From an optimization exercise on the open Yosys and OpenROAD flow, aimed at small area; shortcuts taken in it are not production practice.
Only simulation tests tie the RTL to the original design; equivalence was not proved.
Some runs may be left out. An edit can pass the tests and still lose a function that they never use.

==> design/flow/run.sh <==
#!/bin/bash
# synth_recipe.tcl (not shown) runs the flow's synth.tcl, then flattens the netlist and writes it again
# the make line also repeats each setting of config.mk as NAME=value (left out here)
make -C /OpenROAD-flow-scripts/flow DESIGN_CONFIG=/design/flow/config.mk WORK_HOME=/design/flow/orfs CLKGATE_MAP_FILE= SYNTH_SCRIPT=/design/flow/synth_recipe.tcl finish
==> design/flow/config.mk <==
export PLATFORM = sky130hd
export DESIGN_NAME = MazeRunner
export DESIGN_NICKNAME = MazeRunner
export VERILOG_FILES = /design/flow/design.v
export SDC_FILE = /design/flow/constraint.sdc
export NUM_CORES = 4
export LEC_CHECK = 0
export ABC_AREA = 1
export CAP_MARGIN = 20
export CORE_MARGIN = 2
export CORE_UTILIZATION = 55
export CTS_CLUSTER_DIAMETER = 120
export CTS_CLUSTER_SIZE = 25
export PLACE_DENSITY = 0.7
export SLEW_MARGIN = 20
==> design/flow/constraint.sdc <==
create_clock -name core_clock -period 27.0 [get_ports {clk}]
set_input_delay 5.4000 -clock core_clock [delete_from_list [all_inputs] [get_ports {clk}]]
set_output_delay 5.4000 -clock core_clock [all_outputs]
set_load 0.01 [all_outputs]
==> design/flow/design.v <==
module reset_synch(RST_n,rst_n,clk);
input logic RST_n, clk;
output logic rst_n;
logic ff1;
always_ff @(negedge clk, negedge RST_n) begin
	if(!RST_n) begin
		ff1 <= 0;
		rst_n <= 0;
	end
	else begin
		ff1 <= 1'b1;
		rst_n <= ff1;
	end
end
endmodule
module UART_tx(clk , rst_n ,trmt , tx_data, tx_done, TX);
input clk, trmt, rst_n ;
input [7:0] tx_data;
output TX ;
output reg tx_done;
typedef enum logic {IDLE , TRANSMITTING} state_t;
logic init, shift ,transmitting;
logic [3:0] bit_cnt;
logic [3:0] nxt_bit_cnt;
logic [11:0] baud_cnt;
logic [11:0] nxt_baud_cnt;
logic [3:0] bit_cnt_inc;
logic [11:0] baud_cnt_inc;
rc_inc #(4) iBITINC(.a(bit_cnt), .s(bit_cnt_inc));
rc_inc #(12) iBAUDINC(.a(baud_cnt), .s(baud_cnt_inc));
always_comb begin
casez ({init,shift})
2'b1?: nxt_bit_cnt = '0;
2'b01: nxt_bit_cnt = bit_cnt_inc;
2'b00: nxt_bit_cnt = bit_cnt;
endcase
end
always_ff @(posedge clk) begin
bit_cnt <= nxt_bit_cnt;
end
always_comb begin
casez ({(init || shift),transmitting})
2'b1?: nxt_baud_cnt = '0;
2'b01: nxt_baud_cnt = baud_cnt_inc;
2'b00: nxt_baud_cnt = baud_cnt;
endcase
end
always_ff @(posedge clk) begin
baud_cnt <= nxt_baud_cnt;
end
assign shift = (baud_cnt === 12'hA2C)?1'b1:1'b0;
state_t state, nxt_state;
logic setdone;
logic [10:0] frame;
assign frame = {2'b11,tx_data,1'b0};
assign TX = (state == TRANSMITTING && bit_cnt <= 4'd10) ? frame[bit_cnt] : 1'b1;
always_comb begin
nxt_state = state;
init = 0;
transmitting = 0;
setdone = 0;
unique case(state)
IDLE: if(trmt) begin
      init = 1;
	  nxt_state = TRANSMITTING;
	  end
TRANSMITTING: begin
               init = 0;
               transmitting = 1;
               if(bit_cnt === 4'b1010) begin
               setdone = 1;
			   nxt_state = IDLE;
			   end
			   end
endcase
end
always_ff @(posedge clk, negedge rst_n) begin
if(!rst_n)
state <= IDLE;
else
state <= nxt_state;
end     
always_ff @(posedge clk, negedge rst_n) begin
if(!rst_n)
tx_done <= 1'b0;
else begin
	if(init)
	tx_done <= 1'b0;
	else if(setdone)
	tx_done <= 1'b1;
end
end
endmodule
module UART_rcv(clk , rst_n ,clr_rdy , rx_data, rx_data_n, rdy, RX);
input clk, RX, rst_n , clr_rdy;
output [7:0] rx_data;
output [7:0] rx_data_n;		 
output reg rdy;
typedef enum logic {IDLE , RCVNG} state_t;
logic start, shift ,receiving;
logic [3:0] bit_cnt, bit_cnt_inc;
logic [3:0] nxt_bit_cnt;
logic [11:0] baud_cnt, baud_cnt_dec;
logic [11:0] nxt_baud_cnt;
logic [8:0] shift_reg;
logic [8:0] nxt_shift_reg;
rc_inc #(4) iBITINC(.a(bit_cnt), .s(bit_cnt_inc));
rc_add #(12) iBAUDDEC(.a(baud_cnt), .b(12'hFFF), .ci(1'b0), .s(baud_cnt_dec), .co());
always_comb begin
casez ({start,shift})
2'b1?: nxt_bit_cnt = '0;
2'b01: nxt_bit_cnt = bit_cnt_inc;
2'b00: nxt_bit_cnt = bit_cnt;
endcase
end
always_ff @(posedge clk) begin
bit_cnt <= nxt_bit_cnt;
end
always_comb begin
casez ({(start || shift),receiving})
2'b1?: begin
       if(start == 1)
	   nxt_baud_cnt = 12'h516;
	   else
	   nxt_baud_cnt = 12'hA2C;
	   end
2'b01: nxt_baud_cnt = baud_cnt_dec;
2'b00: nxt_baud_cnt = baud_cnt;
endcase
end
always_ff @(posedge clk) begin
baud_cnt <= nxt_baud_cnt;
end
assign shift = (baud_cnt === 12'h000)?1'b1:1'b0;
always_comb begin
casez (shift)
1'b1: nxt_shift_reg = {RX,shift_reg[8:1]};
1'b0: nxt_shift_reg = shift_reg;
endcase
end
always_ff @(posedge clk) begin
shift_reg <= nxt_shift_reg;
end
assign rx_data = shift_reg[7:0];
assign rx_data_n = nxt_shift_reg[7:0];
state_t state, nxt_state;
logic set_rdy ;
always_comb begin
nxt_state = state;
receiving= 0;
set_rdy = 0;
unique case(state)
IDLE: if(start) begin
	  nxt_state = RCVNG;
	  end
RCVNG: begin
               receiving = 1;
               if(bit_cnt === 4'b1010) begin
               set_rdy = 1;
			   nxt_state = IDLE;
			   end
			   end
endcase
end
assign start = (state == IDLE && RX == 0)?1'b1:1'b0;
always_ff @(posedge clk, negedge rst_n) begin
if(!rst_n)
state <= IDLE;
else
state <= nxt_state;
end
always_ff @(posedge clk, negedge rst_n) begin
if(!rst_n)
rdy <= 1'b0;
else begin
	if(start | clr_rdy)
	rdy <= 1'b0;
	else if(set_rdy)
	rdy <= 1'b1;
end
end
endmodule
module UART(clk,rst_n,RX,TX,rx_rdy,clr_rx_rdy,rx_data,rx_data_n,trmt,tx_data,tx_done);
input clk,rst_n;		 
input RX,trmt;		 
input clr_rx_rdy;		 
input [7:0] tx_data;		 
output TX,rx_rdy,tx_done;	 
output [7:0] rx_data;
output [7:0] rx_data_n;		 
UART_tx iTX(.clk(clk), .rst_n(rst_n), .TX(TX), .trmt(trmt),
        .tx_data(tx_data), .tx_done(tx_done));
UART_rcv iRX(.clk(clk), .rst_n(rst_n), .RX(RX), .rdy(rx_rdy),
            .clr_rdy(clr_rx_rdy), .rx_data(rx_data), .rx_data_n(rx_data_n));
endmodule
module UART_wrapper(clk, rst_n, RX, trmt, resp, tx_done, TX, clr_cmd_rdy, cmd, cmd_rdy, cmd_n, cmd_rdy_n);
input logic clk, rst_n, RX, trmt, clr_cmd_rdy;
input logic [7:0] resp;
output logic cmd_rdy, tx_done, TX;
output logic [15:0] cmd;
output logic [15:0] cmd_n;		 
output logic cmd_rdy_n;
logic rx_rdy, clr_rdy, byte_sel;
logic [7:0] rx_data, rx_data_n;
logic [7:0] upperbyte_n;
logic [7:0] ff_in;
logic [7:0]upperbyte;
logic set_cmd_rdy;
UART uart(.clk(clk),.rst_n(rst_n),.RX(RX),.TX(TX),.rx_rdy(rx_rdy),.clr_rx_rdy(clr_rdy),.rx_data(rx_data),.rx_data_n(rx_data_n),.trmt(trmt),.tx_data(resp),.tx_done(tx_done));
typedef enum logic {IDLE , RCVNG} state_t; 
state_t state, nxt_state;
assign upperbyte_n = (byte_sel)?rx_data:upperbyte;
always_ff @(posedge clk) begin
	upperbyte <= upperbyte_n;
end
always_ff @(posedge clk, negedge rst_n) begin
	if(!rst_n)
		state <= IDLE;
	else
		state <= nxt_state;
end
always_comb begin
	nxt_state = state ;
	set_cmd_rdy = 0;
	clr_rdy = 0;
	byte_sel = 0;
	case (state)
	IDLE:   begin
					  if(rx_rdy) begin
							byte_sel = 1;
							clr_rdy = 1;
							nxt_state = RCVNG;
						end
				  end
	RCVNG:  begin
					 if(rx_rdy) begin
						set_cmd_rdy = 1;
						clr_rdy = 1;
						nxt_state = IDLE;
					 end
					end
	endcase
end
assign cmd_rdy_n = set_cmd_rdy | (cmd_rdy & ~rx_rdy & ~clr_cmd_rdy);
always_ff @(posedge clk, negedge rst_n) begin
	if(!rst_n)
		cmd_rdy <= 0;
	else
		cmd_rdy <= cmd_rdy_n;
end
assign cmd = {upperbyte,rx_data};
assign cmd_n = {upperbyte_n,rx_data_n};
endmodule
module cmd_proc(cmd, cmd_rdy, clk, rst_n, cal_done, sol_cmplt, mv_cmplt, dsrd_hdng, stp_lft, stp_rght,
								strt_mv,strt_hdng,cmd_md, strt_cal, clr_cmd_rdy, send_resp, in_cal,
								cmd_n, cmd_rdy_n, cmd_md_n, dsrd_hdng_n);
	input logic [15:0] cmd;
	input logic [15:0] cmd_n;			 
	input logic cmd_rdy_n;
	output logic cmd_md_n;				 
	output logic [11:0] dsrd_hdng_n;
	input logic cmd_rdy, clk, rst_n, cal_done, sol_cmplt, mv_cmplt;
	output logic [11:0] dsrd_hdng;
	output logic stp_lft, stp_rght, strt_mv, strt_hdng, cmd_md, strt_cal, clr_cmd_rdy, send_resp, in_cal;
	logic [11:0] new_hdng;
	logic new_stp_lft, new_stp_rght;
	logic change_dsrd_hdng, change_stp;
	typedef enum logic [1:0] {IDLE, WAIT_CAL, WAIT_MV, WAIT_SLV} state_t;
	state_t state , nxt_state;
	assign dsrd_hdng_n = (change_dsrd_hdng)?new_hdng:dsrd_hdng;
	always_ff @(posedge clk, negedge rst_n) begin
		if(!rst_n)
			dsrd_hdng <= '0;
		else
			dsrd_hdng <= dsrd_hdng_n;
	end
	assign cmd_md_n = !((nxt_state == WAIT_SLV) ||
	                    ((nxt_state == IDLE) && cmd_rdy_n && (cmd_n[15:13] == 3'b011)));
	always_ff @(posedge clk, negedge rst_n) begin
		if(!rst_n) begin
			stp_lft <= 0;
			stp_rght <= 0;
		end
		else begin
			stp_lft <= (change_stp)?new_stp_lft:stp_lft;
			stp_rght <= (change_stp)?new_stp_rght:stp_rght;
		end
	end
	always_ff @(posedge clk, negedge rst_n) begin
		if(!rst_n)
			state <= IDLE;
		else
			state <= nxt_state;
	end
	always_comb begin
		nxt_state = state;
		change_dsrd_hdng = 0;
		change_stp = 0;
		new_hdng = '0;
		new_stp_lft = 0;
		new_stp_rght = 0;
		strt_mv = 0;
		strt_hdng = 0;
		cmd_md = 1;
		strt_cal = 0;
		clr_cmd_rdy = 0;
		in_cal = 0;
		send_resp = 0;
		case (state)
			IDLE:	begin
							if(cmd_rdy) begin
								clr_cmd_rdy = 1;
								if(cmd[15:13] === 3'b000) begin
									strt_cal = 1;
									nxt_state = WAIT_CAL;
								end
								else if(cmd[15:13] === 3'b001) begin
									new_hdng = cmd[11:0];
									change_dsrd_hdng = 1;
									strt_hdng = 1;
									nxt_state = WAIT_MV;
								end
								else if(cmd[15:13] === 3'b010) begin
									strt_mv = 1;
									change_stp = 1;
									new_stp_lft = cmd[1];
									new_stp_rght = cmd[0];
									nxt_state = WAIT_MV;
								end
								else if(cmd[15:13] === 3'b011) begin
									cmd_md = 0;
									nxt_state = WAIT_SLV;
								end
								else 
									nxt_state = state;
							end
						end
			WAIT_CAL: begin
									in_cal = 1;
									if(cal_done) begin
										send_resp = 1;
										nxt_state = IDLE;
									end
								end
			WAIT_MV:	begin
									if(mv_cmplt) begin
										send_resp = 1;
										nxt_state = IDLE;
									end
								end
			WAIT_SLV: begin
									cmd_md = 0;
									if(sol_cmplt) begin
										send_resp = 1;
										nxt_state = IDLE;
									end
								end
		endcase
	end
endmodule
module maze_solve(cmd_md, cmd0, lft_opn, rght_opn, mv_cmplt,sol_cmplt, clk, rst_n,
									strt_hdng, dsrd_hdng, strt_mv, stp_lft, stp_rght, dsrd_hdng_n);
	input logic cmd_md, cmd0, lft_opn, rght_opn, mv_cmplt, sol_cmplt, clk, rst_n;
	output logic strt_hdng, strt_mv, stp_lft, stp_rght;
	output logic [11:0] dsrd_hdng;
	output logic [11:0] dsrd_hdng_n;		 
	logic [1:0] quad, new_quad;
	logic change_hdng;
	logic [1:0] quad_n;
	assign quad_n = (change_hdng) ? new_quad : quad;
	always_ff @(posedge clk, negedge rst_n) begin
		if(!rst_n)
			quad <= 2'b00;
		else
			quad <= quad_n;
	end
	function automatic [11:0] quad_hdng(input [1:0] q);
		case (q)
			2'b00: quad_hdng = 12'h000;
			2'b01: quad_hdng = 12'h3FF;
			2'b10: quad_hdng = 12'h7FF;
			default: quad_hdng = 12'hC00;
		endcase
	endfunction
	assign dsrd_hdng = quad_hdng(quad);
	assign dsrd_hdng_n = quad_hdng(quad_n);
	assign stp_lft = cmd0;
	assign stp_rght = ~cmd0;
	typedef enum logic [2:0] {IDLE, WAIT_FRWRD, STRT_HDNG, NEW_HDNG, WAIT_HDNG} state_t;
	state_t state, nxt_state;
	always_comb begin
	nxt_state = state;
	change_hdng = 0;
	strt_hdng = 0;
	strt_mv = 0;
	new_quad = quad;
	case (state)
	IDLE: begin
			if(!cmd_md) begin
				strt_mv = 1;
				nxt_state = WAIT_FRWRD;
			end
			end
	WAIT_FRWRD: begin
					if(mv_cmplt) begin
						nxt_state = NEW_HDNG;
					end
				end
	NEW_HDNG: begin
				if(sol_cmplt)
					nxt_state = IDLE;
				else begin
					change_hdng = 1;
					nxt_state = STRT_HDNG;
					if (cmd0 ? lft_opn : (!rght_opn && lft_opn))
						new_quad = quad + 2'b01;		 
					else if (rght_opn)
						new_quad = quad - 2'b01;		 
					else
						new_quad = 2'b10;			 
				end
				end
	STRT_HDNG: begin
							strt_hdng = 1;
							nxt_state = WAIT_HDNG;
						end
	WAIT_HDNG: begin
							if(mv_cmplt) begin
							 strt_mv = 1;
							 nxt_state = WAIT_FRWRD;
							end
						end
	endcase
	end
	always_ff @(posedge clk, negedge rst_n) begin
		if(!rst_n)
			state <= IDLE;
		else
			state <= nxt_state;
	end
endmodule
module navigate(clk,rst_n,strt_hdng,strt_mv,stp_lft,stp_rght,mv_cmplt,hdng_rdy,moving,
                en_fusion,at_hdng,lft_opn,rght_opn,frwrd_opn,frwrd_spd,en_fusion_n);
  parameter FAST_SIM = 1;		 
  input clk,rst_n;					 
  input strt_hdng;					 
  input strt_mv;					 
  input stp_lft;					 
  input stp_rght;					 
  input hdng_rdy;					 
  output logic mv_cmplt;			 
  output logic moving;				 
  output en_fusion;
  output en_fusion_n;				 
  input at_hdng;					 
  input lft_opn,rght_opn,frwrd_opn;	 
  output [10:0] frwrd_spd;		 
  logic lft_opn_rise , rght_opn_rise;
  logic q1,q2;  
  logic dec_frwrd, dec_frwrd_fast, inc_frwrd, init_frwrd;
  typedef enum logic [2:0] {IDLE ,HEADING, ACCELERATE, STOP, FASTSTOP} state_t;
  localparam MAX_FRWRD = 11'h2A0;		 
  localparam MIN_FRWRD = 11'h0D0;		 
  logic [6:0] fs;
  assign frwrd_spd = {1'b0,fs,3'b000};
  logic [6:0] fs_n;
  logic [7:0] fs_k, fs_sum;
  assign fs_k = inc_frwrd ? 8'd3 : dec_frwrd_fast ? 8'hE8 : 8'hFA;
  rc_add #(8) iFS(.a({1'b0,fs}), .b(fs_k), .ci(1'b0), .s(fs_sum), .co());
  always_comb
	if (init_frwrd)
	  fs_n = 7'd26;										 
	else if (hdng_rdy && inc_frwrd && (fs<7'd84))		 
	  fs_n = fs_sum[6:0];								 
	else if (hdng_rdy && (fs>7'd0) && (dec_frwrd | dec_frwrd_fast))
	  fs_n = (!fs_sum[7] && |fs_sum[6:0]) ? fs_sum[6:0] : 7'd0;
	else
	  fs_n = fs;
  always_ff @(posedge clk, negedge rst_n)
    if (!rst_n)
	  fs <= 7'd0;
	else
	  fs <= fs_n;
  assign en_fusion_n = (fs_n > 7'd42);
 always_ff @(posedge clk) begin
  q1 <= lft_opn;
  q2 <= rght_opn;
  end
  assign lft_opn_rise = (!q1 & lft_opn);
  assign rght_opn_rise = (!q2 & rght_opn);
  assign en_fusion = (fs > 7'd42);		 
  state_t state, nxt_state;
  always_comb begin 
  mv_cmplt = 0;
  moving = 0;
  dec_frwrd = 0;
  dec_frwrd_fast = 0;
  inc_frwrd = 0;
  init_frwrd = 0;
  nxt_state = state;
  case(state) 
  IDLE:  begin
         if(strt_hdng) begin
         nxt_state = HEADING;
		 end
		 if(strt_mv) begin
		 init_frwrd = 1;
		 nxt_state = ACCELERATE;
		 end
		 end
  HEADING:  begin
            if(at_hdng) begin
            mv_cmplt = 1;
			nxt_state = IDLE;
			end 
			else begin
			moving = 1;
			end
			end
  ACCELERATE: begin
             inc_frwrd = 1;
             moving = 1;
             if(!frwrd_opn) begin
			 nxt_state = FASTSTOP;
			 end
			 else if((lft_opn_rise && stp_lft) || (rght_opn_rise && stp_rght)) begin 
			 nxt_state = STOP;
			 end
			 end
   STOP:   begin 
           if(fs == 7'd0)begin
			mv_cmplt = 1;
			nxt_state = IDLE;
			end
			else begin
			dec_frwrd = 1;
			moving = 1;
			end
			end
   FASTSTOP: begin 
            if(fs == 7'd0)begin
			mv_cmplt = 1;
			nxt_state = IDLE;
			end
			else begin
			dec_frwrd_fast = 1;
			moving = 1;
			end
			end
   default: nxt_state = FASTSTOP;  
   endcase
   end
   always_ff @(posedge clk,negedge rst_n) begin
   if(!rst_n)
   state <= IDLE;
   else
   state <= nxt_state;
   end
    endmodule
module SPI_mnrch(rst_n, clk,wrt, MISO, wt_data, MOSI, SCLK, SS_n, done, rd_data);
input logic wrt, MISO , clk , rst_n;
input [15:0] wt_data;
output logic MOSI, SCLK, SS_n, done;
output logic [15:0] rd_data;
typedef enum logic [1:0] {IDLE, FRONTPORCH ,TRANSACTION, BACKPORCH} state_t;
state_t state, nxt_state;
logic ld_SCLK;
logic [4:0] SCLK_div;
logic smpl, shft_imm, shft, init , set_done;
logic [3:0]bit_cnt;
logic MISO_smpl;
logic [15:0]shft_reg;
logic done15;
logic [4:0] SCLK_div_inc;
logic [3:0] bit_cnt_inc;
rc_inc #(5) iDIVINC(.a(SCLK_div), .s(SCLK_div_inc));
rc_inc #(4) iBITINC(.a(bit_cnt), .s(bit_cnt_inc));
always_ff @(posedge clk) begin
	SCLK_div <= (ld_SCLK)?5'b10111:SCLK_div_inc;
end 
assign rd_data = shft_reg;
assign SCLK = SCLK_div[4];
assign smpl = (SCLK_div === 5'b01111)?1'b1:1'b0;
assign shft_imm = (SCLK_div === 5'b11111)?1'b1:1'b0;
assign done15 = (bit_cnt === 4'b1111);
always_ff @(posedge clk) begin
	if(init)
		bit_cnt <= 4'b0000;
	else if(shft) 
		bit_cnt <= bit_cnt_inc;
end
always_ff @(posedge clk) begin
	MISO_smpl <= (smpl)?MISO:MISO_smpl;
end
always_ff @(posedge clk) begin
	shft_reg <= (init)?wt_data:
	            (shft)?{shft_reg[14:0],MISO_smpl}:shft_reg;
end
assign MOSI = shft_reg[15];
always_comb begin
init = 0;
ld_SCLK = 0;
set_done = 0;
shft = 0;
nxt_state = state;
case(state)
IDLE:				begin
              ld_SCLK = 1;
              if(wrt) begin
              init = 1;
              nxt_state = FRONTPORCH;
              end
            end
FRONTPORCH:	begin
              if(shft_imm)
              nxt_state = TRANSACTION;
            end
TRANSACTION: begin
              if(done15) begin
              nxt_state = BACKPORCH;
             end
             else if(shft_imm) begin
              shft = 1;
              end
             end
BACKPORCH:   begin
              if(shft_imm) begin
              ld_SCLK = 1;
              shft = 1;
              set_done = 1;
              nxt_state = IDLE;
              end
            end
endcase
end
always_ff @(posedge clk , negedge rst_n) begin
	if(!rst_n)
		state <= IDLE;
	else 
		state <= nxt_state;
end
always_ff @(posedge clk , negedge rst_n) begin
	if(!rst_n)
		SS_n <= 1;
	else if(init)
		SS_n <= 0;
	else if(set_done)
		SS_n <= 1;
end
always_ff @(posedge clk, negedge rst_n) begin
	if(!rst_n)
		done <= 0;
	else if(init)
		done <= 0;
	else if(set_done)
		done <= 1;
end
endmodule
module SPI_a2d(rst_n, clk,wrt, MISO, wt_data, MOSI, SCLK, SS_n, done, rd_data);
input logic wrt, MISO , clk , rst_n;
input [15:0] wt_data;
output logic MOSI, SCLK, SS_n, done;
output logic [15:0] rd_data;
typedef enum logic [1:0] {IDLE, FRONTPORCH ,TRANSACTION, BACKPORCH} state_t;
state_t state, nxt_state;
logic ld_SCLK;
logic [4:0] SCLK_div;
logic smpl, shft_imm, shft, init , set_done;
logic [3:0]bit_cnt;
logic MISO_smpl;
logic [11:0]shft_reg;
logic [2:0]chnl;
logic done15;
logic [4:0] SCLK_div_inc;
logic [3:0] bit_cnt_inc;
rc_inc #(5) iDIVINC(.a(SCLK_div), .s(SCLK_div_inc));
rc_inc #(4) iBITINC(.a(bit_cnt), .s(bit_cnt_inc));
always_ff @(posedge clk) begin
	SCLK_div <= (ld_SCLK)?5'b10111:SCLK_div_inc;
end 
assign rd_data = {4'h0,shft_reg};
assign SCLK = SCLK_div[4];
assign smpl = (SCLK_div === 5'b01111)?1'b1:1'b0;
assign shft_imm = (SCLK_div === 5'b11111)?1'b1:1'b0;
assign done15 = (bit_cnt === 4'b1111);
always_ff @(posedge clk) begin
	if(init)
		bit_cnt <= 4'b0000;
	else if(shft) 
		bit_cnt <= bit_cnt_inc;
end
always_ff @(posedge clk) begin
	MISO_smpl <= (smpl)?MISO:MISO_smpl;
end
always_ff @(posedge clk) begin
	if (shft)
		shft_reg <= {shft_reg[10:0],MISO_smpl};
end
always_ff @(posedge clk) begin
	if (init)
		chnl <= wt_data[13:11];
end
assign MOSI = (bit_cnt == 4'd2) ? chnl[2] :
              (bit_cnt == 4'd3) ? chnl[1] :
              (bit_cnt == 4'd4) ? chnl[0] : 1'b0;
always_comb begin
init = 0;
ld_SCLK = 0;
set_done = 0;
shft = 0;
nxt_state = state;
case(state)
IDLE:				begin
              ld_SCLK = 1;
              if(wrt) begin
              init = 1;
              nxt_state = FRONTPORCH;
              end
            end
FRONTPORCH:	begin
              if(shft_imm)
              nxt_state = TRANSACTION;
            end
TRANSACTION: begin
              if(done15) begin
              nxt_state = BACKPORCH;
             end
             else if(shft_imm) begin
              shft = 1;
              end
             end
BACKPORCH:   begin
              if(shft_imm) begin
              ld_SCLK = 1;
              shft = 1;
              set_done = 1;
              nxt_state = IDLE;
              end
            end
endcase
end
always_ff @(posedge clk , negedge rst_n) begin
	if(!rst_n)
		state <= IDLE;
	else 
		state <= nxt_state;
end
always_ff @(posedge clk , negedge rst_n) begin
	if(!rst_n)
		SS_n <= 1;
	else if(init)
		SS_n <= 0;
	else if(set_done)
		SS_n <= 1;
end
always_ff @(posedge clk, negedge rst_n) begin
	if(!rst_n)
		done <= 0;
	else if(init)
		done <= 0;
	else if(set_done)
		done <= 1;
end
endmodule
module SPI_inrt(rst_n, clk,wrt, MISO, wt_data, MOSI, SCLK, SS_n, done, rd_data);
input logic wrt, MISO , clk , rst_n;
input [15:0] wt_data;
output logic MOSI, SCLK, SS_n, done;
output logic [15:0] rd_data;
typedef enum logic [1:0] {IDLE, FRONTPORCH ,TRANSACTION, BACKPORCH} state_t;
state_t state, nxt_state;
logic ld_SCLK;
logic [4:0] SCLK_div;
logic smpl, shft_imm, shft, init , set_done;
logic [3:0]bit_cnt;
logic MISO_smpl;
logic [7:0]shft_reg;
logic [2:0]cid;
logic [15:0]wt_cmd;
logic done15;
logic [4:0] SCLK_div_inc;
logic [3:0] bit_cnt_inc;
rc_inc #(5) iDIVINC(.a(SCLK_div), .s(SCLK_div_inc));
rc_inc #(4) iBITINC(.a(bit_cnt), .s(bit_cnt_inc));
always_ff @(posedge clk) begin
	SCLK_div <= (ld_SCLK)?5'b10111:SCLK_div_inc;
end 
assign rd_data = {8'h00,shft_reg};
assign SCLK = SCLK_div[4];
assign smpl = (SCLK_div === 5'b01111)?1'b1:1'b0;
assign shft_imm = (SCLK_div === 5'b11111)?1'b1:1'b0;
assign done15 = (bit_cnt === 4'b1111);
always_ff @(posedge clk) begin
	if(init)
		bit_cnt <= 4'b0000;
	else if(shft) 
		bit_cnt <= bit_cnt_inc;
end
always_ff @(posedge clk) begin
	MISO_smpl <= (smpl)?MISO:MISO_smpl;
end
always_ff @(posedge clk) begin
	if (shft)
		shft_reg <= {shft_reg[6:0],MISO_smpl};
end
always_ff @(posedge clk) begin
	if (init)
		cid <= {wt_data[15],wt_data[10],wt_data[8]};
end
always_comb
	case (cid)
		3'b011: wt_cmd = 16'h0D02;
		3'b001: wt_cmd = 16'h1160;
		3'b010: wt_cmd = 16'h1440;
		3'b111: wt_cmd = 16'hA700;
		default: wt_cmd = 16'hA600;
	endcase
assign MOSI = wt_cmd[~bit_cnt];
always_comb begin
init = 0;
ld_SCLK = 0;
set_done = 0;
shft = 0;
nxt_state = state;
case(state)
IDLE:				begin
              ld_SCLK = 1;
              if(wrt) begin
              init = 1;
              nxt_state = FRONTPORCH;
              end
            end
FRONTPORCH:	begin
              if(shft_imm)
              nxt_state = TRANSACTION;
            end
TRANSACTION: begin
              if(done15) begin
              nxt_state = BACKPORCH;
             end
             else if(shft_imm) begin
              shft = 1;
              end
             end
BACKPORCH:   begin
              if(shft_imm) begin
              ld_SCLK = 1;
              shft = 1;
              set_done = 1;
              nxt_state = IDLE;
              end
            end
endcase
end
always_ff @(posedge clk , negedge rst_n) begin
	if(!rst_n)
		state <= IDLE;
	else 
		state <= nxt_state;
end
always_ff @(posedge clk , negedge rst_n) begin
	if(!rst_n)
		SS_n <= 1;
	else if(init)
		SS_n <= 0;
	else if(set_done)
		SS_n <= 1;
end
always_ff @(posedge clk, negedge rst_n) begin
	if(!rst_n)
		done <= 0;
	else if(init)
		done <= 0;
	else if(set_done)
		done <= 1;
end
endmodule
module inertial_integrator(clk,rst_n,strt_cal,cal_done,vld,rdy,yaw_rt,
                           IR_Dtrm,heading,moving,en_fusion,heading_n);
  parameter FAST_SIM = 1;		 
  input clk, rst_n;
  input strt_cal;						 
  input vld;							 
  input signed [15:0] yaw_rt;			 
  input [8:0] IR_Dtrm;					 
  input moving;							 
  input en_fusion;						 
  output logic cal_done;				 
  output reg rdy;
  output signed [11:0] heading;
  output [11:0] heading_n;				 
  reg comp_smpl;						 
  reg vld_ff1,vld_ff2;				 
  logic clr_integrator;
  logic clr_smpl_cntr;
  logic en_smpl_cntr;
  logic compensate_offset;
  typedef enum reg[1:0] {IDLE,CALIBRATING,RUNNING} state_t;
  state_t state,nstate;
  reg signed [26:1] yaw_int;						 
  reg signed [18:1] yaw_off;						 
  reg [3:0] smpl_cntr;								 
  wire enough_smpls;
  wire [3:0] smpl_cntr_inc;
  rc_inc #(4) iSMPLINC(.a(smpl_cntr), .s(smpl_cntr_inc));
  wire signed [18:0] yaw_comp;
  wire signed [18:0] yaw_fusion;
  always_ff @(posedge clk, negedge rst_n)
    if (!rst_n)
	   state <= IDLE;
	 else
	   state <= nstate;
  always_comb begin
	 cal_done = 0;
	 clr_integrator = 0;
	 clr_smpl_cntr = 0;
	 en_smpl_cntr = 0;
	 compensate_offset = 0;
	 nstate = IDLE;
	 case (state)
	   IDLE : begin
		  if (strt_cal) begin
		    clr_integrator = 1;
			clr_smpl_cntr = 1;
		    nstate = CALIBRATING;
		  end else
		    nstate = IDLE;
		end
		CALIBRATING : begin
		  en_smpl_cntr = vld_ff1;
		  if (enough_smpls) begin
		    cal_done = 1;
			clr_integrator = 1;
			nstate = RUNNING;
		  end else
			nstate = CALIBRATING;
		end
		default : begin		 
		  compensate_offset = 1;
		  if (strt_cal) begin
			 clr_smpl_cntr = 1;
			 clr_integrator = 1;
			 nstate = CALIBRATING;
		  end else
		    nstate = RUNNING;
		end
	 endcase
  end
  always_ff @(posedge clk)
    if (vld)
      comp_smpl <= compensate_offset;
  wire [18:1] yaw_diff;
  rc_add #(18) iCOMP(.a({yaw_rt,2'b00}), .b(~yaw_off), .ci(1'b1), .s(yaw_diff), .co());
  assign yaw_comp = (comp_smpl) ? {yaw_diff,1'b0} : {{3{yaw_rt[15]}},yaw_rt};
  always @(posedge clk)
    if (clr_smpl_cntr)
	  smpl_cntr <= 0;
	else if (en_smpl_cntr)
	  smpl_cntr <= smpl_cntr_inc;
  assign enough_smpls = (smpl_cntr==4'h8) ? 1'b1 : 1'b0;
  always_ff @(posedge clk, negedge rst_n)
    if (!rst_n) begin
	  vld_ff1 <= 1'b0;
	  vld_ff2 <= 1'b0;
	  rdy <= 1'b0;
	end else begin
      vld_ff1 <= vld;
      vld_ff2 <= vld_ff1;
	  rdy <= vld_ff2;
	end
  wire [15:3] fus_raw;
  rc_add #(13) iFUS(.a({{4{IR_Dtrm[8]}},IR_Dtrm}), .b(~{IR_Dtrm,4'h0}), .ci(1'b1), .s(fus_raw), .co());
  assign yaw_fusion = (en_fusion) ? {{3{fus_raw[15]}},fus_raw,3'b000} : 19'h00000;
  wire [20:0] yaw_inc;
  rc_add #(18) iINC(.a({yaw_comp[18],yaw_comp[18:2]}), .b({{2{yaw_fusion[18]}},yaw_fusion[18:3]}), .ci(1'b0), .s(yaw_inc[20:3]), .co());
  assign yaw_inc[2:0] = {yaw_comp[1:0],1'b0};
  wire [26:1] yaw_int_nxt;
  rc_add #(26) iINT(.a(yaw_int), .b({{5{yaw_inc[20]}},yaw_inc}), .ci(1'b0), .s(yaw_int_nxt), .co());
  always @(posedge clk, negedge rst_n)
    if (!rst_n) begin
	  yaw_int <= 0;
	end else begin
	  yaw_int <= yaw_int_n;
	end
  wire [26:1] yaw_int_n;
  assign yaw_int_n = (clr_integrator) ? 26'h0 :
                     ((vld_ff2) && ((!compensate_offset) || (moving))) ? yaw_int_nxt : yaw_int;
  assign heading_n = yaw_int_n[26:15];
  always @(posedge clk)
    if (cal_done) begin
	  yaw_off <= yaw_int[18:1];		 
	end
	assign heading = yaw_int[26:15];
endmodule
module inert_intf(clk,rst_n,strt_cal,cal_done,heading,rdy,IR_Dtrm,
                  SS_n,SCLK,MOSI,MISO,INT,moving,en_fusion,tmr,heading_n);
  parameter FAST_SIM = 0;	 
  input logic clk, rst_n;
  input logic MISO;							 
  input logic INT;							 
  input logic strt_cal;						 
  input logic moving;							 
  input logic en_fusion;						 
  input logic [8:0] IR_Dtrm;					 
  input logic [15:0] tmr;						 
  output logic cal_done;				 
  output logic [11:0] heading_n;		 
  output logic signed [11:0] heading;	 
  output logic rdy;					 
  output logic SS_n,SCLK,MOSI;		 
  logic done;
  logic [15:0] inert_data;		 
  logic signed [15:0] yaw_rt;
  logic C_Y_H, C_Y_L, wrt, vld;
  logic  [15:0] wt_data;
  logic [7:0] yawL;
  logic [7:0] yawH;
  logic ff1_INT, ff2_INT;
  always_ff @(posedge clk) begin
    if(C_Y_L)
      yawL <= inert_data[7:0];
  end
  always_ff @(posedge clk) begin
    if(C_Y_H)
      yawH <= inert_data[7:0];
  end
  always_ff @(posedge clk) begin
		ff1_INT <= INT;
		ff2_INT <= ff1_INT;
  end
	assign yaw_rt = {yawH,yawL};
  typedef enum logic [2:0] {INIT1, INIT2,INIT3, WAIT,READH, READL, DONE} state_t; 
  state_t state, nxt_state;
  SPI_inrt iSPI(.clk(clk),.rst_n(rst_n),.SS_n(SS_n),.SCLK(SCLK),
                 .MISO(MISO),.MOSI(MOSI),.wrt(wrt),.done(done),
				 .rd_data(inert_data),.wt_data(wt_data));
  inertial_integrator #(FAST_SIM) iINT(.clk(clk), .rst_n(rst_n), .strt_cal(strt_cal),
                        .vld(vld),.rdy(rdy),.cal_done(cal_done), .yaw_rt(yaw_rt),.moving(moving),
						.en_fusion(en_fusion),.IR_Dtrm(IR_Dtrm),.heading(heading),.heading_n(heading_n));
  always_comb begin
  nxt_state = state;
  C_Y_H = 0;
  C_Y_L = 0;
  wrt = 0;
  vld = 0;
  wt_data = 16'h0000;
  case (state)
  INIT1: begin
          wt_data = 16'h0D02;
          if(&tmr) begin
            wrt = 1;
            nxt_state = INIT2;
          end
         end
  INIT2: begin
          wt_data = 16'h1160;
          if(done) begin 
						wrt = 1;
						nxt_state = INIT3;
          end
         end
  INIT3: begin
          wt_data = 16'h1440;
          if(done) begin 
						wrt = 1;
						nxt_state = WAIT;
          end
				 end
  WAIT:  begin
          if(ff2_INT) begin
            wt_data = 16'hA700;
            wrt = 1;
            nxt_state = READH;
          end
				 end
  READH: begin
          if(done) begin
						C_Y_H = 1;
						wt_data = 16'hA600;
						wrt = 1;
						nxt_state = READL;
          end
         end
	READL: begin
          if(done) begin
						C_Y_L = 1;
						nxt_state = DONE;
          end
         end
	DONE:  begin
          vld = 1;
          nxt_state = WAIT;
         end 
	default: nxt_state = INIT1;
  endcase
  end
  always_ff @(posedge clk, negedge rst_n) begin
	if(!rst_n)
		state <= INIT1;
	else
		state <= nxt_state;
  end
endmodule
module IR_math(en_fusion,dsrd_hdng,IR_corr,dsrd_hdng_adj);
input en_fusion;
input [11:0] dsrd_hdng;
input [11:0] IR_corr;			 
output [11:0] dsrd_hdng_adj;
wire [11:0] sum;
rc_add #(12) iADJ(.a(dsrd_hdng), .b(IR_corr), .ci(1'b0), .s(sum), .co());
assign dsrd_hdng_adj = (en_fusion) ? sum : dsrd_hdng;
endmodule
module IR_corr(lft_IR,rght_IR,IR_Dtrm,corr);
parameter NOM_IR = 12'h970;
input   [11:0]lft_IR;
input   [11:0]rght_IR;
input   [8:0]IR_Dtrm;
output  [11:0]corr;
localparam OPEN_THRES = 12'hD30;
wire lft_opn, rght_opn;
assign lft_opn = (lft_IR>OPEN_THRES);
assign rght_opn = (rght_IR>OPEN_THRES);
wire [11:0] x, y;
wire [12:0] diff;
assign x = lft_opn ? NOM_IR : lft_IR;
assign y = (rght_opn && !lft_opn) ? NOM_IR : rght_IR;
rc_add #(13) iDIFF(.a({1'b0,x}), .b(~{1'b0,y}), .ci(1'b1), .s(diff), .co());
wire [11:5] mux2;
assign mux2 = (lft_opn&&rght_opn) ? 7'h00 :
              (lft_opn||rght_opn) ? diff[11:5] : diff[12:6];
wire [12:1] sum;
rc_add #(12) iSUM(.a({{4{IR_Dtrm[8]}},IR_Dtrm[6:0],1'b0}), .b({{6{mux2[11]}},mux2[11:6]}), .ci(1'b0), .s(sum), .co());
assign corr = sum[12:1];
endmodule
module I_term(err_sat,moverflowing,hdng_vld,clk,rst_n,I_term);
	input signed [9:0]err_sat;
	input moverflowing,hdng_vld , clk, rst_n;
	output signed [11:0]I_term;
	logic signed [15:0]integrator;
	logic signed [15:0]nxt_integrator;
	logic signed [15:0]err_ext;
	logic signed [15:0]sum;
	logic overflow;
	logic update;
	assign err_ext = {{6{err_sat[9]}},err_sat[9:0]};
	rc_add #(16) iISUM(.a(integrator), .b(err_ext), .ci(1'b0), .s(sum), .co());
	assign overflow = (integrator[15] === err_ext[15] && err_ext[15] !== sum[15] )?1'b1:1'b0;
	assign update = (~overflow && hdng_vld)?1'b1:1'b0;
	assign nxt_integrator = (~moverflowing)?16'h0000:
													(update)?sum:integrator;
	assign I_term = integrator[15:4];
	always_ff @(posedge clk) begin
		integrator <= nxt_integrator;
	end
endmodule
module D_term(err_sat, hdng_vld, rst_n, clk ,D_term);
	input signed [9:0] err_sat;
	input hdng_vld, rst_n, clk;
	output signed [12:0] D_term;
	localparam signed [4:0]D_COEFF = 5'h0E;
	logic signed [9:0] d1;
	logic signed [9:0] d2;
	logic signed [9:0] q1;
	logic signed [9:0] q2;
	logic signed [10:0]diff;
	logic signed [7:0]diff_sat;
	assign d1 = (hdng_vld)?err_sat:q1;
	assign d2 = (hdng_vld)?q1:q2;
	always_ff @(posedge clk, negedge rst_n) begin
		if(!rst_n) begin
			q1 <= 0;
			q2 <= 0;
		end
		else begin
			q1 <= d1;
			q2 <= d2;
		end
	end
	rc_add #(11) iDIFF(.a({err_sat[9],err_sat}), .b(~{q2[9],q2}), .ci(1'b1), .s(diff), .co());
	assign diff_sat = (diff[10] === 0 && |diff[9:7])?8'b01111111:
									  (diff[10] === 1 && !(&diff[9:7]))?8'b10000000:diff[7:0];
	wire [11:0] d14;
	rc_add #(12) iD14(.a({diff_sat,4'h0}), .b(~{{3{diff_sat[7]}},diff_sat,1'b0}), .ci(1'b1), .s(d14), .co());
	assign D_term = {d14[11],d14};
endmodule
module P_term(err_sat, P_term_out);
	input signed [9:0] err_sat;
	output signed [13:0] P_term_out;
	localparam signed [3:0] P_COEFF = 4'h3;
	wire [11:0] p3;
	rc_add #(12) iP3(.a({{2{err_sat[9]}},err_sat}), .b({err_sat[9],err_sat,1'b0}), .ci(1'b0), .s(p3), .co());
	assign P_term_out = {{2{p3[11]}},p3};
endmodule
module PID(actl_hdng_n , dsrd_hdng_n , lft_spd , rght_spd , clk, rst_n ,moverflowing , hdng_vld, frwrd_spd , at_hdng);
	input signed [11:0] actl_hdng_n;
	input signed [11:0] dsrd_hdng_n;
	input signed [10:0] frwrd_spd;
	input clk, rst_n, moverflowing, hdng_vld;
	output signed [11:0] lft_spd;
	output signed [11:0] rght_spd;
	output at_hdng;
	localparam signed [9:0]low_err_pos = 10'b0000011110;
	localparam signed [9:0]low_err_neg = 10'b1111100010;
	logic signed [9:0] err_sat, err_sat_n;
	logic signed [11:0] error_n;
	logic signed [13:0] P_term_out;
	logic signed [11:0] I_term_out;
	logic signed [12:0] D_term_out;
	logic signed [11:0] ext_frwrd_spd;
	logic signed [15:0] sum;
	logic signed [14:0] ext_P_term_out;
	logic signed [14:0] ext_D_term_out;
	logic signed [14:0] ext_I_term_out;
	rc_add #(12) iERR(.a(actl_hdng_n), .b(~dsrd_hdng_n), .ci(1'b1), .s(error_n), .co());
	assign err_sat_n = (error_n[11] === 0 && |error_n[10:9])?10'b0111111111:
									 (error_n[11] === 1 && !(&error_n[10:9]))?10'b1000000000:
										error_n[9:0];
	always_ff @(posedge clk, negedge rst_n)
		if (!rst_n)
			err_sat <= 10'h000;
		else
			err_sat <= err_sat_n;
	assign ext_frwrd_spd = {1'b0,frwrd_spd} ;
	P_term P(.err_sat(err_sat) , .P_term_out(P_term_out));
	assign ext_P_term_out = {P_term_out[13],P_term_out} ;
	I_term I(.err_sat(err_sat),.moverflowing(moverflowing),.hdng_vld(hdng_vld),.clk(clk),.rst_n(rst_n),.I_term(I_term_out));
	assign ext_I_term_out = {{3{I_term_out[11]}},I_term_out} ;
	D_term D(.err_sat(err_sat), .hdng_vld(hdng_vld), .rst_n(rst_n), .clk(clk) ,.D_term(D_term_out));
	assign ext_D_term_out = {{2{D_term_out[12]}},D_term_out} ;
	wire [13:0] sum_di, sum_dip;
	rc_add #(14) iS1(.a({{2{D_term_out[11]}},D_term_out[11:0]}), .b({{2{I_term_out[11]}},I_term_out}), .ci(1'b0), .s(sum_di), .co());
	rc_add #(14) iS2(.a(sum_di), .b({{2{P_term_out[11]}},P_term_out[11:0]}), .ci(1'b0), .s(sum_dip), .co());
	assign sum = {{2{sum_dip[13]}},sum_dip};
	wire [11:0] lft_sum, rght_dif;
	rc_add #(12) iLFT(.a(sum[14:3]), .b(ext_frwrd_spd), .ci(1'b0), .s(lft_sum), .co());
	rc_add #(12) iRGHT(.a(ext_frwrd_spd), .b(~sum[14:3]), .ci(1'b1), .s(rght_dif), .co());
	assign lft_spd =  (moverflowing)? lft_sum : 12'h000;
	assign rght_spd =  (moverflowing)? rght_dif : 12'h000;
	assign at_hdng = (err_sat < low_err_pos && err_sat > low_err_neg);
endmodule
module DutyScaleROM(clk,batt_level,dscale);
  input clk;
  input [5:0] batt_level;
  output logic signed [9:0] dscale;		 
  reg [5:0] addr;
  always_ff @(posedge clk)
    addr <= batt_level;
  always_comb begin
    case(addr)
      6'h00 : dscale = 10'h11B;
      6'h01 : dscale = 10'h10F;
      6'h02 : dscale = 10'h103;
      6'h03 : dscale = 10'h0F8;
      6'h04 : dscale = 10'h0EC;
      6'h05 : dscale = 10'h0E0;
      6'h06 : dscale = 10'h0D5;
      6'h07 : dscale = 10'h0C9;
      6'h08 : dscale = 10'h0BE;
      6'h09 : dscale = 10'h0B3;
      6'h0A : dscale = 10'h0A8;
      6'h0B : dscale = 10'h09D;
      6'h0C : dscale = 10'h092;
      6'h0D : dscale = 10'h088;
      6'h0E : dscale = 10'h07D;
      6'h0F : dscale = 10'h072;
      6'h10 : dscale = 10'h068;
      6'h11 : dscale = 10'h05E;
      6'h12 : dscale = 10'h054;
      6'h13 : dscale = 10'h049;
      6'h14 : dscale = 10'h03F;
      6'h15 : dscale = 10'h036;
      6'h16 : dscale = 10'h02C;
      6'h17 : dscale = 10'h022;
      6'h18 : dscale = 10'h018;
      6'h19 : dscale = 10'h00F;
      6'h1A : dscale = 10'h005;
      6'h1B : dscale = 10'h3FC;
      6'h1C : dscale = 10'h3F3;
      6'h1D : dscale = 10'h3E9;
      6'h1E : dscale = 10'h3E0;
      6'h1F : dscale = 10'h3D7;
      6'h20 : dscale = 10'h3CE;
      6'h21 : dscale = 10'h3C5;
      6'h22 : dscale = 10'h3BD;
      6'h23 : dscale = 10'h3B4;
      6'h24 : dscale = 10'h3AB;
      6'h25 : dscale = 10'h3A3;
      6'h26 : dscale = 10'h39A;
      6'h27 : dscale = 10'h392;
      6'h28 : dscale = 10'h389;
      6'h29 : dscale = 10'h381;
      6'h2A : dscale = 10'h379;
      6'h2B : dscale = 10'h371;
      6'h2C : dscale = 10'h369;
      6'h2D : dscale = 10'h361;
      6'h2E : dscale = 10'h359;
      6'h2F : dscale = 10'h351;
      6'h30 : dscale = 10'h349;
      6'h31 : dscale = 10'h341;
      6'h32 : dscale = 10'h33A;
      6'h33 : dscale = 10'h332;
      6'h34 : dscale = 10'h32B;
      6'h35 : dscale = 10'h323;
      6'h36 : dscale = 10'h31C;
      6'h37 : dscale = 10'h314;
      6'h38 : dscale = 10'h30D;
      6'h39 : dscale = 10'h306;
      6'h3A : dscale = 10'h2FF;
      6'h3B : dscale = 10'h2F7;
      6'h3C : dscale = 10'h2F0;
      6'h3D : dscale = 10'h2E9;
      6'h3E : dscale = 10'h2E2;
      6'h3F : dscale = 10'h2DB;
    endcase
  end
endmodule
module PWM12(clk,rst_n,cnt,S1,R1,S2,PWM1,PWM2);
input clk, rst_n;
input [11:0] cnt;			 
input S1;					 
input R1;					 
input S2;					 
output reg PWM1, PWM2;
logic R2;
assign R2 = &cnt;
always_ff @(posedge clk, negedge rst_n) begin
if(!rst_n)
PWM1 <= 1'b0;
else if(R1)
PWM1 <= 1'b0;
else if(S1)
PWM1 <= 1'b1;
end
always_ff @(posedge clk, negedge rst_n) begin
if(!rst_n)
PWM2 <= 1'b0;
else if(R2)
PWM2 <= 1'b0;
else if(S2)
PWM2 <= 1'b1;
end
endmodule
module PWM8(clk,rst_n,cnt,PWM_sig);
  input clk,rst_n;		 
  input [7:0] cnt;		 
  output PWM_sig;
  assign PWM_sig = (|cnt) && (cnt <= 8'hC0);
endmodule
module MtrDrv(lft_spd, vbatt, rght_spd, clk, rst_n, cnt, lftPWM1, lftPWM2, rghtPWM1, rghtPWM2);
input logic [11:0] vbatt;
input logic signed [11:0] lft_spd, rght_spd;
input logic clk, rst_n;
input logic [11:0] cnt;				 
output logic lftPWM1, lftPWM2, rghtPWM1, rghtPWM2;
logic signed [9:0] dscale;			 
DutyScaleROM ROM(.clk(clk),.batt_level(vbatt[9:4]),.dscale(dscale));
logic [12:0]  lft_div, rght_div;
spd_scale iLMUL(.spd(lft_spd), .d(dscale), .div(lft_div));
spd_scale iRMUL(.spd(rght_spd), .d(dscale), .div(rght_div));
logic [11:0] lft_x, rght_x;
assign lft_x = (!lft_div[12] && lft_div[11]) ? 12'hFFF : {~lft_div[11],lft_div[10:0]};
assign rght_x = (!rght_div[12] && rght_div[11]) ? 12'hFFF : {~rght_div[11],rght_div[10:0]};
logic [11:0] cm;
rc_add #(12) iCM(.a(cnt), .b(12'hFD4), .ci(1'b0), .s(cm), .co());
logic S1;
assign S1 = (cnt >= 12'h02C);
logic lR1, lG, lW, lS2;
rc_ge #(12) iLR1(.a(cnt), .b(lft_x), .ge(lR1));
rc_ge #(12) iLG(.a(cm), .b(lft_x), .ge(lG));
assign lW = (lft_x >= 12'hFD4);
assign lS2 = lW ? (S1 | lG) : (S1 & lG);
logic rz, rR1c, rGc, rR1, rG, rW, rS2;
assign rz = ~|rght_x;
rc_add #(12) iRR1(.a(cnt), .b(rght_x), .ci(1'b0), .s(), .co(rR1c));
rc_add #(12) iRG(.a(cm), .b(rght_x), .ci(1'b0), .s(), .co(rGc));
assign rR1 = rz | rR1c;
assign rG = rz | rGc;
assign rW = ~rz & (rght_x <= 12'd44);
assign rS2 = rW ? (S1 | rG) : (S1 & rG);
PWM12 lftPWM(.clk(clk),.rst_n(rst_n),.cnt(cnt),.S1(S1),.R1(lR1),.S2(lS2),.PWM1(lftPWM1),.PWM2(lftPWM2));
PWM12 rghtPWM(.clk(clk),.rst_n(rst_n),.cnt(cnt),.S1(S1),.R1(rR1),.S2(rS2),.PWM1(rghtPWM1),.PWM2(rghtPWM2));
endmodule
module spd_scale(input [11:0] spd, input [9:0] d, output [12:0] div);
  wire fs0 = ~(spd[0] & d[9]) ^ (spd[1] & d[8]) ^ (spd[2] & d[7]);
  wire fc0 = (~(spd[0] & d[9]) & (spd[1] & d[8])) | (~(spd[0] & d[9]) & (spd[2] & d[7])) | ((spd[1] & d[8]) & (spd[2] & d[7]));
  wire fs1 = ~(spd[1] & d[9]) ^ (spd[2] & d[8]) ^ (spd[3] & d[7]);
  wire fc1 = (~(spd[1] & d[9]) & (spd[2] & d[8])) | (~(spd[1] & d[9]) & (spd[3] & d[7])) | ((spd[2] & d[8]) & (spd[3] & d[7]));
  wire fs2 = ~(spd[2] & d[9]) ^ (spd[3] & d[8]) ^ (spd[4] & d[7]);
  wire fc2 = (~(spd[2] & d[9]) & (spd[3] & d[8])) | (~(spd[2] & d[9]) & (spd[4] & d[7])) | ((spd[3] & d[8]) & (spd[4] & d[7]));
  wire fs3 = (spd[5] & d[6]) ^ (spd[6] & d[5]) ^ (spd[7] & d[4]);
  wire fc3 = ((spd[5] & d[6]) & (spd[6] & d[5])) | ((spd[5] & d[6]) & (spd[7] & d[4])) | ((spd[6] & d[5]) & (spd[7] & d[4]));
  wire fs4 = ~(spd[3] & d[9]) ^ (spd[4] & d[8]) ^ (spd[5] & d[7]);
  wire fc4 = (~(spd[3] & d[9]) & (spd[4] & d[8])) | (~(spd[3] & d[9]) & (spd[5] & d[7])) | ((spd[4] & d[8]) & (spd[5] & d[7]));
  wire hs5 = (spd[6] & d[6]) ^ (spd[7] & d[5]);
  wire hc5 = (spd[6] & d[6]) & (spd[7] & d[5]);
  wire fs6 = ~(spd[4] & d[9]) ^ (spd[5] & d[8]) ^ (spd[6] & d[7]);
  wire fc6 = (~(spd[4] & d[9]) & (spd[5] & d[8])) | (~(spd[4] & d[9]) & (spd[6] & d[7])) | ((spd[5] & d[8]) & (spd[6] & d[7]));
  wire hs7 = (spd[0] & d[6]) ^ (spd[1] & d[5]);
  wire hc7 = (spd[0] & d[6]) & (spd[1] & d[5]);
  wire fs8 = (spd[0] & d[7]) ^ (spd[1] & d[6]) ^ (spd[2] & d[5]);
  wire fc8 = ((spd[0] & d[7]) & (spd[1] & d[6])) | ((spd[0] & d[7]) & (spd[2] & d[5])) | ((spd[1] & d[6]) & (spd[2] & d[5]));
  wire hs9 = (spd[3] & d[4]) ^ (spd[4] & d[3]);
  wire hc9 = (spd[3] & d[4]) & (spd[4] & d[3]);
  wire fs10 = (spd[0] & d[8]) ^ (spd[1] & d[7]) ^ (spd[2] & d[6]);
  wire fc10 = ((spd[0] & d[8]) & (spd[1] & d[7])) | ((spd[0] & d[8]) & (spd[2] & d[6])) | ((spd[1] & d[7]) & (spd[2] & d[6]));
  wire fs11 = (spd[3] & d[5]) ^ (spd[4] & d[4]) ^ (spd[5] & d[3]);
  wire fc11 = ((spd[3] & d[5]) & (spd[4] & d[4])) | ((spd[3] & d[5]) & (spd[5] & d[3])) | ((spd[4] & d[4]) & (spd[5] & d[3]));
  wire hs12 = (spd[6] & d[2]) ^ (spd[7] & d[1]);
  wire hc12 = (spd[6] & d[2]) & (spd[7] & d[1]);
  wire fs13 = (spd[3] & d[6]) ^ (spd[4] & d[5]) ^ (spd[5] & d[4]);
  wire fc13 = ((spd[3] & d[6]) & (spd[4] & d[5])) | ((spd[3] & d[6]) & (spd[5] & d[4])) | ((spd[4] & d[5]) & (spd[5] & d[4]));
  wire fs14 = (spd[6] & d[3]) ^ (spd[7] & d[2]) ^ (spd[8] & d[1]);
  wire fc14 = ((spd[6] & d[3]) & (spd[7] & d[2])) | ((spd[6] & d[3]) & (spd[8] & d[1])) | ((spd[7] & d[2]) & (spd[8] & d[1]));
  wire fs15 = (spd[9] & d[0]) ^ 1'b1 ^ fs0;
  wire fc15 = ((spd[9] & d[0]) & 1'b1) | ((spd[9] & d[0]) & fs0) | (1'b1 & fs0);
  wire fs16 = (spd[4] & d[6]) ^ (spd[5] & d[5]) ^ (spd[6] & d[4]);
  wire fc16 = ((spd[4] & d[6]) & (spd[5] & d[5])) | ((spd[4] & d[6]) & (spd[6] & d[4])) | ((spd[5] & d[5]) & (spd[6] & d[4]));
  wire fs17 = (spd[7] & d[3]) ^ (spd[8] & d[2]) ^ (spd[9] & d[1]);
  wire fc17 = ((spd[7] & d[3]) & (spd[8] & d[2])) | ((spd[7] & d[3]) & (spd[9] & d[1])) | ((spd[8] & d[2]) & (spd[9] & d[1]));
  wire fs18 = (spd[10] & d[0]) ^ fs1 ^ fc0;
  wire fc18 = ((spd[10] & d[0]) & fs1) | ((spd[10] & d[0]) & fc0) | (fs1 & fc0);
  wire fs19 = (spd[8] & d[3]) ^ (spd[9] & d[2]) ^ (spd[10] & d[1]);
  wire fc19 = ((spd[8] & d[3]) & (spd[9] & d[2])) | ((spd[8] & d[3]) & (spd[10] & d[1])) | ((spd[9] & d[2]) & (spd[10] & d[1]));
  wire fs20 = ~(spd[11] & d[0]) ^ spd[0] ^ 1'b1;
  wire fc20 = (~(spd[11] & d[0]) & spd[0]) | (~(spd[11] & d[0]) & 1'b1) | (spd[0] & 1'b1);
  wire fs21 = fs2 ^ fs3 ^ fc1;
  wire fc21 = (fs2 & fs3) | (fs2 & fc1) | (fs3 & fc1);
  wire fs22 = (spd[8] & d[4]) ^ (spd[9] & d[3]) ^ (spd[10] & d[2]);
  wire fc22 = ((spd[8] & d[4]) & (spd[9] & d[3])) | ((spd[8] & d[4]) & (spd[10] & d[2])) | ((spd[9] & d[3]) & (spd[10] & d[2]));
  wire fs23 = ~(spd[11] & d[1]) ^ spd[1] ^ fs4;
  wire fc23 = (~(spd[11] & d[1]) & spd[1]) | (~(spd[11] & d[1]) & fs4) | (spd[1] & fs4);
  wire fs24 = hs5 ^ fc2 ^ fc3;
  wire fc24 = (hs5 & fc2) | (hs5 & fc3) | (fc2 & fc3);
  wire fs25 = (spd[7] & d[6]) ^ (spd[8] & d[5]) ^ (spd[9] & d[4]);
  wire fc25 = ((spd[7] & d[6]) & (spd[8] & d[5])) | ((spd[7] & d[6]) & (spd[9] & d[4])) | ((spd[8] & d[5]) & (spd[9] & d[4]));
  wire fs26 = (spd[10] & d[3]) ^ ~(spd[11] & d[2]) ^ spd[2];
  wire fc26 = ((spd[10] & d[3]) & ~(spd[11] & d[2])) | ((spd[10] & d[3]) & spd[2]) | (~(spd[11] & d[2]) & spd[2]);
  wire fs27 = fs6 ^ fc4 ^ hc5;
  wire fc27 = (fs6 & fc4) | (fs6 & hc5) | (fc4 & hc5);
  wire fs28 = ~(spd[5] & d[9]) ^ (spd[6] & d[8]) ^ (spd[7] & d[7]);
  wire fc28 = (~(spd[5] & d[9]) & (spd[6] & d[8])) | (~(spd[5] & d[9]) & (spd[7] & d[7])) | ((spd[6] & d[8]) & (spd[7] & d[7]));
  wire fs29 = (spd[8] & d[6]) ^ (spd[9] & d[5]) ^ (spd[10] & d[4]);
  wire fc29 = ((spd[8] & d[6]) & (spd[9] & d[5])) | ((spd[8] & d[6]) & (spd[10] & d[4])) | ((spd[9] & d[5]) & (spd[10] & d[4]));
  wire fs30 = ~(spd[11] & d[3]) ^ spd[3] ^ fc6;
  wire fc30 = (~(spd[11] & d[3]) & spd[3]) | (~(spd[11] & d[3]) & fc6) | (spd[3] & fc6);
  wire fs31 = ~(spd[6] & d[9]) ^ (spd[7] & d[8]) ^ (spd[8] & d[7]);
  wire fc31 = (~(spd[6] & d[9]) & (spd[7] & d[8])) | (~(spd[6] & d[9]) & (spd[8] & d[7])) | ((spd[7] & d[8]) & (spd[8] & d[7]));
  wire fs32 = (spd[9] & d[6]) ^ (spd[10] & d[5]) ^ ~(spd[11] & d[4]);
  wire fc32 = ((spd[9] & d[6]) & (spd[10] & d[5])) | ((spd[9] & d[6]) & ~(spd[11] & d[4])) | ((spd[10] & d[5]) & ~(spd[11] & d[4]));
  wire fs33 = ~(spd[7] & d[9]) ^ (spd[8] & d[8]) ^ (spd[9] & d[7]);
  wire fc33 = (~(spd[7] & d[9]) & (spd[8] & d[8])) | (~(spd[7] & d[9]) & (spd[9] & d[7])) | ((spd[8] & d[8]) & (spd[9] & d[7]));
  wire hs34 = (spd[0] & d[4]) ^ (spd[1] & d[3]);
  wire hc34 = (spd[0] & d[4]) & (spd[1] & d[3]);
  wire fs35 = (spd[0] & d[5]) ^ (spd[1] & d[4]) ^ (spd[2] & d[3]);
  wire fc35 = ((spd[0] & d[5]) & (spd[1] & d[4])) | ((spd[0] & d[5]) & (spd[2] & d[3])) | ((spd[1] & d[4]) & (spd[2] & d[3]));
  wire hs36 = (spd[3] & d[2]) ^ (spd[4] & d[1]);
  wire hc36 = (spd[3] & d[2]) & (spd[4] & d[1]);
  wire fs37 = (spd[2] & d[4]) ^ (spd[3] & d[3]) ^ (spd[4] & d[2]);
  wire fc37 = ((spd[2] & d[4]) & (spd[3] & d[3])) | ((spd[2] & d[4]) & (spd[4] & d[2])) | ((spd[3] & d[3]) & (spd[4] & d[2]));
  wire fs38 = (spd[5] & d[1]) ^ (spd[6] & d[0]) ^ hs7;
  wire fc38 = ((spd[5] & d[1]) & (spd[6] & d[0])) | ((spd[5] & d[1]) & hs7) | ((spd[6] & d[0]) & hs7);
  wire fs39 = (spd[5] & d[2]) ^ (spd[6] & d[1]) ^ (spd[7] & d[0]);
  wire fc39 = ((spd[5] & d[2]) & (spd[6] & d[1])) | ((spd[5] & d[2]) & (spd[7] & d[0])) | ((spd[6] & d[1]) & (spd[7] & d[0]));
  wire fs40 = fs8 ^ hs9 ^ hc7;
  wire fc40 = (fs8 & hs9) | (fs8 & hc7) | (hs9 & hc7);
  wire fs41 = (spd[8] & d[0]) ^ fs10 ^ fs11;
  wire fc41 = ((spd[8] & d[0]) & fs10) | ((spd[8] & d[0]) & fs11) | (fs10 & fs11);
  wire fs42 = hs12 ^ fc8 ^ hc9;
  wire fc42 = (hs12 & fc8) | (hs12 & hc9) | (fc8 & hc9);
  wire fs43 = fs13 ^ fs14 ^ fs15;
  wire fc43 = (fs13 & fs14) | (fs13 & fs15) | (fs14 & fs15);
  wire fs44 = fc10 ^ fc11 ^ hc12;
  wire fc44 = (fc10 & fc11) | (fc10 & hc12) | (fc11 & hc12);
  wire fs45 = fs16 ^ fs17 ^ fs18;
  wire fc45 = (fs16 & fs17) | (fs16 & fs18) | (fs17 & fs18);
  wire fs46 = fc13 ^ fc14 ^ fc15;
  wire fc46 = (fc13 & fc14) | (fc13 & fc15) | (fc14 & fc15);
  wire fs47 = fs19 ^ fs20 ^ fs21;
  wire fc47 = (fs19 & fs20) | (fs19 & fs21) | (fs20 & fs21);
  wire fs48 = fc16 ^ fc17 ^ fc18;
  wire fc48 = (fc16 & fc17) | (fc16 & fc18) | (fc17 & fc18);
  wire fs49 = fs22 ^ fs23 ^ fs24;
  wire fc49 = (fs22 & fs23) | (fs22 & fs24) | (fs23 & fs24);
  wire fs50 = fc19 ^ fc20 ^ fc21;
  wire fc50 = (fc19 & fc20) | (fc19 & fc21) | (fc20 & fc21);
  wire fs51 = fs25 ^ fs26 ^ fs27;
  wire fc51 = (fs25 & fs26) | (fs25 & fs27) | (fs26 & fs27);
  wire fs52 = fc22 ^ fc23 ^ fc24;
  wire fc52 = (fc22 & fc23) | (fc22 & fc24) | (fc23 & fc24);
  wire fs53 = fs28 ^ fs29 ^ fs30;
  wire fc53 = (fs28 & fs29) | (fs28 & fs30) | (fs29 & fs30);
  wire fs54 = fc25 ^ fc26 ^ fc27;
  wire fc54 = (fc25 & fc26) | (fc25 & fc27) | (fc26 & fc27);
  wire fs55 = spd[4] ^ fs31 ^ fs32;
  wire fc55 = (spd[4] & fs31) | (spd[4] & fs32) | (fs31 & fs32);
  wire fs56 = fc28 ^ fc29 ^ fc30;
  wire fc56 = (fc28 & fc29) | (fc28 & fc30) | (fc29 & fc30);
  wire fs57 = (spd[10] & d[6]) ^ ~(spd[11] & d[5]) ^ spd[5];
  wire fc57 = ((spd[10] & d[6]) & ~(spd[11] & d[5])) | ((spd[10] & d[6]) & spd[5]) | (~(spd[11] & d[5]) & spd[5]);
  wire fs58 = fs33 ^ fc31 ^ fc32;
  wire fc58 = (fs33 & fc31) | (fs33 & fc32) | (fc31 & fc32);
  wire fs59 = ~(spd[8] & d[9]) ^ (spd[9] & d[8]) ^ (spd[10] & d[7]);
  wire fc59 = (~(spd[8] & d[9]) & (spd[9] & d[8])) | (~(spd[8] & d[9]) & (spd[10] & d[7])) | ((spd[9] & d[8]) & (spd[10] & d[7]));
  wire fs60 = ~(spd[11] & d[6]) ^ spd[6] ^ fc33;
  wire fc60 = (~(spd[11] & d[6]) & spd[6]) | (~(spd[11] & d[6]) & fc33) | (spd[6] & fc33);
  wire fs61 = ~(spd[9] & d[9]) ^ (spd[10] & d[8]) ^ ~(spd[11] & d[7]);
  wire fc61 = (~(spd[9] & d[9]) & (spd[10] & d[8])) | (~(spd[9] & d[9]) & ~(spd[11] & d[7])) | ((spd[10] & d[8]) & ~(spd[11] & d[7]));
  wire hs62 = (spd[0] & d[3]) ^ (spd[1] & d[2]);
  wire hc62 = (spd[0] & d[3]) & (spd[1] & d[2]);
  wire fs63 = (spd[2] & d[2]) ^ (spd[3] & d[1]) ^ (spd[4] & d[0]);
  wire fc63 = ((spd[2] & d[2]) & (spd[3] & d[1])) | ((spd[2] & d[2]) & (spd[4] & d[0])) | ((spd[3] & d[1]) & (spd[4] & d[0]));
  wire fs64 = (spd[5] & d[0]) ^ fs35 ^ hs36;
  wire fc64 = ((spd[5] & d[0]) & fs35) | ((spd[5] & d[0]) & hs36) | (fs35 & hs36);
  wire fs65 = fs37 ^ fs38 ^ fc35;
  wire fc65 = (fs37 & fs38) | (fs37 & fc35) | (fs38 & fc35);
  wire fs66 = fs39 ^ fs40 ^ fc37;
  wire fc66 = (fs39 & fs40) | (fs39 & fc37) | (fs40 & fc37);
  wire fs67 = fs41 ^ fs42 ^ fc39;
  wire fc67 = (fs41 & fs42) | (fs41 & fc39) | (fs42 & fc39);
  wire fs68 = fs43 ^ fs44 ^ fc41;
  wire fc68 = (fs43 & fs44) | (fs43 & fc41) | (fs44 & fc41);
  wire fs69 = fs45 ^ fs46 ^ fc43;
  wire fc69 = (fs45 & fs46) | (fs45 & fc43) | (fs46 & fc43);
  wire fs70 = fs47 ^ fs48 ^ fc45;
  wire fc70 = (fs47 & fs48) | (fs47 & fc45) | (fs48 & fc45);
  wire fs71 = fs49 ^ fs50 ^ fc47;
  wire fc71 = (fs49 & fs50) | (fs49 & fc47) | (fs50 & fc47);
  wire fs72 = fs51 ^ fs52 ^ fc49;
  wire fc72 = (fs51 & fs52) | (fs51 & fc49) | (fs52 & fc49);
  wire fs73 = fs53 ^ fs54 ^ fc51;
  wire fc73 = (fs53 & fs54) | (fs53 & fc51) | (fs54 & fc51);
  wire fs74 = fs55 ^ fs56 ^ fc53;
  wire fc74 = (fs55 & fs56) | (fs55 & fc53) | (fs56 & fc53);
  wire fs75 = fs57 ^ fs58 ^ fc55;
  wire fc75 = (fs57 & fs58) | (fs57 & fc55) | (fs58 & fc55);
  wire fs76 = fs59 ^ fs60 ^ fc57;
  wire fc76 = (fs59 & fs60) | (fs59 & fc57) | (fs60 & fc57);
  wire fs77 = spd[7] ^ fs61 ^ fc59;
  wire fc77 = (spd[7] & fs61) | (spd[7] & fc59) | (fs61 & fc59);
  wire fs78 = ~(spd[10] & d[9]) ^ ~(spd[11] & d[8]) ^ spd[8];
  wire fc78 = (~(spd[10] & d[9]) & ~(spd[11] & d[8])) | (~(spd[10] & d[9]) & spd[8]) | (~(spd[11] & d[8]) & spd[8]);
  wire hs79 = (spd[0] & d[2]) ^ (spd[1] & d[1]);
  wire hc79 = (spd[0] & d[2]) & (spd[1] & d[1]);
  wire fs80 = (spd[2] & d[1]) ^ (spd[3] & d[0]) ^ hs62;
  wire fc80 = ((spd[2] & d[1]) & (spd[3] & d[0])) | ((spd[2] & d[1]) & hs62) | ((spd[3] & d[0]) & hs62);
  wire fs81 = hs34 ^ fs63 ^ hc62;
  wire fc81 = (hs34 & fs63) | (hs34 & hc62) | (fs63 & hc62);
  wire fs82 = hc34 ^ fs64 ^ fc63;
  wire fc82 = (hc34 & fs64) | (hc34 & fc63) | (fs64 & fc63);
  wire fs83 = hc36 ^ fs65 ^ fc64;
  wire fc83 = (hc36 & fs65) | (hc36 & fc64) | (fs65 & fc64);
  wire fs84 = fc38 ^ fs66 ^ fc65;
  wire fc84 = (fc38 & fs66) | (fc38 & fc65) | (fs66 & fc65);
  wire fs85 = fc40 ^ fs67 ^ fc66;
  wire fc85 = (fc40 & fs67) | (fc40 & fc66) | (fs67 & fc66);
  wire fs86 = fc42 ^ fs68 ^ fc67;
  wire fc86 = (fc42 & fs68) | (fc42 & fc67) | (fs68 & fc67);
  wire fs87 = fc44 ^ fs69 ^ fc68;
  wire fc87 = (fc44 & fs69) | (fc44 & fc68) | (fs69 & fc68);
  wire fs88 = fc46 ^ fs70 ^ fc69;
  wire fc88 = (fc46 & fs70) | (fc46 & fc69) | (fs70 & fc69);
  wire fs89 = fc48 ^ fs71 ^ fc70;
  wire fc89 = (fc48 & fs71) | (fc48 & fc70) | (fs71 & fc70);
  wire fs90 = fc50 ^ fs72 ^ fc71;
  wire fc90 = (fc50 & fs72) | (fc50 & fc71) | (fs72 & fc71);
  wire fs91 = fc52 ^ fs73 ^ fc72;
  wire fc91 = (fc52 & fs73) | (fc52 & fc72) | (fs73 & fc72);
  wire fs92 = fc54 ^ fs74 ^ fc73;
  wire fc92 = (fc54 & fs74) | (fc54 & fc73) | (fs74 & fc73);
  wire fs93 = fc56 ^ fs75 ^ fc74;
  wire fc93 = (fc56 & fs75) | (fc56 & fc74) | (fs75 & fc74);
  wire fs94 = fc58 ^ fs76 ^ fc75;
  wire fc94 = (fc58 & fs76) | (fc58 & fc75) | (fs76 & fc75);
  wire fs95 = fc60 ^ fs77 ^ fc76;
  wire fc95 = (fc60 & fs77) | (fc60 & fc76) | (fs77 & fc76);
  wire fs96 = fc61 ^ fs78 ^ fc77;
  wire fc96 = (fc61 & fs78) | (fc61 & fc77) | (fs78 & fc77);
  wire fs97 = (spd[11] & d[9]) ^ spd[9] ^ fc78;
  wire fc97 = ((spd[11] & d[9]) & spd[9]) | ((spd[11] & d[9]) & fc78) | (spd[9] & fc78);
  wire hs98 = spd[10] ^ 1'b1;
  wire hc98 = spd[10] & 1'b1;
  wire [11:0] lc;
  assign lc[0] = 1'b0;
  assign lc[1] = ((spd[0] & d[0]) & 1'b0) | (lc[0] & ((spd[0] & d[0]) | 1'b0));
  assign lc[2] = ((spd[0] & d[1]) & (spd[1] & d[0])) | (lc[1] & ((spd[0] & d[1]) | (spd[1] & d[0])));
  assign lc[3] = ((spd[2] & d[0]) & hs79) | (lc[2] & ((spd[2] & d[0]) | hs79));
  assign lc[4] = (fs80 & hc79) | (lc[3] & (fs80 | hc79));
  assign lc[5] = (fs81 & fc80) | (lc[4] & (fs81 | fc80));
  assign lc[6] = (fs82 & fc81) | (lc[5] & (fs82 | fc81));
  assign lc[7] = (fs83 & fc82) | (lc[6] & (fs83 | fc82));
  assign lc[8] = (fs84 & fc83) | (lc[7] & (fs84 | fc83));
  assign lc[9] = (fs85 & fc84) | (lc[8] & (fs85 | fc84));
  assign lc[10] = (fs86 & fc85) | (lc[9] & (fs86 | fc85));
  assign lc[11] = (fs87 & fc86) | (lc[10] & (fs87 | fc86));
  rc_add #(13) iHI(.a({1'b1, ~spd[11], hs98, fs97, fs96, fs95, fs94, fs93, fs92, fs91, fs90, fs89, fs88}), .b({1'b0, hc98, fc97, fc96, fc95, fc94, fc93, fc92, fc91, fc90, fc89, fc88, fc87}), .ci(lc[11]), .s(div), .co());
endmodule
module A2D_intf(clk,rst_n,strt_cnv,cnv_cmplt,chnnl,res,SS_n,SCLK,MOSI,MISO);
  input clk,rst_n;			 
  input strt_cnv;			 
  input [2:0] chnnl;		 
  input MISO;				 
  output [11:0] res;		 
  output logic cnv_cmplt;	 
  output SS_n;				 
  output SCLK,MOSI;			 
  typedef enum reg[1:0] {IDLE,CMD,WAIT,RSP} state_t;
  state_t state, nxt_state;
  reg [7:0] wait_cnt;
  wire [15:0] rspns;		 
  wire [15:0] cmd;
  wire done;
  logic wrt,clr_cnt;
  assign cmd = {2'b00,chnnl,11'h000};		 
  always_ff @(posedge clk, negedge rst_n)
    if (!rst_n)
	  state <= IDLE;
	else
	  state <= nxt_state;
  always_ff @(posedge clk)
    if (clr_cnt)
	  wait_cnt <= 8'h00;
	else
	  wait_cnt <= wait_cnt + 1;
  always_comb begin
	wrt = 0;
	cnv_cmplt = 1'b0;
	clr_cnt = 0;
	nxt_state = IDLE;
	case (state)
	  IDLE:
	    if (strt_cnv) begin
		  nxt_state = CMD;
		  wrt = 1;
		end
	  CMD: begin
	    if (done) begin
		  clr_cnt = 1;
		  nxt_state = WAIT;
		end else
		  nxt_state = CMD;
	  end
	  WAIT: begin			 
		wrt = 1;
		nxt_state = RSP;
	  end
	  RSP: begin
	    if (done) begin
		  cnv_cmplt = 1;
		  nxt_state = IDLE;
		end else
		  nxt_state = RSP;
	  end
	endcase
  end
  SPI_a2d iSPI(.clk(clk),.rst_n(rst_n),.SS_n(SS_n),.SCLK(SCLK),.MISO(MISO),.MOSI(MOSI),.wrt(wrt),
                  .done(done),.rd_data(rspns),.wt_data(cmd));
  assign res = rspns[11:0];		 
endmodule
module sensor_intf(clk,rst_n,IR_lft_en,IR_cntr_en,IR_rght_en,lft_IR,
                   rght_IR,IR_Dtrm,vbatt,lft_opn,rght_opn,strt_cal,
				   frwrd_opn,batt_low,A2D_SS_n,
				   A2D_SCLK,A2D_MOSI,A2D_MISO,tmr,IR_corr_n);
  parameter FAST_SIM = 1'b1;
  parameter NOM_IR = 12'h900;		 
  input clk,rst_n;					 
  input A2D_MISO;
  input strt_cal;					 
  output IR_lft_en;					 
  output IR_cntr_en;
  output IR_rght_en;
  output reg [11:0] lft_IR;				 
  output reg [11:0] rght_IR;			 
  output reg [8:0] IR_Dtrm;					 
  output [11:0] vbatt;					 
  output lft_opn,frwrd_opn,rght_opn;	 
  output batt_low;						 
  output A2D_SS_n;						 
  output A2D_MOSI, A2D_SCLK;			 
  input [10:0] tmr;						 
  output [11:0] IR_corr_n;				 
  typedef enum reg [2:0] {LFT_STTL,LFT_CPTR,CNTR_STTL,CNTR_CPTR,RGHT_STTL,
                          RGHT_CPTR,BATT_STTL,BATT_CPTR} state_t;
  typedef enum reg {IDLE,CAL} cal_state_t;
  state_t state,nxt_state;
  cal_state_t cal_state, nxt_cal_state;
  wire [11:0] res;
  wire cnv_cmplt;
  wire IR_duty;
  wire signed [8:0] lft_IR_Dtrm,rght_IR_Dtrm;
  wire signed [9:0] IR_Dtrm_sum;
  wire sttl_ovr;				 
  wire [13:0] vbatt_accum;		 
  wire [11:0] IR_err;			 
  logic strt_cnv;
  logic capture_batt,capture_rght,capture_lft,capture_cntr;
  logic [2:0] chnnl;
  logic [1:0] IR_sel;
  logic clr_avg_accums;
  logic accum_lft,accum_rght;
  logic ld_offs;
  reg frwrd_opn_r;		 
  reg [11:0] lft_IR_prev1,rght_IR_prev1;	 
  reg [11:0] lft_IR_prev2,rght_IR_prev2;	 
  reg [11:0] vbatt1,vbatt2,vbatt3;	 
  reg [14:0] lft_accum,rght_accum;			 
  wire [11:0] lft_off_reg,rght_off_reg;		 
  reg [3:0] smpl_cnt;
  wire [3:0] smpl_cnt_inc;
  rc_inc #(4) iSMPLINC(.a(smpl_cnt), .s(smpl_cnt_inc));
  localparam OPEN_THRES = 12'hD30;
  localparam OPEN_THRES_FRNT = 12'hDC0;
  localparam HUG = 12'h0E0;			 
  assign sttl_ovr = &tmr[10:0];
  always_ff @(posedge clk, negedge rst_n)
    if (!rst_n) begin
      vbatt1 <= 12'hC00;
	  vbatt2 <= 12'hC00;
	  vbatt3 <= 12'hC00;
	  vbatt_hi <= 8'hC0;		 
    end else if (capture_batt) begin
      vbatt1 <= res;
	  vbatt2 <= vbatt1;
	  vbatt3 <= vbatt2;
	  vbatt_hi <= vbatt_accum[13:6];
	end
  wire [12:0] vb12, vb34;
  reg [7:0] vbatt_hi;
  rc_add #(13) iVB12(.a({1'b0,vbatt1}), .b({1'b0,vbatt2}), .ci(1'b0), .s(vb12), .co());
  rc_add #(13) iVB34(.a({1'b0,vbatt3}), .b({1'b0,res}), .ci(1'b0), .s(vb34), .co());
  rc_add #(14) iVBSUM(.a({1'b0,vb12}), .b({1'b0,vb34}), .ci(1'b0), .s(vbatt_accum), .co());
  assign vbatt = {vbatt_hi,4'h0};				 
  assign batt_low = (vbatt[11:4]<8'hD9)? 1'b1 : 1'b0;	 
  always_ff @(posedge clk, negedge rst_n)
    if (!rst_n)
      frwrd_opn_r <= 1'b0;
    else if (capture_cntr)
      frwrd_opn_r <= (res>OPEN_THRES_FRNT) ? 1'b1 : 1'b0;
  wire [11:0] IR_new;
  wire [11:0] off_sel;
  assign off_sel = (state==LFT_CPTR) ? lft_off_reg : rght_off_reg;
  rc_add #(12) iIRSUB(.a(res), .b(~off_sel), .ci(1'b1), .s(IR_new), .co());
  always_ff @(posedge clk)
    if (capture_rght) begin
      rght_IR <= IR_new;
	  rght_IR_prev1 <= rght_IR;
	  rght_IR_prev2 <= rght_IR_prev1;
	  rght_IR_D <= cap_IR_Dtrm;
    end
  always_ff @(posedge clk)
    if (capture_lft) begin
      lft_IR <= IR_new;
	  lft_IR_prev1 <= lft_IR;
	  lft_IR_prev2 <= lft_IR_prev1;
	  lft_IR_D <= cap_IR_Dtrm;
	end
  wire [12:0] cap_IR_diff;
  wire [8:0] cap_IR_Dtrm;
  reg [8:0] lft_IR_D, rght_IR_D;
  rc_add #(13) iCDIFF(.a({1'b0,IR_new}), .b({1'b1,~((state==LFT_CPTR) ? lft_IR_prev2 : rght_IR_prev2)}), .ci(1'b1), .s(cap_IR_diff), .co());
  assign cap_IR_Dtrm = (cap_IR_diff[12] & ~&cap_IR_diff[11:8]) ? 9'h100 :
                       (~cap_IR_diff[12] & |cap_IR_diff[11:8]) ? 9'h0FF :
					   cap_IR_diff[8:0];
  assign lft_IR_Dtrm = lft_IR_D;
  assign rght_IR_Dtrm = rght_IR_D;
  rc_add #(10) iDSUM(.a({lft_IR_Dtrm[8],lft_IR_Dtrm}), .b(~{rght_IR_Dtrm[8],rght_IR_Dtrm}), .ci(1'b1), .s(IR_Dtrm_sum), .co());
  wire [8:0] IR_Dtrm_n;
  assign IR_Dtrm_n = ((lft_opn) && (rght_opn)) ? 9'h000 :		 
              (lft_opn) ? ~{rght_IR_Dtrm[8],rght_IR_Dtrm[8:1]} :				 
	      (rght_opn) ? {lft_IR_Dtrm[8],lft_IR_Dtrm[8:1]} :				 
	      IR_Dtrm_sum[9:1];
  always_ff @(posedge clk)
    IR_Dtrm <= IR_Dtrm_n;
  wire [11:0] lft_IR_n, rght_IR_n;
  assign lft_IR_n = capture_lft ? IR_new : lft_IR;
  assign rght_IR_n = capture_rght ? IR_new : rght_IR;
  IR_corr #(NOM_IR) iCORR(.lft_IR(lft_IR_n), .rght_IR(rght_IR_n), .IR_Dtrm(IR_Dtrm_n), .corr(IR_corr_n));
  always_ff @(posedge clk, negedge rst_n)
    if (!rst_n)
      state <= LFT_STTL;
    else
      state <= nxt_state;
  always_comb begin
    strt_cnv = 0;
    capture_batt = 0;
    capture_rght = 0;
    capture_lft = 0;
    capture_cntr = 0;
    chnnl = 3'b000;
    IR_sel = 2'b00;		 
    nxt_state = state;
    case (state)
      LFT_STTL : begin
	    IR_sel = 2'b01;				 
	    if (sttl_ovr) begin
	      chnnl = 3'b101;			 
	      strt_cnv = 1;
	      nxt_state = LFT_CPTR;
		end
	  end
	  LFT_CPTR : begin
	    IR_sel = 2'b01;				 
		if (cnv_cmplt) begin
		  capture_lft = 1;
		  nxt_state = CNTR_STTL;
		end
	  end
      CNTR_STTL : begin
	    IR_sel = 2'b10;				 
	    if (sttl_ovr) begin
	      chnnl = 3'b111;			 
	      strt_cnv = 1;
	      nxt_state = CNTR_CPTR;
		end
	  end	    
	  CNTR_CPTR : begin
	    IR_sel = 2'b10;				 
		if (cnv_cmplt) begin
		  capture_cntr = 1;
		  nxt_state = RGHT_STTL;
		end
	  end
      RGHT_STTL : begin
	    IR_sel = 2'b11;				 
	    if (sttl_ovr) begin
	      chnnl = 3'b010;			 
	      strt_cnv = 1;
	      nxt_state = RGHT_CPTR;
		end
	  end
	  RGHT_CPTR : begin
	    IR_sel = 2'b11;				 
		if (cnv_cmplt) begin
		  capture_rght = 1;
		  nxt_state = BATT_STTL;
		end
	  end
	  BATT_STTL : begin
	    if (sttl_ovr) begin
	      chnnl = 3'b000;			 
	      strt_cnv = 1;
	      nxt_state = BATT_CPTR;
		end
	  end
	  BATT_CPTR : begin
	    if (cnv_cmplt) begin
	      capture_batt = 1;
		  nxt_state = LFT_STTL;
	    end
	  end
    endcase
  end
  rc_add #(12) iIRERR(.a(res), .b(12'h000 - NOM_IR - HUG), .ci(1'b0), .s(IR_err), .co());
  wire [14:0] accum_new;
  rc_add #(15) iACC(.a((state==LFT_CPTR) ? lft_accum : rght_accum), .b({{3{IR_err[11]}},IR_err}), .ci(1'b0), .s(accum_new), .co());
  always_ff @(posedge clk, negedge rst_n)
    if (!rst_n)
	  lft_accum <= 15'h0000;
    else if (clr_avg_accums)
	  lft_accum <= 15'h0000;
	else if (accum_lft && !ld_offs)
	  lft_accum <= accum_new;
  always_ff @(posedge clk, negedge rst_n)
    if (!rst_n)
	  rght_accum <= 15'h0000;
    else if (clr_avg_accums)
	  rght_accum <= 15'h0000;
	else if (accum_rght && !ld_offs)
	  rght_accum <= accum_new;
  always_ff @(posedge clk)
    if (clr_avg_accums)
	  smpl_cnt <= 4'h0;
	else if (accum_rght)	 
	  smpl_cnt <= smpl_cnt_inc;
  assign lft_off_reg = (cal_state==CAL) ? 12'h000 : lft_accum[14:3];
  assign rght_off_reg = (cal_state==CAL) ? 12'h000 : rght_accum[14:3];
  always_ff @(posedge clk, negedge rst_n)
    if (!rst_n)
      cal_state <= IDLE;
    else
      cal_state <= nxt_cal_state;
  always_comb begin
    clr_avg_accums = 0;
    accum_lft = 0;
	accum_rght = 0;
	ld_offs = 0;
    nxt_cal_state = cal_state;
	case (cal_state)
	  IDLE : begin
	    if (strt_cal) begin
		  clr_avg_accums = 1;
		  nxt_cal_state = CAL;
		end
	  end
	  CAL : begin
	    accum_lft = capture_lft;
		accum_rght = capture_rght;
		if (smpl_cnt == 4'h8) begin
		  ld_offs = 1;
		  nxt_cal_state = IDLE;
		end
	  end
	endcase
  end
  assign lft_opn = (lft_IR>OPEN_THRES) ? 1'b1 : 1'b0;
  assign frwrd_opn = frwrd_opn_r;
  assign rght_opn = (rght_IR>OPEN_THRES) ? 1'b1 : 1'b0;
  A2D_intf iA2D(.clk(clk),.rst_n(rst_n),.strt_cnv(strt_cnv),.cnv_cmplt(cnv_cmplt),
                .chnnl(chnnl),.res(res),.SS_n(A2D_SS_n),.SCLK(A2D_SCLK),.MOSI(A2D_MOSI),
  			    .MISO(A2D_MISO));
  PWM8 iDRV(.clk(clk),.rst_n(rst_n),.cnt(tmr[7:0]),.PWM_sig(IR_duty));
  assign IR_lft_en = (IR_sel==2'b01) ? IR_duty : 1'b0;
  assign IR_cntr_en = (IR_sel==2'b10) ? IR_duty : 1'b0;
  assign IR_rght_en = (IR_sel==2'b11) ? IR_duty : 1'b0;
endmodule
module piezo_drv(clk, rst_n, batt_low, fanfare, piezo, piezo_n);
parameter FAST_SIM = 1;
input logic clk, rst_n, batt_low, fanfare;
output logic piezo, piezo_n;
logic [19:0] dur_hi;
logic [10:0] freq_hi;
logic [23:0] dur_cnt;
logic [14:0] freq_cnt;
assign dur_cnt = {dur_hi,4'b0000};
assign freq_cnt = {freq_hi,4'b0000};
logic [19:0] dur_hi_inc;
logic [10:0] freq_hi_inc;
rc_inc #(20) iDURINC(.a(dur_hi), .s(dur_hi_inc));
rc_inc #(11) iFRQINC(.a(freq_hi), .s(freq_hi_inc));
logic rst_dur, rst_freq;
typedef enum logic[3:0] {IDLE, G6, G7,C7,E7, E7_LOWBAT, G6_LOWBAT, C7_LOWBAT, G7_2, E7_2} state_t;
always_ff @(posedge clk) begin
	if(rst_dur)
		dur_hi <= '0;
	else
		dur_hi <= dur_hi_inc;
end
always_ff @(posedge clk) begin
	if(rst_freq)
		freq_hi <= '0;
	else
		freq_hi <= freq_hi_inc;
end
state_t state, nxt_state;
always_comb begin
piezo = 0;
nxt_state = state;
rst_freq = 0;
rst_dur = 0;
case (state)
IDLE: begin
		  if(batt_low) begin
			nxt_state = G6_LOWBAT;
			rst_freq = 1;
			rst_dur = 1;
		end
		else if (fanfare) begin
			nxt_state = G6;
			rst_freq = 1;
			rst_dur = 1;
		end
	  end
G6_LOWBAT: begin
				if (dur_cnt >= 8388608) begin
					 rst_dur = 1;
					 rst_freq = 1;
					 nxt_state = C7_LOWBAT;
				end
				else if(freq_cnt < 16000)
					 piezo = 1;
				else if(freq_cnt > 31888) begin
					 rst_freq = 1;
				end 
			end	
C7_LOWBAT: begin
				if (dur_cnt >= 8388608) begin
					 rst_dur = 1;
					 rst_freq =1;
					 nxt_state = E7_LOWBAT;
				end
				else if(freq_cnt < 12000)
					 piezo = 1;
				else if(freq_cnt > 23890) begin
					 rst_freq = 1;
				end 
			end
E7_LOWBAT: begin
				if (dur_cnt >= 8388608) begin
					 rst_dur = 1;
					 rst_freq =1;
					 nxt_state = IDLE;
				end
				else if(freq_cnt < 9500)
					 piezo = 1;
				else if(freq_cnt > 18960) begin
					 rst_freq = 1;
				end 
			end
G6:	begin
			if(dur_cnt > 8388608) begin
				rst_dur = 1;
				rst_freq = 1;
				nxt_state = C7;
			end
			else if(freq_cnt < 16000)
					 piezo = 1;
			else if(freq_cnt > 31888) begin
					 rst_freq = 1;
		end 
		end
C7:	begin
		if (dur_cnt >= 8388608) begin
					 rst_dur = 1;
					 rst_freq =1;
					 nxt_state = E7;
				end
				else if(freq_cnt < 12000)
					 piezo = 1;
				else if(freq_cnt > 23890) begin
					 rst_freq = 1;
				end 
		end
E7: begin
				if (dur_cnt >= 8388608) begin
					 rst_dur = 1;
					 rst_freq =1;
					 nxt_state = G7;
				end
				else if(freq_cnt < 9500)
					 piezo = 1;
				else if(freq_cnt > 18960) begin
					 rst_freq = 1;
				end 
			end
G7: begin
			if(dur_cnt > 12582912) begin
				rst_dur = 1;
				rst_freq = 1;
				nxt_state = E7_2;
			end
			else if(freq_cnt < 7971)
					 piezo = 1;
			else if(freq_cnt > 15943) begin
					 rst_freq = 1;
			end 
		end
E7_2:	begin
			if (dur_cnt >= 8388608) begin
					 rst_dur = 1;
					 rst_freq =1;
					 nxt_state = G7_2;
				end
				else if(freq_cnt < 9500)
					 piezo = 1;
				else if(freq_cnt > 18960) begin
					 rst_freq = 1;
				end 
		end
G7_2:begin
			if(dur_cnt > 12582912) begin
				rst_dur = 1;
				rst_freq = 1;
				nxt_state = IDLE;
			end
			else if(freq_cnt < 7971)
					 piezo = 1;
			else if(freq_cnt > 15943) begin
					 rst_freq = 1;
			end 
		end
default: nxt_state = IDLE;
endcase
end
always_ff @(posedge clk, negedge rst_n) begin
	if(!rst_n)
		state <= IDLE;
	else
		state <= nxt_state;
end
assign piezo_n = ~piezo;
endmodule
module MazeRunner(
  input clk, RST_n,						 
  output INRT_SS_n,INRT_SCLK,INRT_MOSI,	 
  input INRT_MISO,						 
  input INRT_INT,						 
  output A2D_SS_n,A2D_SCLK,A2D_MOSI,	 
  input A2D_MISO,						 
  output lftPWM1,lftPWM2,				 
  output rghtPWM1,rghtPWM2,				 
  input RX,								 
  input hall_n,							 
  output TX,							 
  output piezo,piezo_n,					 
  output IR_lft_en,						 
  output IR_cntr_en,					 
  output IR_rght_en,					 
  output [7:0] LED
);
  localparam FAST_SIM = 1;
  localparam NOM_IR = 12'h900;			 
  wire rst_n;							 
  wire strt_cal;						 
  wire cal_done;						 
  wire signed [11:0] lft_spd, rght_spd;	 
  wire signed [11:0] actl_hdng;			 
  wire signed [11:0] dsrd_hdng_cmd;		 
  wire signed [11:0] dsrd_hdng_slv;		 
  wire signed [11:0] dsrd_hdng;			 
  wire signed [11:0] dsrd_hdng_adj;		 
  wire strt_hdng_cmd,strt_hdng_slv;		 
  wire strt_mv_cmd,strt_mv_slv;			 
  wire strt_mv,strt_hdng;				 
  wire stp_lft_cmd,stp_rght_cmd;		 
  wire stp_lft_slv,stp_rght_slv;		 
  wire stp_lft,stp_rght;				 
  wire [11:0] lft_IR,rght_IR;			 
  wire [11:0] IR_corr_n;				 
  wire [15:0] cmd_n;					 
  wire cmd_rdy_n, cmd_md_n, en_fusion_n;
  wire [11:0] dsrd_hdng_cmd_n, dsrd_hdng_slv_n, dsrd_hdng_n, dsrd_hdng_adj_n, actl_hdng_n;
  wire [8:0] IR_Dtrm; 					 
  wire [11:0] vbatt;					 
  wire lft_opn,rght_opn,frwrd_opn;		 
  wire hdng_rdy;						 
  wire moving;							 
  wire en_fusion;						 
  wire at_hdng;							 
  wire send_resp;						 
  wire mv_cmplt;						 
  wire sol_cmplt;						 
  wire resp_sent;
  wire [10:0] frwrd_spd;				 
  wire [15:0] cmd;						 
  wire cmd_rdy;							 
  wire clr_cmd_rdy;						 
  wire batt_low;
  wire cmd_md;							 
  assign sol_cmplt = ~hall_n;			 
  reset_synch iRST(.*);
  logic [15:0] tmr, tmr_inc;
  rc_inc #(16) iTMRINC(.a(tmr), .s(tmr_inc));
  always_ff @(posedge clk, negedge rst_n)
    if (!rst_n)
      tmr <= 16'h0000;
    else
      tmr <= tmr_inc;
  UART_wrapper iWRAP(.clk(clk), .rst_n(rst_n), .RX(RX), .TX(TX), .resp(8'hA5), 
               .trmt(send_resp), .tx_done(resp_sent),
			   .cmd_rdy(cmd_rdy), .cmd(cmd), .clr_cmd_rdy(clr_cmd_rdy),
			   .cmd_n(cmd_n), .cmd_rdy_n(cmd_rdy_n));
  cmd_proc iCMD(.clk(clk),.rst_n(rst_n),.cmd(cmd),.cmd_rdy(cmd_rdy),
           .clr_cmd_rdy(clr_cmd_rdy),.send_resp(send_resp),.strt_cal(strt_cal),
		   .cal_done(cal_done),.cmd_md(cmd_md),.dsrd_hdng(dsrd_hdng_cmd),
		   .strt_hdng(strt_hdng_cmd),.strt_mv(strt_mv_cmd),.stp_lft(stp_lft_cmd),
		   .stp_rght(stp_rght_cmd),.mv_cmplt(mv_cmplt),.sol_cmplt(sol_cmplt),
		   .in_cal(LED[0]),.cmd_n(cmd_n),.cmd_rdy_n(cmd_rdy_n),.cmd_md_n(cmd_md_n),.dsrd_hdng_n(dsrd_hdng_cmd_n));
  maze_solve iSLV(.clk(clk),.rst_n(rst_n),.cmd0(cmd[0]),.cmd_md(cmd_md),
             .lft_opn(lft_opn),.rght_opn(rght_opn),.dsrd_hdng(dsrd_hdng_slv),
			 .strt_hdng(strt_hdng_slv),.strt_mv(strt_mv_slv),
			 .stp_lft(stp_lft_slv),.stp_rght(stp_rght_slv),.mv_cmplt(mv_cmplt)
			 ,.sol_cmplt(sol_cmplt),.dsrd_hdng_n(dsrd_hdng_slv_n));
  assign dsrd_hdng = (cmd_md) ? dsrd_hdng_cmd : dsrd_hdng_slv;
  assign dsrd_hdng_n = (cmd_md_n) ? dsrd_hdng_cmd_n : dsrd_hdng_slv_n;
  assign strt_hdng = (cmd_md) ? strt_hdng_cmd : strt_hdng_slv;
  assign strt_mv = (cmd_md) ? strt_mv_cmd : strt_mv_slv;
  assign stp_lft = (cmd_md) ? stp_lft_cmd : stp_lft_slv;
  assign stp_rght = (cmd_md) ? stp_rght_cmd : stp_rght_slv;
  navigate #(FAST_SIM) iNAV(.clk(clk),.rst_n(rst_n),.strt_hdng(strt_hdng),.strt_mv(strt_mv),
                .stp_lft(stp_lft),.stp_rght(stp_rght),.mv_cmplt(mv_cmplt),.hdng_rdy(hdng_rdy),
				.moving(moving),.en_fusion(en_fusion),.at_hdng(at_hdng),.lft_opn(lft_opn),
				.rght_opn(rght_opn),.frwrd_opn(frwrd_opn),.frwrd_spd(frwrd_spd),.en_fusion_n(en_fusion_n));
  assign LED[7:1] = 7'h00;	 
  inert_intf #(FAST_SIM) iNEMO(.clk(clk),.rst_n(rst_n),.strt_cal(strt_cal),
             .cal_done(cal_done),.heading(actl_hdng),.rdy(hdng_rdy),.IR_Dtrm(IR_Dtrm),   
			 .SS_n(INRT_SS_n),.SCLK(INRT_SCLK),.MOSI(INRT_MOSI),.MISO(INRT_MISO),
			 .INT(INRT_INT),.moving(moving),.en_fusion(en_fusion),.tmr(tmr),.heading_n(actl_hdng_n));
  IR_math iIR_adj(.en_fusion(en_fusion_n),.dsrd_hdng(dsrd_hdng_n),.IR_corr(IR_corr_n),
				            .dsrd_hdng_adj(dsrd_hdng_adj_n));
  PID iCNTRL(.clk(clk),.rst_n(rst_n),.moverflowing(moving),.dsrd_hdng_n(dsrd_hdng_adj_n),.actl_hdng_n(actl_hdng_n),
             .hdng_vld(hdng_rdy),.at_hdng(at_hdng),.frwrd_spd(frwrd_spd),.lft_spd(lft_spd),
			 .rght_spd(rght_spd));
  MtrDrv iMTR(.clk(clk),.rst_n(rst_n),.lft_spd(lft_spd),.rght_spd(rght_spd),
              .vbatt(vbatt),.cnt(tmr[11:0]),.lftPWM1(lftPWM1),.lftPWM2(lftPWM2),
				  .rghtPWM1(rghtPWM1),.rghtPWM2(rghtPWM2));
  sensor_intf #(FAST_SIM,NOM_IR) iIR(.clk(clk),.rst_n(rst_n),
                          .IR_lft_en(IR_lft_en),.strt_cal(strt_cal),
                          .IR_cntr_en(IR_cntr_en),.IR_rght_en(IR_rght_en),
						  .lft_IR(lft_IR),.rght_IR(rght_IR),.IR_Dtrm(IR_Dtrm),
						  .vbatt(vbatt),.lft_opn(lft_opn),.rght_opn(rght_opn),
						  .frwrd_opn(frwrd_opn),.batt_low(batt_low),
						  .A2D_SS_n(A2D_SS_n),.A2D_SCLK(A2D_SCLK),
						  .A2D_MOSI(A2D_MOSI),.A2D_MISO(A2D_MISO),.tmr(tmr[10:0]),.IR_corr_n(IR_corr_n));
  piezo_drv #(FAST_SIM) ICHRG(.clk(clk),.rst_n(rst_n),.batt_low(batt_low),.fanfare(sol_cmplt),
                           .piezo(piezo),.piezo_n(piezo_n));
endmodule
module rc_add #(parameter W = 8) (
  input  [W-1:0] a, b,
  input          ci,
  output [W-1:0] s,
  output         co
);
  wire [W:0] c;
  assign c[0] = ci;
  genvar i;
  generate for (i = 0; i < W; i = i + 1) begin : g_bit
    assign s[i] = a[i] ^ b[i] ^ c[i];
    assign c[i+1] = (a[i] & b[i]) | (c[i] & (a[i] ^ b[i]));
  end endgenerate
  assign co = c[W];
endmodule
module rc_inc #(parameter W = 8) (
  input  [W-1:0] a,
  output [W-1:0] s
);
  wire [W:0] c;
  assign c[0] = 1'b1;
  genvar i;
  generate for (i = 0; i < W; i = i + 1) begin : g_bit
    assign s[i] = a[i] ^ c[i];
    assign c[i+1] = a[i] & c[i];
  end endgenerate
endmodule
module rc_ge #(parameter W = 8) (
  input  [W-1:0] a, b,
  output         ge
);
  wire [W:0] c;
  assign c[0] = 1'b1;
  genvar i;
  generate for (i = 0; i < W; i = i + 1) begin : g_bit
    assign c[i+1] = (a[i] & ~b[i]) | (c[i] & (a[i] | ~b[i]));
  end endgenerate
  assign ge = c[W];
endmodule
### Placement by cell class, run 1

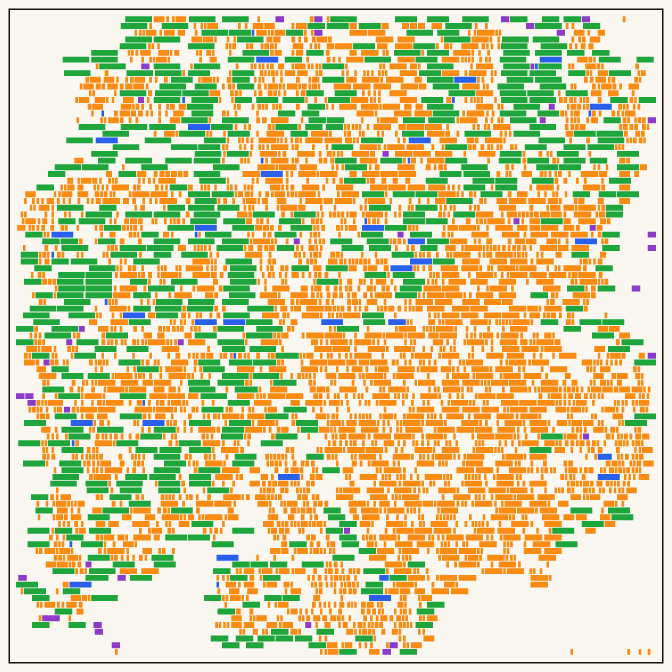
Key: purple = other buffers and delay cells [cells 42]; orange = combinational and other logic [cells 3,400]; green = flops [cells 509]; blue = clock drivers and dummy loads [cells 46]
sequential share of cell area: 0.334
# rows: 95

### Clock network drawn from the DEF, run 1

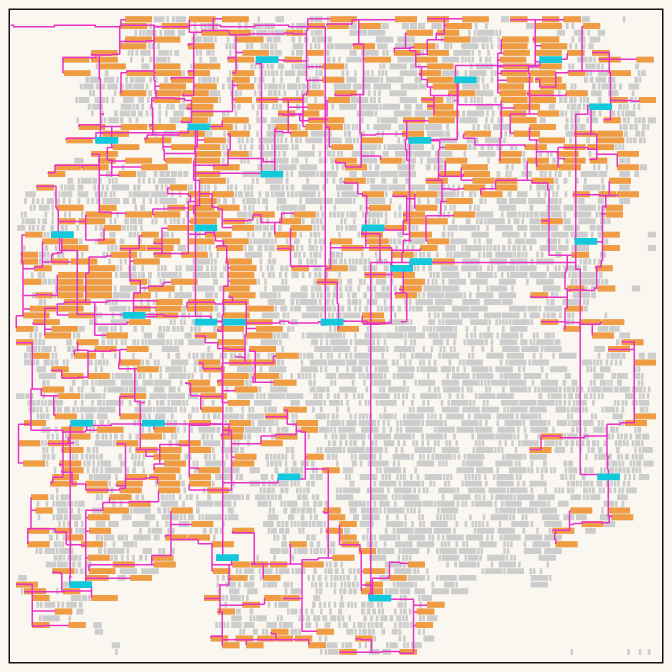
Key: orange = flip-flops [count 509]; magenta = clock wires [length 6,190 um]; cyan = clock drivers [count 25]
Position of the flops: spread over the die.
Worst-Skew Late Latency: 0.62 ns
clk_skew: 0.0418 ns

### Routed metal, one colour a layer, run 1

The bar under the picture is 100 um long. Two of the layers only.
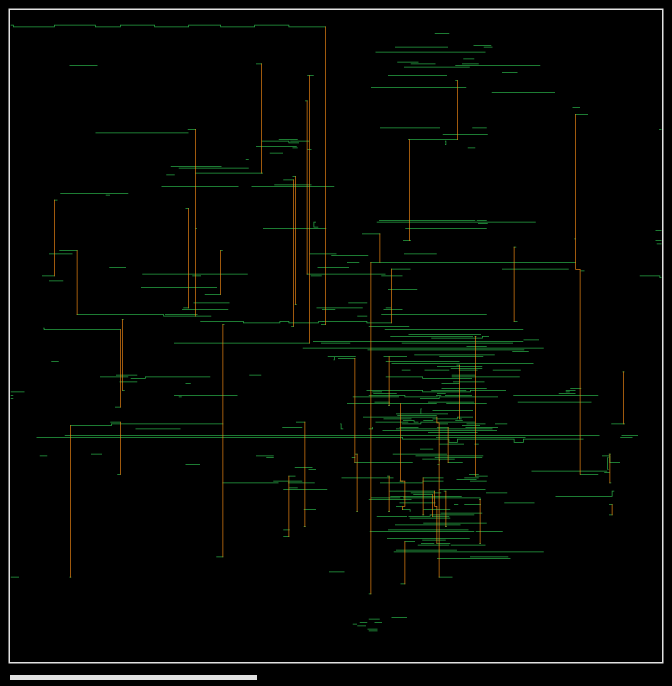
Key: green = metal 3 [wire length 4,930 um]; orange = metal 4 [wire length 1,790 um]

### Cell density map, run 1

The die is cut into 26 by 26 equal tiles; dark purple is low, yellow is high, 0 to 100% covered.
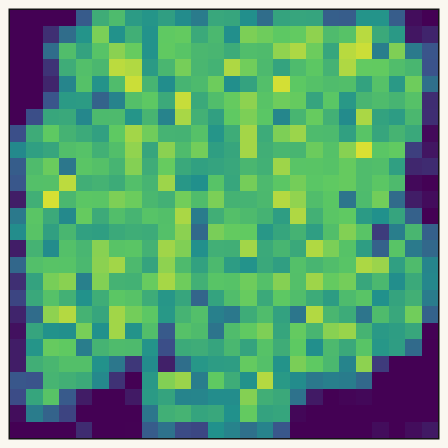
The fullest tile reaches 94%. 19% of the tiles are over 75% full. 9.2% of the tiles are nearly empty. The emptiest ninth of the die: bottom right.
core area: 0.0669 mm2
fin util: 0.581
initial core utilization: 0.553

[run 1: worst max-delay path by stage]
stage	start	end	slack (ns)	depth (start not counted)
CTS	iCNTRL.err_sat[0]	iMTR.rghtPWM.PWM1	5.28	84
global placement	iCNTRL.err_sat[0]	iMTR.rghtPWM.PWM2	5.71	91
global route	iCNTRL.err_sat[0]	iMTR.rghtPWM.PWM2	3.93	91
finish	iCNTRL.err_sat[0]	iMTR.rghtPWM.PWM1	5.30	84
detailed placement	iCNTRL.err_sat[0]	iMTR.rghtPWM.PWM1	5.34	84
floorplan	iCNTRL.err_sat[0]	iMTR.rghtPWM.PWM1	6.57	84
[run 1: critical path, delay by kind of cell, from the launching register on]
family | cells | cell delay (ns)
compound gates | 9 | 1.89
simple gates | 17 | 1.65
fa+ha+maj | 42 | 16.17
buf+inv | 16 | 1.42
flops | 1 | 0.44
[run 1: kinds of logic (layout without fill, tap and decap cells)]
kind of cell | Yosys count | count (layout) | synth area share
simple gates | 1328 | 1328 | 0.146
fa+ha+maj | 668 | 668 | 0.316
xor+xnor | 25 | 25 | 0.00591
compound gates | 501 | 501 | 0.0789
other cells | 2 | 8 | 0.000203
mux | 15 | 15 | 0.00436
buf+inv | 945 | 943 | 0.0977
flops | 509 | 509 | 0.351
[run 1: metal layers]
| layer | wire [um] | up-vias |
|---|---|---|
| met5 | 0 | - |
| met3 | 4930 | 96 |
| met2 | 35700 | 610 |
| met1 | 35000 | 12400 |
| met4 | 1790 | 0 |
| li1 | - | 12300 |
[run 1: placed cells by master, fill, tap and decap left out, drive strengths merged, types with 5 or more instances in the layout]
master | Yosys | layout
o21a | 8 | 8
or2 | 23 | 23
o32ai | 5 | 5
clkinv | 11 | 12
conb | 2 | 8
xor2 | 9 | 9
inv | 844 | 847
nor3 | 29 | 29
a22o | 17 | 17
dfstp | 10 | 10
clkbuf | 70 | 43
edfxtp | 172 | 172
clkdlybuf4s50 | 0 | 23
dfxtp | 123 | 123
fa | 447 | 447
nor4 | 15 | 15
dfrtp | 202 | 202
o22ai | 35 | 35
o21ai | 225 | 225
xnor2 | 16 | 16
buf | 20 | 18
o21bai | 6 | 6
o31ai | 10 | 10
nand3 | 77 | 77
o211ai | 19 | 19
a21oi | 119 | 119
a211oi | 5 | 5
nor2 | 415 | 415
mux2 | 9 | 9
nand2 | 735 | 735
ha | 221 | 221
mux2i | 6 | 6
nand4 | 22 | 22
a31oi | 16 | 16
[run 1: cell type report]
class / instances / share of cell area
inverters: 855 / 0.0826
clock buffers: 42 / 0.0177
multi-input cells: 2545 / 0.526
well taps: 873 / 0.0281
repair buffers: 42 / 0.00984
clock inverters: 4 / 0.00174
flip-flops and latches: 509 / 0.334
[run 1: metrics by stage]
step / area [um2] / hold WS [ns] / cells / setup slack [ns]
6_report: 38900 / 0.302 / 4870 / 5.30
5_1_grt: 38900 / 0.305 / 4870 / 3.93
4_1_cts: 38900 / 0.304 / 4868 / 5.28
3_5_place_dp: 38100 / 0.303 / 4822 / 5.34
3_3_place_gp: 38100 / 0.300 / 4822 / 5.71
2_1_floorplan: 37100 / 0.292 / 3999 / 6.57
==> summary.txt, run 1 <==
status finished clean; reg2reg setup slack 5.30 ns; Tmin final 21.70 ns; CTS tree built; drt pass-1 iters 7; period utilisation layout 0.804; Ys Warns 20; Syn Std Cell Area 0.0370 mm2; Synth top area share 0.242; Fillers 5,987; GRT Util Overall 0.230; die height 264 um; Setup TNS 0 ns; max reg flops 25; CP most frequent cell fa_1; Mean Syn Cell Area 9.28 um2; share of cells above drive strength 1 0.0320; worst r2r path cells 84; Hold Path Stages 0; Multi-input gate area 0.0205 mm2; crit path capture type flip-flop; unrepaired setup endpoints after global routing no; Post-CTS Resized 0; Port Buffers 23; Async S/R FF share, synth 0.420; number of enable flip-flop cells after synthesis 172; met2 GRT Util 0.372; crit-path max FO 10; arrival time worst endpoint 22.24 ns; slowest cell on the critical path fa_1; Setup CP Type flip-flop to flip-flop; most common cell in the netlist inv_1; vias per cell 5.22; CTS HTree Levels 1; vias in the first global route 25,400
--- run 2 (diff from run 1) ---
--- a/design/flow/config.mk
+++ b/design/flow/config.mk
@@ -9,7 +9,7 @@
 export CAP_MARGIN = 20
 export CORE_MARGIN = 2
-export CORE_UTILIZATION = 55
+export CORE_UTILIZATION = 65
 export CTS_CLUSTER_DIAMETER = 120
 export CTS_CLUSTER_SIZE = 25
-export PLACE_DENSITY = 0.7
+export PLACE_DENSITY = 0.8
 export SLEW_MARGIN = 20
==> run 2 against run 1 <==
Still clean. Hold slack better by 0.0041 ns. Maximum frequency is 1.7% lower. Flip-flop and latch count stayed put. Wire length is 0.43% higher. First-iteration DRC count is 21% higher. Synthesized area stayed put. Die area is 15% lower. Cell count is 2.4% lower. Via count is 1.8% higher.
==> summary.txt, run 2 <==
number of enable flip-flop cells after synthesis 172; clk_skew 0.0266 ns; Final WS setup 4.93 ns; CTS HTree Levels 1; Setup TNS 0 ns; DRC Markers 0; slowest cell on the critical path fa_1; crit path capture type flip-flop; Synth top area share 0.242; Tmin final 22.07 ns; Worst-Skew Late Latency 0.61 ns; WP data required 27.54 ns; Multi-input gate area 0.0205 mm2; Setup CP Type flip-flop to flip-flop; arrival time worst endpoint 22.61 ns; most frequent cells in the layout inv_1, nand2_1, fa_1, nor2_1, ha_1; GRT Util Overall 0.274; Setup Slack @ Placement 5.15 ns; Syn Std Cell Area 0.0370 mm2; CTS tree built; most common cell in the netlist inv_1; share of cells above drive strength 1 0.0318; Ys Warns 20; HPWL after DPL 60,300 um; period utilisation layout 0.817; die height 243 um; CP most frequent cell fa_1; Rel. slew slack 0.380; # rows 87; Fillers 4,392; Top Family by Delay on Critical Path adder cells; reg2reg setup slack 4.93 ns; worst r2r path cells 84; max reg flops 25; Async S/R FF share, synth 0.420; most common cell after layout, fill and taps aside inv_1; Mean Syn Cell Area 9.28 um2; vias in the first global route 26,200; crit-path max FO 10; post-route ant nets 0; sink of the worst hold path iRST.rst_n; Port Buffers 23; postcts setup bufs 0; unrepaired setup endpoints after global routing no; Hold Path Stages 0; drt pass-1 iters 6; Crit path buffers/inverters 16; die area 0.0589 mm2; vias per cell 5.45; Post-CTS Resized 0; status finished clean
## run 2: cell counts after synthesis
Identical to the previous run, type by type.
## run 2: cell families after synthesis
logic type / count (synthesis) / synth area share
xor gates and xnor gates: 25 / 0.00591
AOI/OAI and AO/OA: 501 / 0.0789
DFF: 509 / 0.351
other: 2 / 0.000203
muxes: 15 / 0.00436
adders and majority gates: 668 / 0.316
and+or+nand+nor: 1328 / 0.146
buffers and inverters: 945 / 0.0977
## run 2: routing by layer
metal / wire length, um / track usage / vias to the layer above
li1: - / - / 12300
met1: 33300 / 0.383 / 12700
met2: 36800 / 0.450 / 767
met3: 5000 / 0.0410 / 145
met4: 2580 / 0.0814 / 0
met5: 0 / 0 / -
## run 2: stage by stage
| step | area [um2] | std cells | hold slack (ns) |
|---|---|---|---|
| detailed placement | 38000 | 4703 | 0.306 |
| global route | 38800 | 4751 | 0.313 |
| global placement | 38000 | 4703 | 0.302 |
| CTS | 38700 | 4749 | 0.307 |
| finish | 38800 | 4751 | 0.306 |
| floorplan | 37100 | 3999 | 0.292 |
## run 2: worst max path at each step
stage | slack [ns] | start | end | cells after the start
2_1_floorplan | 6.57 | iCNTRL.err_sat[0] | iMTR.rghtPWM.PWM1 | 84
3_3_place_gp | 5.60 | iCNTRL.err_sat[0] | iMTR.rghtPWM.PWM2 | 91
3_5_place_dp | 5.15 | iCNTRL.err_sat[0] | iMTR.rghtPWM.PWM2 | 91
4_1_cts | 4.98 | iCNTRL.err_sat[0] | iMTR.rghtPWM.PWM1 | 84
5_1_grt | 3.53 | iCNTRL.err_sat[0] | iMTR.rghtPWM.PWM2 | 91
6_report | 4.93 | iCNTRL.err_sat[0] | iMTR.rghtPWM.PWM1 | 84
## run 2: final cells by class
cell class	instances	area share
multi-input cells	2545	0.528
flip-flops and latches	509	0.335
inverters	855	0.0829
well taps	756	0.0244
clock buffers	42	0.0178
repair buffers	40	0.00949
clock inverters	4	0.00187
### Cell density map, run 2

The die is cut into 24 by 24 equal tiles; dark purple is low, yellow is high, 0 to 100% covered.
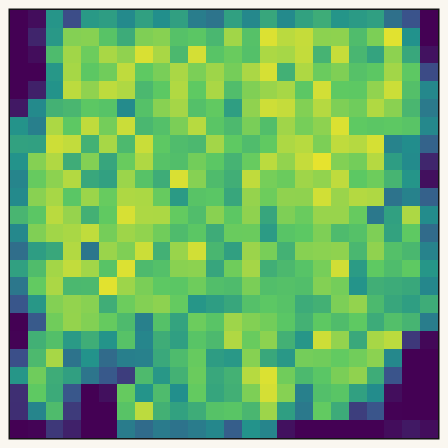
The fullest tile reaches 97%. 5.4% of the tiles are nearly empty. The mean over all tiles is 64%. 41% of the tiles are over 75% full.
core area: 0.0564 mm2
initial core utilization: 0.657
fin util: 0.687

### Placement by cell class, run 2

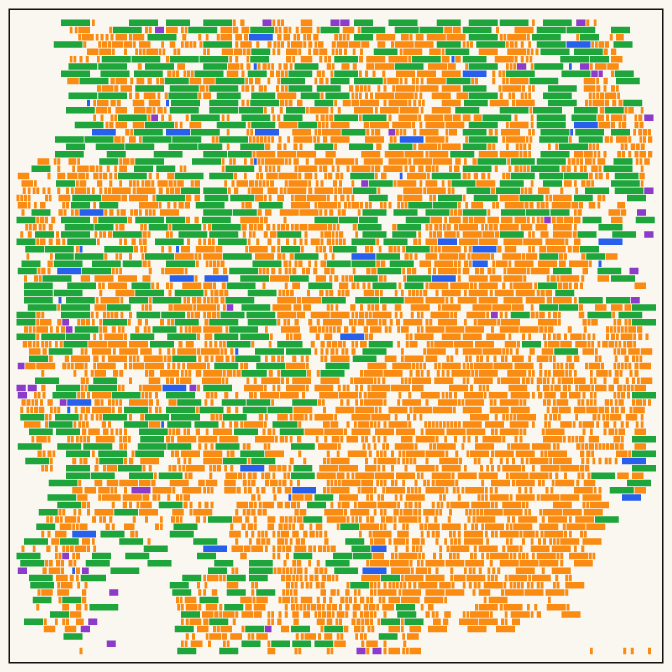
Key: orange = combinational and other logic [cells 3,400]; green = flops [cells 509]; purple = other buffers and delay cells [cells 40]; blue = clock drivers and dummy loads [cells 46]

--- run 3 (diff from run 2) ---
--- a/design/flow/design.v
+++ b/design/flow/design.v
@@ -1853,18 +1853,22 @@
   wire [14:0] accum_new;
   rc_add #(15) iACC(.a((state==LFT_CPTR) ? lft_accum : rght_accum), .b({{3{IR_err[11]}},IR_err}), .ci(1'b0), .s(accum_new), .co());
-  always_ff @(posedge clk, negedge rst_n)
-    if (!rst_n)
-	  lft_accum <= 15'h0000;
-    else if (clr_avg_accums)
+  always_ff @(posedge clk)
+    if (clr_avg_accums)
 	  lft_accum <= 15'h0000;
 	else if (accum_lft && !ld_offs)
 	  lft_accum <= accum_new;
-  always_ff @(posedge clk, negedge rst_n)
-    if (!rst_n)
-	  rght_accum <= 15'h0000;
-    else if (clr_avg_accums)
+  always_ff @(posedge clk)
+    if (clr_avg_accums)
 	  rght_accum <= 15'h0000;
 	else if (accum_rght && !ld_offs)
 	  rght_accum <= accum_new;
+  reg offs_vld;
+  always_ff @(posedge clk, negedge rst_n)
+    if (!rst_n)
+	  offs_vld <= 1'b0;
+	else if (clr_avg_accums)
+	  offs_vld <= 1'b0;
+	else if (ld_offs)
+	  offs_vld <= 1'b1;
   always_ff @(posedge clk)
     if (clr_avg_accums)
@@ -1872,6 +1876,6 @@
 	else if (accum_rght)	 
 	  smpl_cnt <= smpl_cnt_inc;
-  assign lft_off_reg = (cal_state==CAL) ? 12'h000 : lft_accum[14:3];
-  assign rght_off_reg = (cal_state==CAL) ? 12'h000 : rght_accum[14:3];
+  assign lft_off_reg = (offs_vld) ? lft_accum[14:3] : 12'h000;
+  assign rght_off_reg = (offs_vld) ? rght_accum[14:3] : 12'h000;
   always_ff @(posedge clk, negedge rst_n)
     if (!rst_n)
--- a/design/flow/config.mk
+++ b/design/flow/config.mk
@@ -7,9 +7,9 @@
 export LEC_CHECK = 0
 export ABC_AREA = 1
-export CAP_MARGIN = 20
+export CAP_MARGIN = 5
 export CORE_MARGIN = 2
-export CORE_UTILIZATION = 65
+export CORE_UTILIZATION = 72
 export CTS_CLUSTER_DIAMETER = 120
 export CTS_CLUSTER_SIZE = 25
-export PLACE_DENSITY = 0.8
-export SLEW_MARGIN = 20
+export PLACE_DENSITY = 0.88
+export SLEW_MARGIN = 5
==> run 3 against run 2 <==
Synthesized area fell by 0.18%. Utilization is 6.7 points higher. Non-clock buffer count down 4. Worst setup slack worse by 0.060 ns. Global-route usage rose by 3.4 points. Clock-buffer cell count unchanged. Wire length increased by 1.2%. Sequential share of layout area is 0.076 points lower. Register-to-register slack got worse by 0.06 ns. Critical path type unchanged. Highest routed layer unchanged.
==> summary.txt, run 3 <==
most common cell after layout, fill and taps aside inv_1; # rows 83; worst r2r path cells 91; CP most frequent cell fa_1; most common cell in the netlist inv_1; DRC Markers 0; Final WS setup 4.87 ns; vias per cell 5.72; most frequent cells in the layout inv_1, nand2_1, fa_1, nor2_1, ha_1; Syn Std Cell Area 0.0370 mm2; HPWL after DPL 61,100 um; Hold Path Stages 0; WP data required 27.50 ns; Post-CTS Resized 0; drt pass-1 iters 6; Ys Warns 20; status finished clean; post-route ant nets 0; Setup TNS 0 ns; die area 0.0532 mm2; DP Cell Count 4,570; Rel. slew slack 0.270; slowest cell on the critical path fa_1; unrepaired setup endpoints after global routing no; CTS HTree Levels 1; clk_skew 0.0279 ns; GRT Util Overall 0.308; max reg flops 25; Synth top area share 0.242; Multi-input gate area 0.0205 mm2; period utilisation layout 0.820; origin of the worst setup path iCNTRL.err_sat[0]; vias in the first global route 26,900; number of enable flip-flop cells after synthesis 172; design area 0.0385 mm2; crit path capture type flip-flop; CTS tree built; Worst-Skew Late Latency 0.60 ns; reg2reg setup slack 4.87 ns
run 3: logic make-up (layout without fill, tap and decap cells):
group                      after synthesis  after routing  synth area share
AOI/OAI and AO/OA                      507            507            0.0814
xor gates and xnor gates                25             25           0.00592
adders and majority gates              671            671             0.318
buffers and inverters                  954            942            0.0991
DFF                                    510            510             0.348
muxes                                   32             32           0.00927
other                                    2              8          0.000203
and+or+nand+nor                       1239           1239             0.138
run 3: stage by stage:
stage	util	hold slack, ns
6_report	0.754	0.297
5_1_grt	0.754	0.302
4_1_cts	0.754	0.300
3_5_place_dp	0.740	0.299
3_3_place_gp	0.740	0.297
2_1_floorplan	-	0.292
run 3: worst min-delay path by stage:
stage	startpoint	end	slack, ns
global placement	iRST.ff1	iRST.rst_n	0.30
CTS	iRST.ff1	iRST.rst_n	0.30
finish	iRST.ff1	iRST.rst_n	0.30
global route	iRST.ff1	iRST.rst_n	0.30
floorplan	iRST.ff1	iRST.rst_n	0.29
detailed placement	iRST.ff1	iRST.rst_n	0.30
run 3: metal layers:
layer	vias to the layer above	GRT usage	wire, um	share of wire
met4	0	0.101	2940	0.037
li1	12200	-	-	-
met2	1110	0.517	38100	0.48
met3	231	0.0494	6230	0.079
met1	12800	0.415	31300	0.40
met5	-	0	0	0
run 3: area by class of cell:
class	instances	share of cell area
Sequential cell	510	0.335
Tap cell	680	0.0221
Timing Repair Buffer	36	0.00852
Inverter	862	0.0842
Clock inverter	2	0.000846
Clock buffer	42	0.0176
Multi-Input combinational cell	2482	0.532
run 3: worst max-delay path, delay by kind of cell, from the launching register on:
family | cells | cell delay (ns)
AOI/OAI and AO/OA | 5 | 1.43
adders and majority gates | 42 | 16.49
buffers and inverters | 16 | 1.61
DFF | 1 | 0.44
and+or+nand+nor | 28 | 2.05
### Cell density map, run 3

The die is cut into 23 by 23 equal tiles; dark purple is low, yellow is high, 0 to 100% covered.
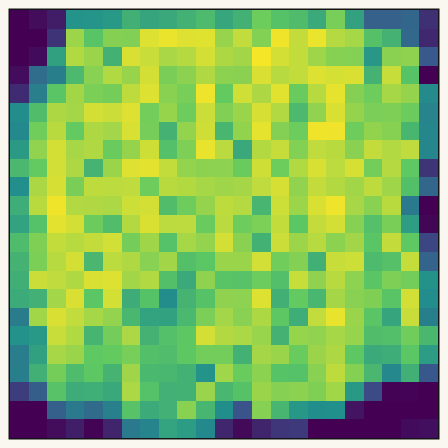
The mean over all tiles is 71%. The fullest tile reaches 99%. 4.5% of the tiles are nearly empty. 59% of the tiles are over 75% full.
initial core utilization: 0.725
core area: 0.0510 mm2
fin util: 0.754

### Placement by cell class, run 3

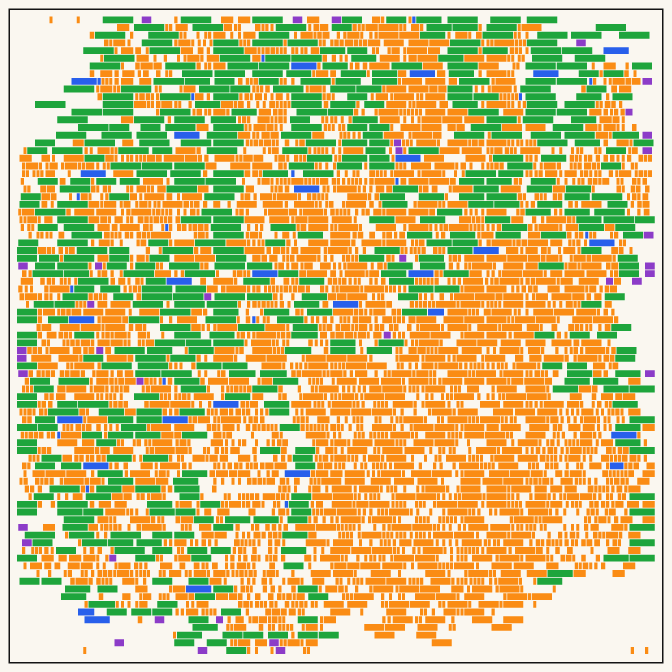
Key: blue = clock drivers and dummy loads [cells 44]; green = flops [cells 510]; purple = other buffers and delay cells [cells 36]; orange = combinational and other logic [cells 3,344]

--- run 4 (diff from run 3) ---
--- a/design/flow/config.mk
+++ b/design/flow/config.mk
@@ -7,5 +7,5 @@
 export LEC_CHECK = 0
 export ABC_AREA = 1
-export CAP_MARGIN = 5
+export CAP_MARGIN = 20
 export CORE_MARGIN = 2
 export CORE_UTILIZATION = 72
@@ -13,3 +13,3 @@
 export CTS_CLUSTER_SIZE = 25
 export PLACE_DENSITY = 0.88
-export SLEW_MARGIN = 5
+export SLEW_MARGIN = 20
### Placement by cell class, run 4

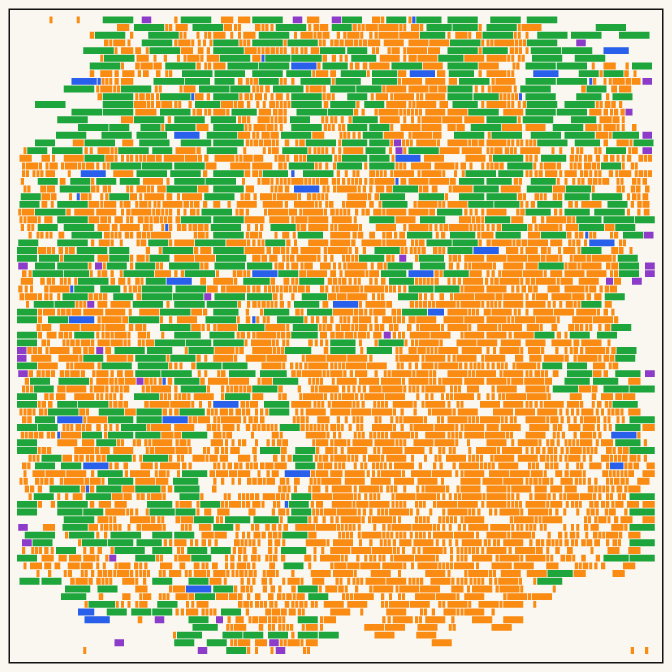
Key: orange = combinational and other logic [cells 3,344]; purple = other buffers and delay cells [cells 36]; blue = clock drivers and dummy loads [cells 44]; green = flops [cells 510]
sequential share of cell area: 0.335
fin util: 0.755
design area: 0.0385 mm2

### Cell density map, run 4

The die is cut into 23 by 23 equal tiles; dark purple is low, yellow is high, 0 to 100% covered.
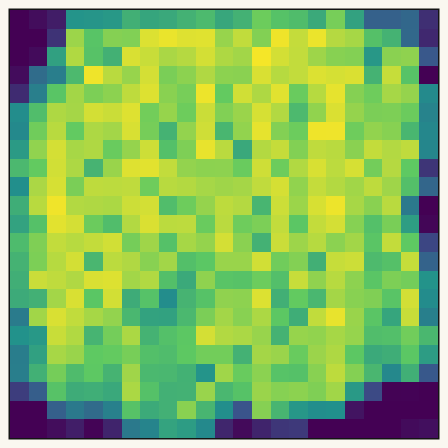
The mean over all tiles is 71%. 59% of the tiles are over 75% full. 4.5% of the tiles are nearly empty. The fullest tile reaches 99%.

==> run 4 against run 3 <==
Wire length grew 0.10%. Flip-flop and latch count is the same. Hold slack about the same. Highest routed layer unchanged. Worst setup slack worse by 0.0048 ns. Critical path depth unchanged. Cell area barely moved. First-iteration DRC count increased by 2.9%. Maximum frequency about the same. Die area stayed put. Synthesized area unchanged.
==> summary.txt, run 4 <==
status finished clean; Setup CP Type flip-flop to flip-flop; arrival time worst endpoint 22.64 ns; core area 0.0510 mm2; drt pass-1 iters 5; vias in the first global route 26,900; GRT Util Overall 0.308; crit path capture type flip-flop; postcts setup bufs 0; die height 231 um; Worst-Skew Late Latency 0.60 ns; Async S/R FF share, synth 0.363; clk_skew 0.0285 ns; period utilisation layout 0.820; Synth top area share 0.242; number of enable flip-flop cells after synthesis 172; crit-path max FO 11; share of cells above drive strength 1 0.0343; Setup TNS 0 ns; Mean Syn Cell Area 9.38 um2; Crit path buffers/inverters 16; Ys Warns 20; most common cell in the netlist inv_1; Port Buffers 23; HPWL after DPL 61,100 um; CP most frequent cell fa_1
## run 4: cell counts after synthesis
Identical to the previous run, type by type.
## run 4: stage by stage
stage | util | worst slack (ns) | std cells
global placement | 0.740 | 5.81 | 4570
detailed placement | 0.740 | 4.98 | 4570
floorplan | - | 6.43 | 3946
global route | 0.755 | 3.65 | 4614
CTS | 0.754 | 4.90 | 4614
finish | 0.755 | 4.86 | 4614
## run 4: kinds of logic after synthesis
kind of cell               Yosys count  share of synthesized area
AOI/OAI and AO/OA                  507                     0.0814
xor gates and xnor gates            25                    0.00592
adders and majority gates          671                      0.318
buffers and inverters              954                     0.0991
DFF                                510                      0.348
muxes                               32                    0.00927
other                                2                   0.000203
and+or+nand+nor                   1239                      0.138
## run 4: worst reg2reg max path: cells and delay by family, from the launching register on
kind | cells | cell delay (ns)
AOI/OAI and AO/OA | 5 | 1.42
adders and majority gates | 42 | 16.50
buffers and inverters | 16 | 1.63
DFF | 1 | 0.44
and+or+nand+nor | 28 | 2.04
## run 4: final timing paths
kind	startpoint	end	slack, ns	depth (start not counted)
max	iCNTRL.err_sat[0]	iMTR.rghtPWM.PWM2	4.86	91
min	iRST.ff1	iRST.rst_n	0.30	0
max reg2reg	iCNTRL.err_sat[0]	iMTR.rghtPWM.PWM2	4.86	91
min reg2reg	iRST.ff1	iRST.rst_n	0.30	0
max in group asynchronous	RST_n	iRST.ff1	8.49	1
min in group asynchronous	iRST.rst_n	ICHRG.state[0]	13.96	1
## run 4: cell type report
| type | instances | area, um2 | area share |
|---|---|---|---|
| Tap cell | 680 | 851 | 0.0221 |
| Multi-Input combinational cell | 2482 | 20500 | 0.532 |
| Clock inverter | 2 | 32.5 | 0.000846 |
| Clock buffer | 42 | 678 | 0.0176 |
| Inverter | 862 | 3240 | 0.0842 |
| Sequential cell | 510 | 12900 | 0.335 |
| Timing Repair Buffer | 36 | 328 | 0.00852 |
## run 4: routing by layer
layer / GRT usage / vias to the layer above / wire [um]
met1: 0.415 / 12800 / 31400
met4: 0.101 / 0 / 2820
met5: 0 / - / 0
met3: 0.0494 / 208 / 6240
met2: 0.517 / 1094 / 38300
li1: - / 12200 / -
--- run 5 (diff from run 4) ---
--- a/design/flow/config.mk
+++ b/design/flow/config.mk
@@ -9,7 +9,7 @@
 export CAP_MARGIN = 20
 export CORE_MARGIN = 2
-export CORE_UTILIZATION = 72
+export CORE_UTILIZATION = 80
 export CTS_CLUSTER_DIAMETER = 120
 export CTS_CLUSTER_SIZE = 25
-export PLACE_DENSITY = 0.88
+export PLACE_DENSITY = 0.93
 export SLEW_MARGIN = 20
### Cell density map, run 5

The die is cut into 22 by 22 equal tiles; dark purple is low, yellow is high, 0 to 100% covered.
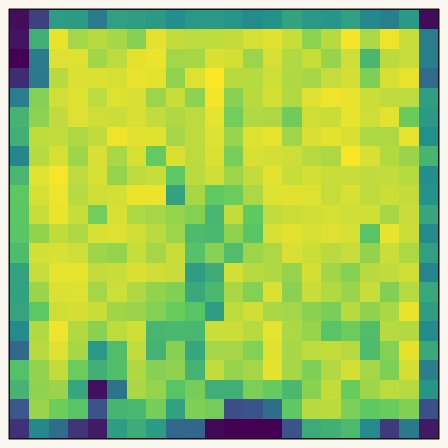
72% of the tiles are over 75% full. 0.80% of the tiles are nearly empty. The fullest tile reaches 100%. The mean over all tiles is 79%.

### Placement by cell class, run 5

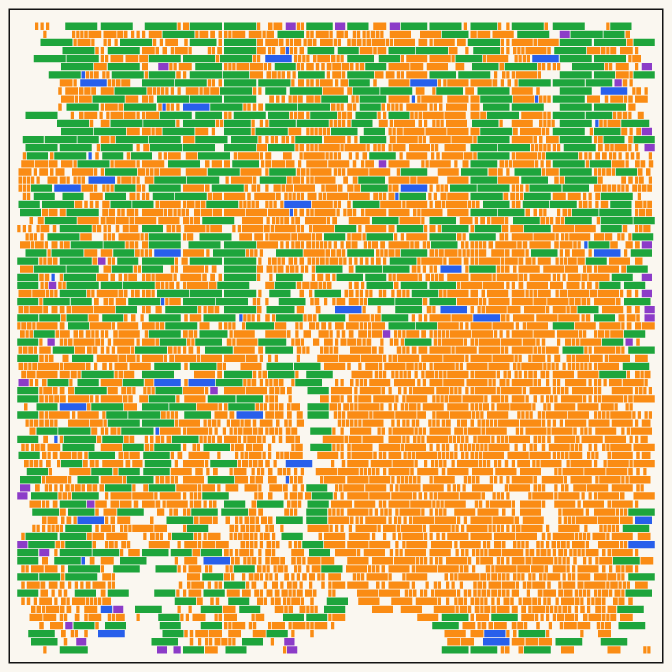
Key: green = flops [cells 510]; blue = clock drivers and dummy loads [cells 46]; purple = other buffers and delay cells [cells 34]; orange = combinational and other logic [cells 3,344]
sequential share of cell area: 0.335
fin util: 0.845
core area: 0.0455 mm2
# rows: 78

==> run 5 against run 4 <==
Maximum frequency down 3.5%. Synthesized area unchanged. Wire length increased by 10%. Still clean on timing, DRC and antenna. Critical path depth is 7 lower. Hold slack improved by 0.010 ns. Via count is 4.4% higher. Sequential share of layout area increased by 0.058 points. Flip-flop and latch count is the same.
==> summary.txt, run 5 <==
status finished clean; most common cell in the netlist inv_1; Ys Warns 20; postcts setup bufs 0; Rel. slew slack 0.350; origin of the worst setup path iCNTRL.err_sat[0]; FF-to-FF End iMTR.rghtPWM.PWM1; Synth top area share 0.242; share of cells above drive strength 1 0.0343; HPWL after DPL 65,600 um; drt pass-1 iters 10; CTS HTree Levels 1; most frequent cells in the layout inv_1, nand2_1, fa_1, nor2_1, ha_1; CTS tree built; max reg flops 25; Crit path buffers/inverters 16; Post-CTS Resized 0; GRT Util Overall 0.377; Post-Place Cell Area 0.0376 mm2; Top Family by Delay on Critical Path adder cells; slowest cell on the critical path o31ai_1; vias per cell 6.06; Reg area 0.0129 mm2; post-route ant nets 0; arrival time worst endpoint 23.48 ns; Syn Std Cell Area 0.0370 mm2; Port Buffers 23; Worst R2R Start iCNTRL.err_sat[0]; clk_skew 0.0506 ns; Async S/R FF share, synth 0.363; crit-path max FO 11; DRC Markers 0; sink of the worst hold path iRST.rst_n; Setup CP Type flip-flop to flip-flop; CP most frequent cell fa_1; Setup TNS 0 ns; Hold Path Stages 0; die area 0.0479 mm2; reg2reg setup slack 4.06 ns; initial core utilization 0.813; most common cell after layout, fill and taps aside inv_1; Multi-input gate area 0.0205 mm2; Fillers 2,421; hold_sp iRST.ff1; Tmin final 22.94 ns; worst r2r path cells 84; period utilisation layout 0.850; crit path capture type flip-flop; Worst-Skew Late Latency 0.62 ns
## run 5: cell families (layout without fill, tap and decap cells)
family | after synthesis | count (layout) | synth area share
and+or+nand+nor | 1239 | 1239 | 0.138
buffers and inverters | 954 | 942 | 0.0991
adders and majority gates | 671 | 671 | 0.318
DFF | 510 | 510 | 0.348
AOI/OAI and AO/OA | 507 | 507 | 0.0814
muxes | 32 | 32 | 0.00927
xor gates and xnor gates | 25 | 25 | 0.00592
other | 2 | 9 | 0.000203
## run 5: cell type report
class / count / area share
Tap cell: 600 / 0.0195
Clock buffer: 42 / 0.0179
Clock inverter: 4 / 0.00176
Antenna cell: 1 / 0.0000652
Sequential cell: 510 / 0.335
Inverter: 862 / 0.0843
Timing Repair Buffer: 34 / 0.00814
Multi-Input combinational cell: 2482 / 0.533
## run 5: worst max-delay path by stage
stage                         to  slack [ns]  cells past startpoint
5_1_grt        iMTR.rghtPWM.PWM2        3.11                     91
3_3_place_gp   iMTR.rghtPWM.PWM1        5.70                     84
2_1_floorplan  iMTR.rghtPWM.PWM1        6.43                     85
4_1_cts        iMTR.rghtPWM.PWM1        4.33                     84
6_report       iMTR.rghtPWM.PWM1        4.06                     84
3_5_place_dp   iMTR.rghtPWM.PWM1        4.43                     84
## run 5: worst reg2reg max path: cells and delay by family, from the launching register on
family	cells	cell delay, ns
buffers and inverters	16	1.79
AO/OA/AOI/OAI	9	2.16
flip-flops	1	0.44
adder cells (fa/ha/maj)	42	16.74
AND/OR/NAND/NOR	17	1.77
## run 5: stage by stage
stage / setup WS (ns) / hold WS (ns) / std cells
after floorplan: 6.43 / 0.292 / 3946
after global placement: 5.70 / 0.295 / 4487
after detailed placement: 4.43 / 0.312 / 4488
after CTS: 4.33 / 0.313 / 4534
after global routing: 3.11 / 0.320 / 4534
final: 4.06 / 0.308 / 4535
## run 5: per-layer routing
layer  global-route usage  part of all wire  vias up
li1                     -                 -    12200
met1                0.478              0.36    13300
met2                0.633              0.49     1603
met3               0.0765             0.096      391
met4                0.171             0.053        4
met5                    0           0.00031        -

==> layout pictures side by side <==
Clock network drawn from the DEF.
(a)
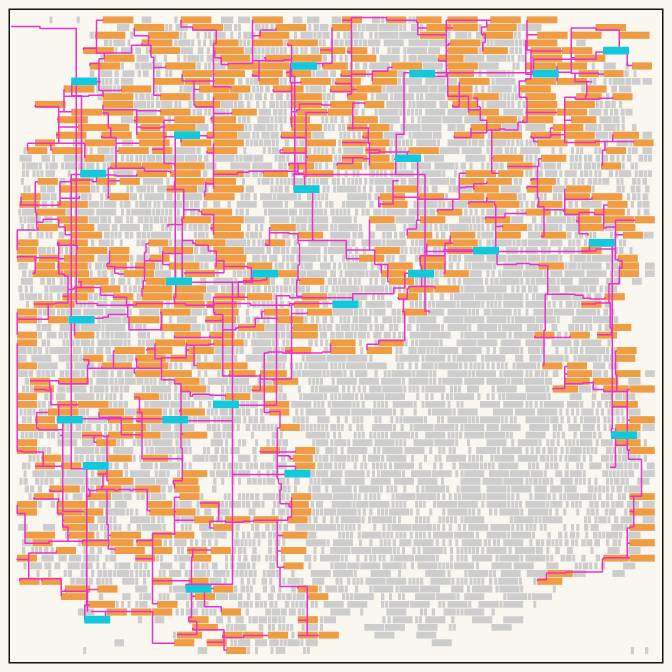
(b)
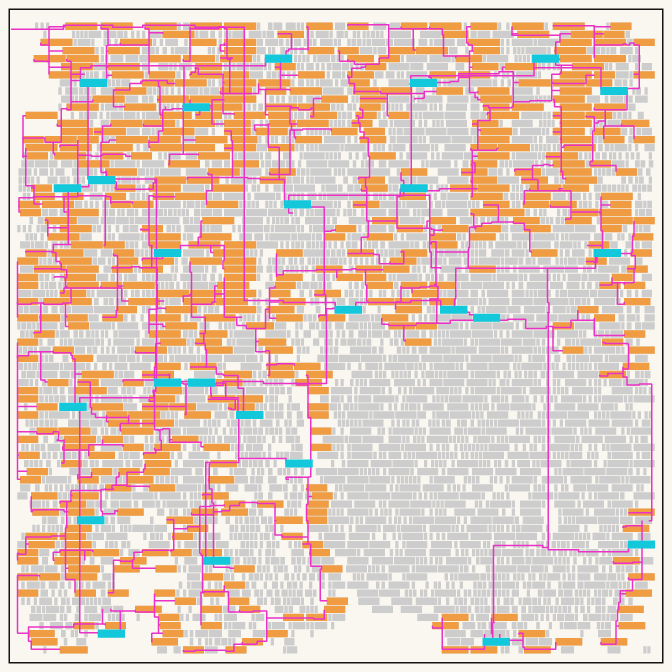
(a) -> run 4
(b) -> run 5

Key to (b):
Key: orange = flip-flops [count 510]; magenta = clock wires [length 5,470 um]; cyan = clock drivers [count 25]
Position of the flops: spread over the die. There are 26 routed clock nets.


==> screenshots <==
Routed metal, one colour a layer.
The bar under the picture is 50 um long. Two of the layers only.
Plate I
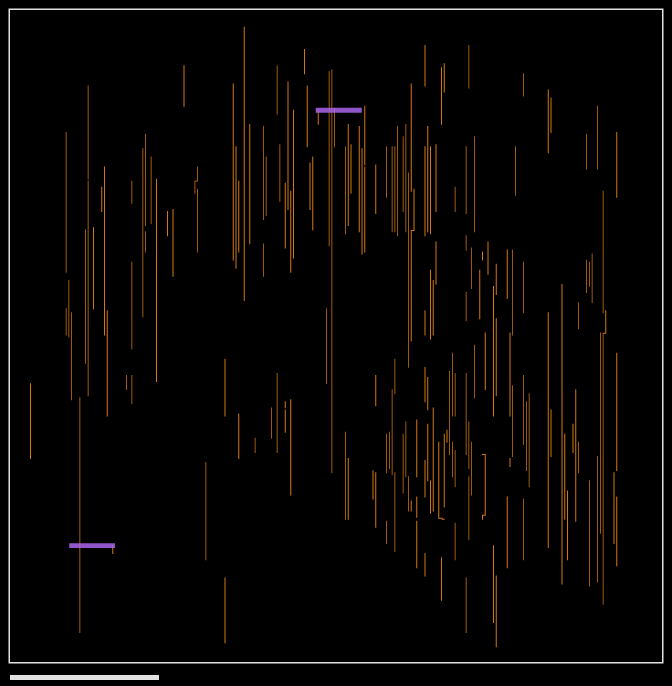
Plate II
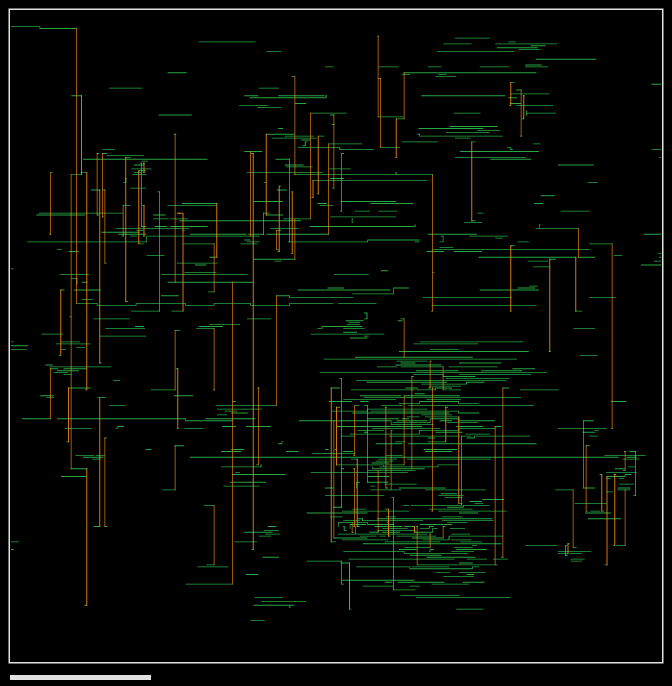
run 3: Plate II
run 5: Plate I

Key to Plate II:
Key: green = metal 3 [wire length 6,230 um]; orange = metal 4 [wire length 2,940 um]

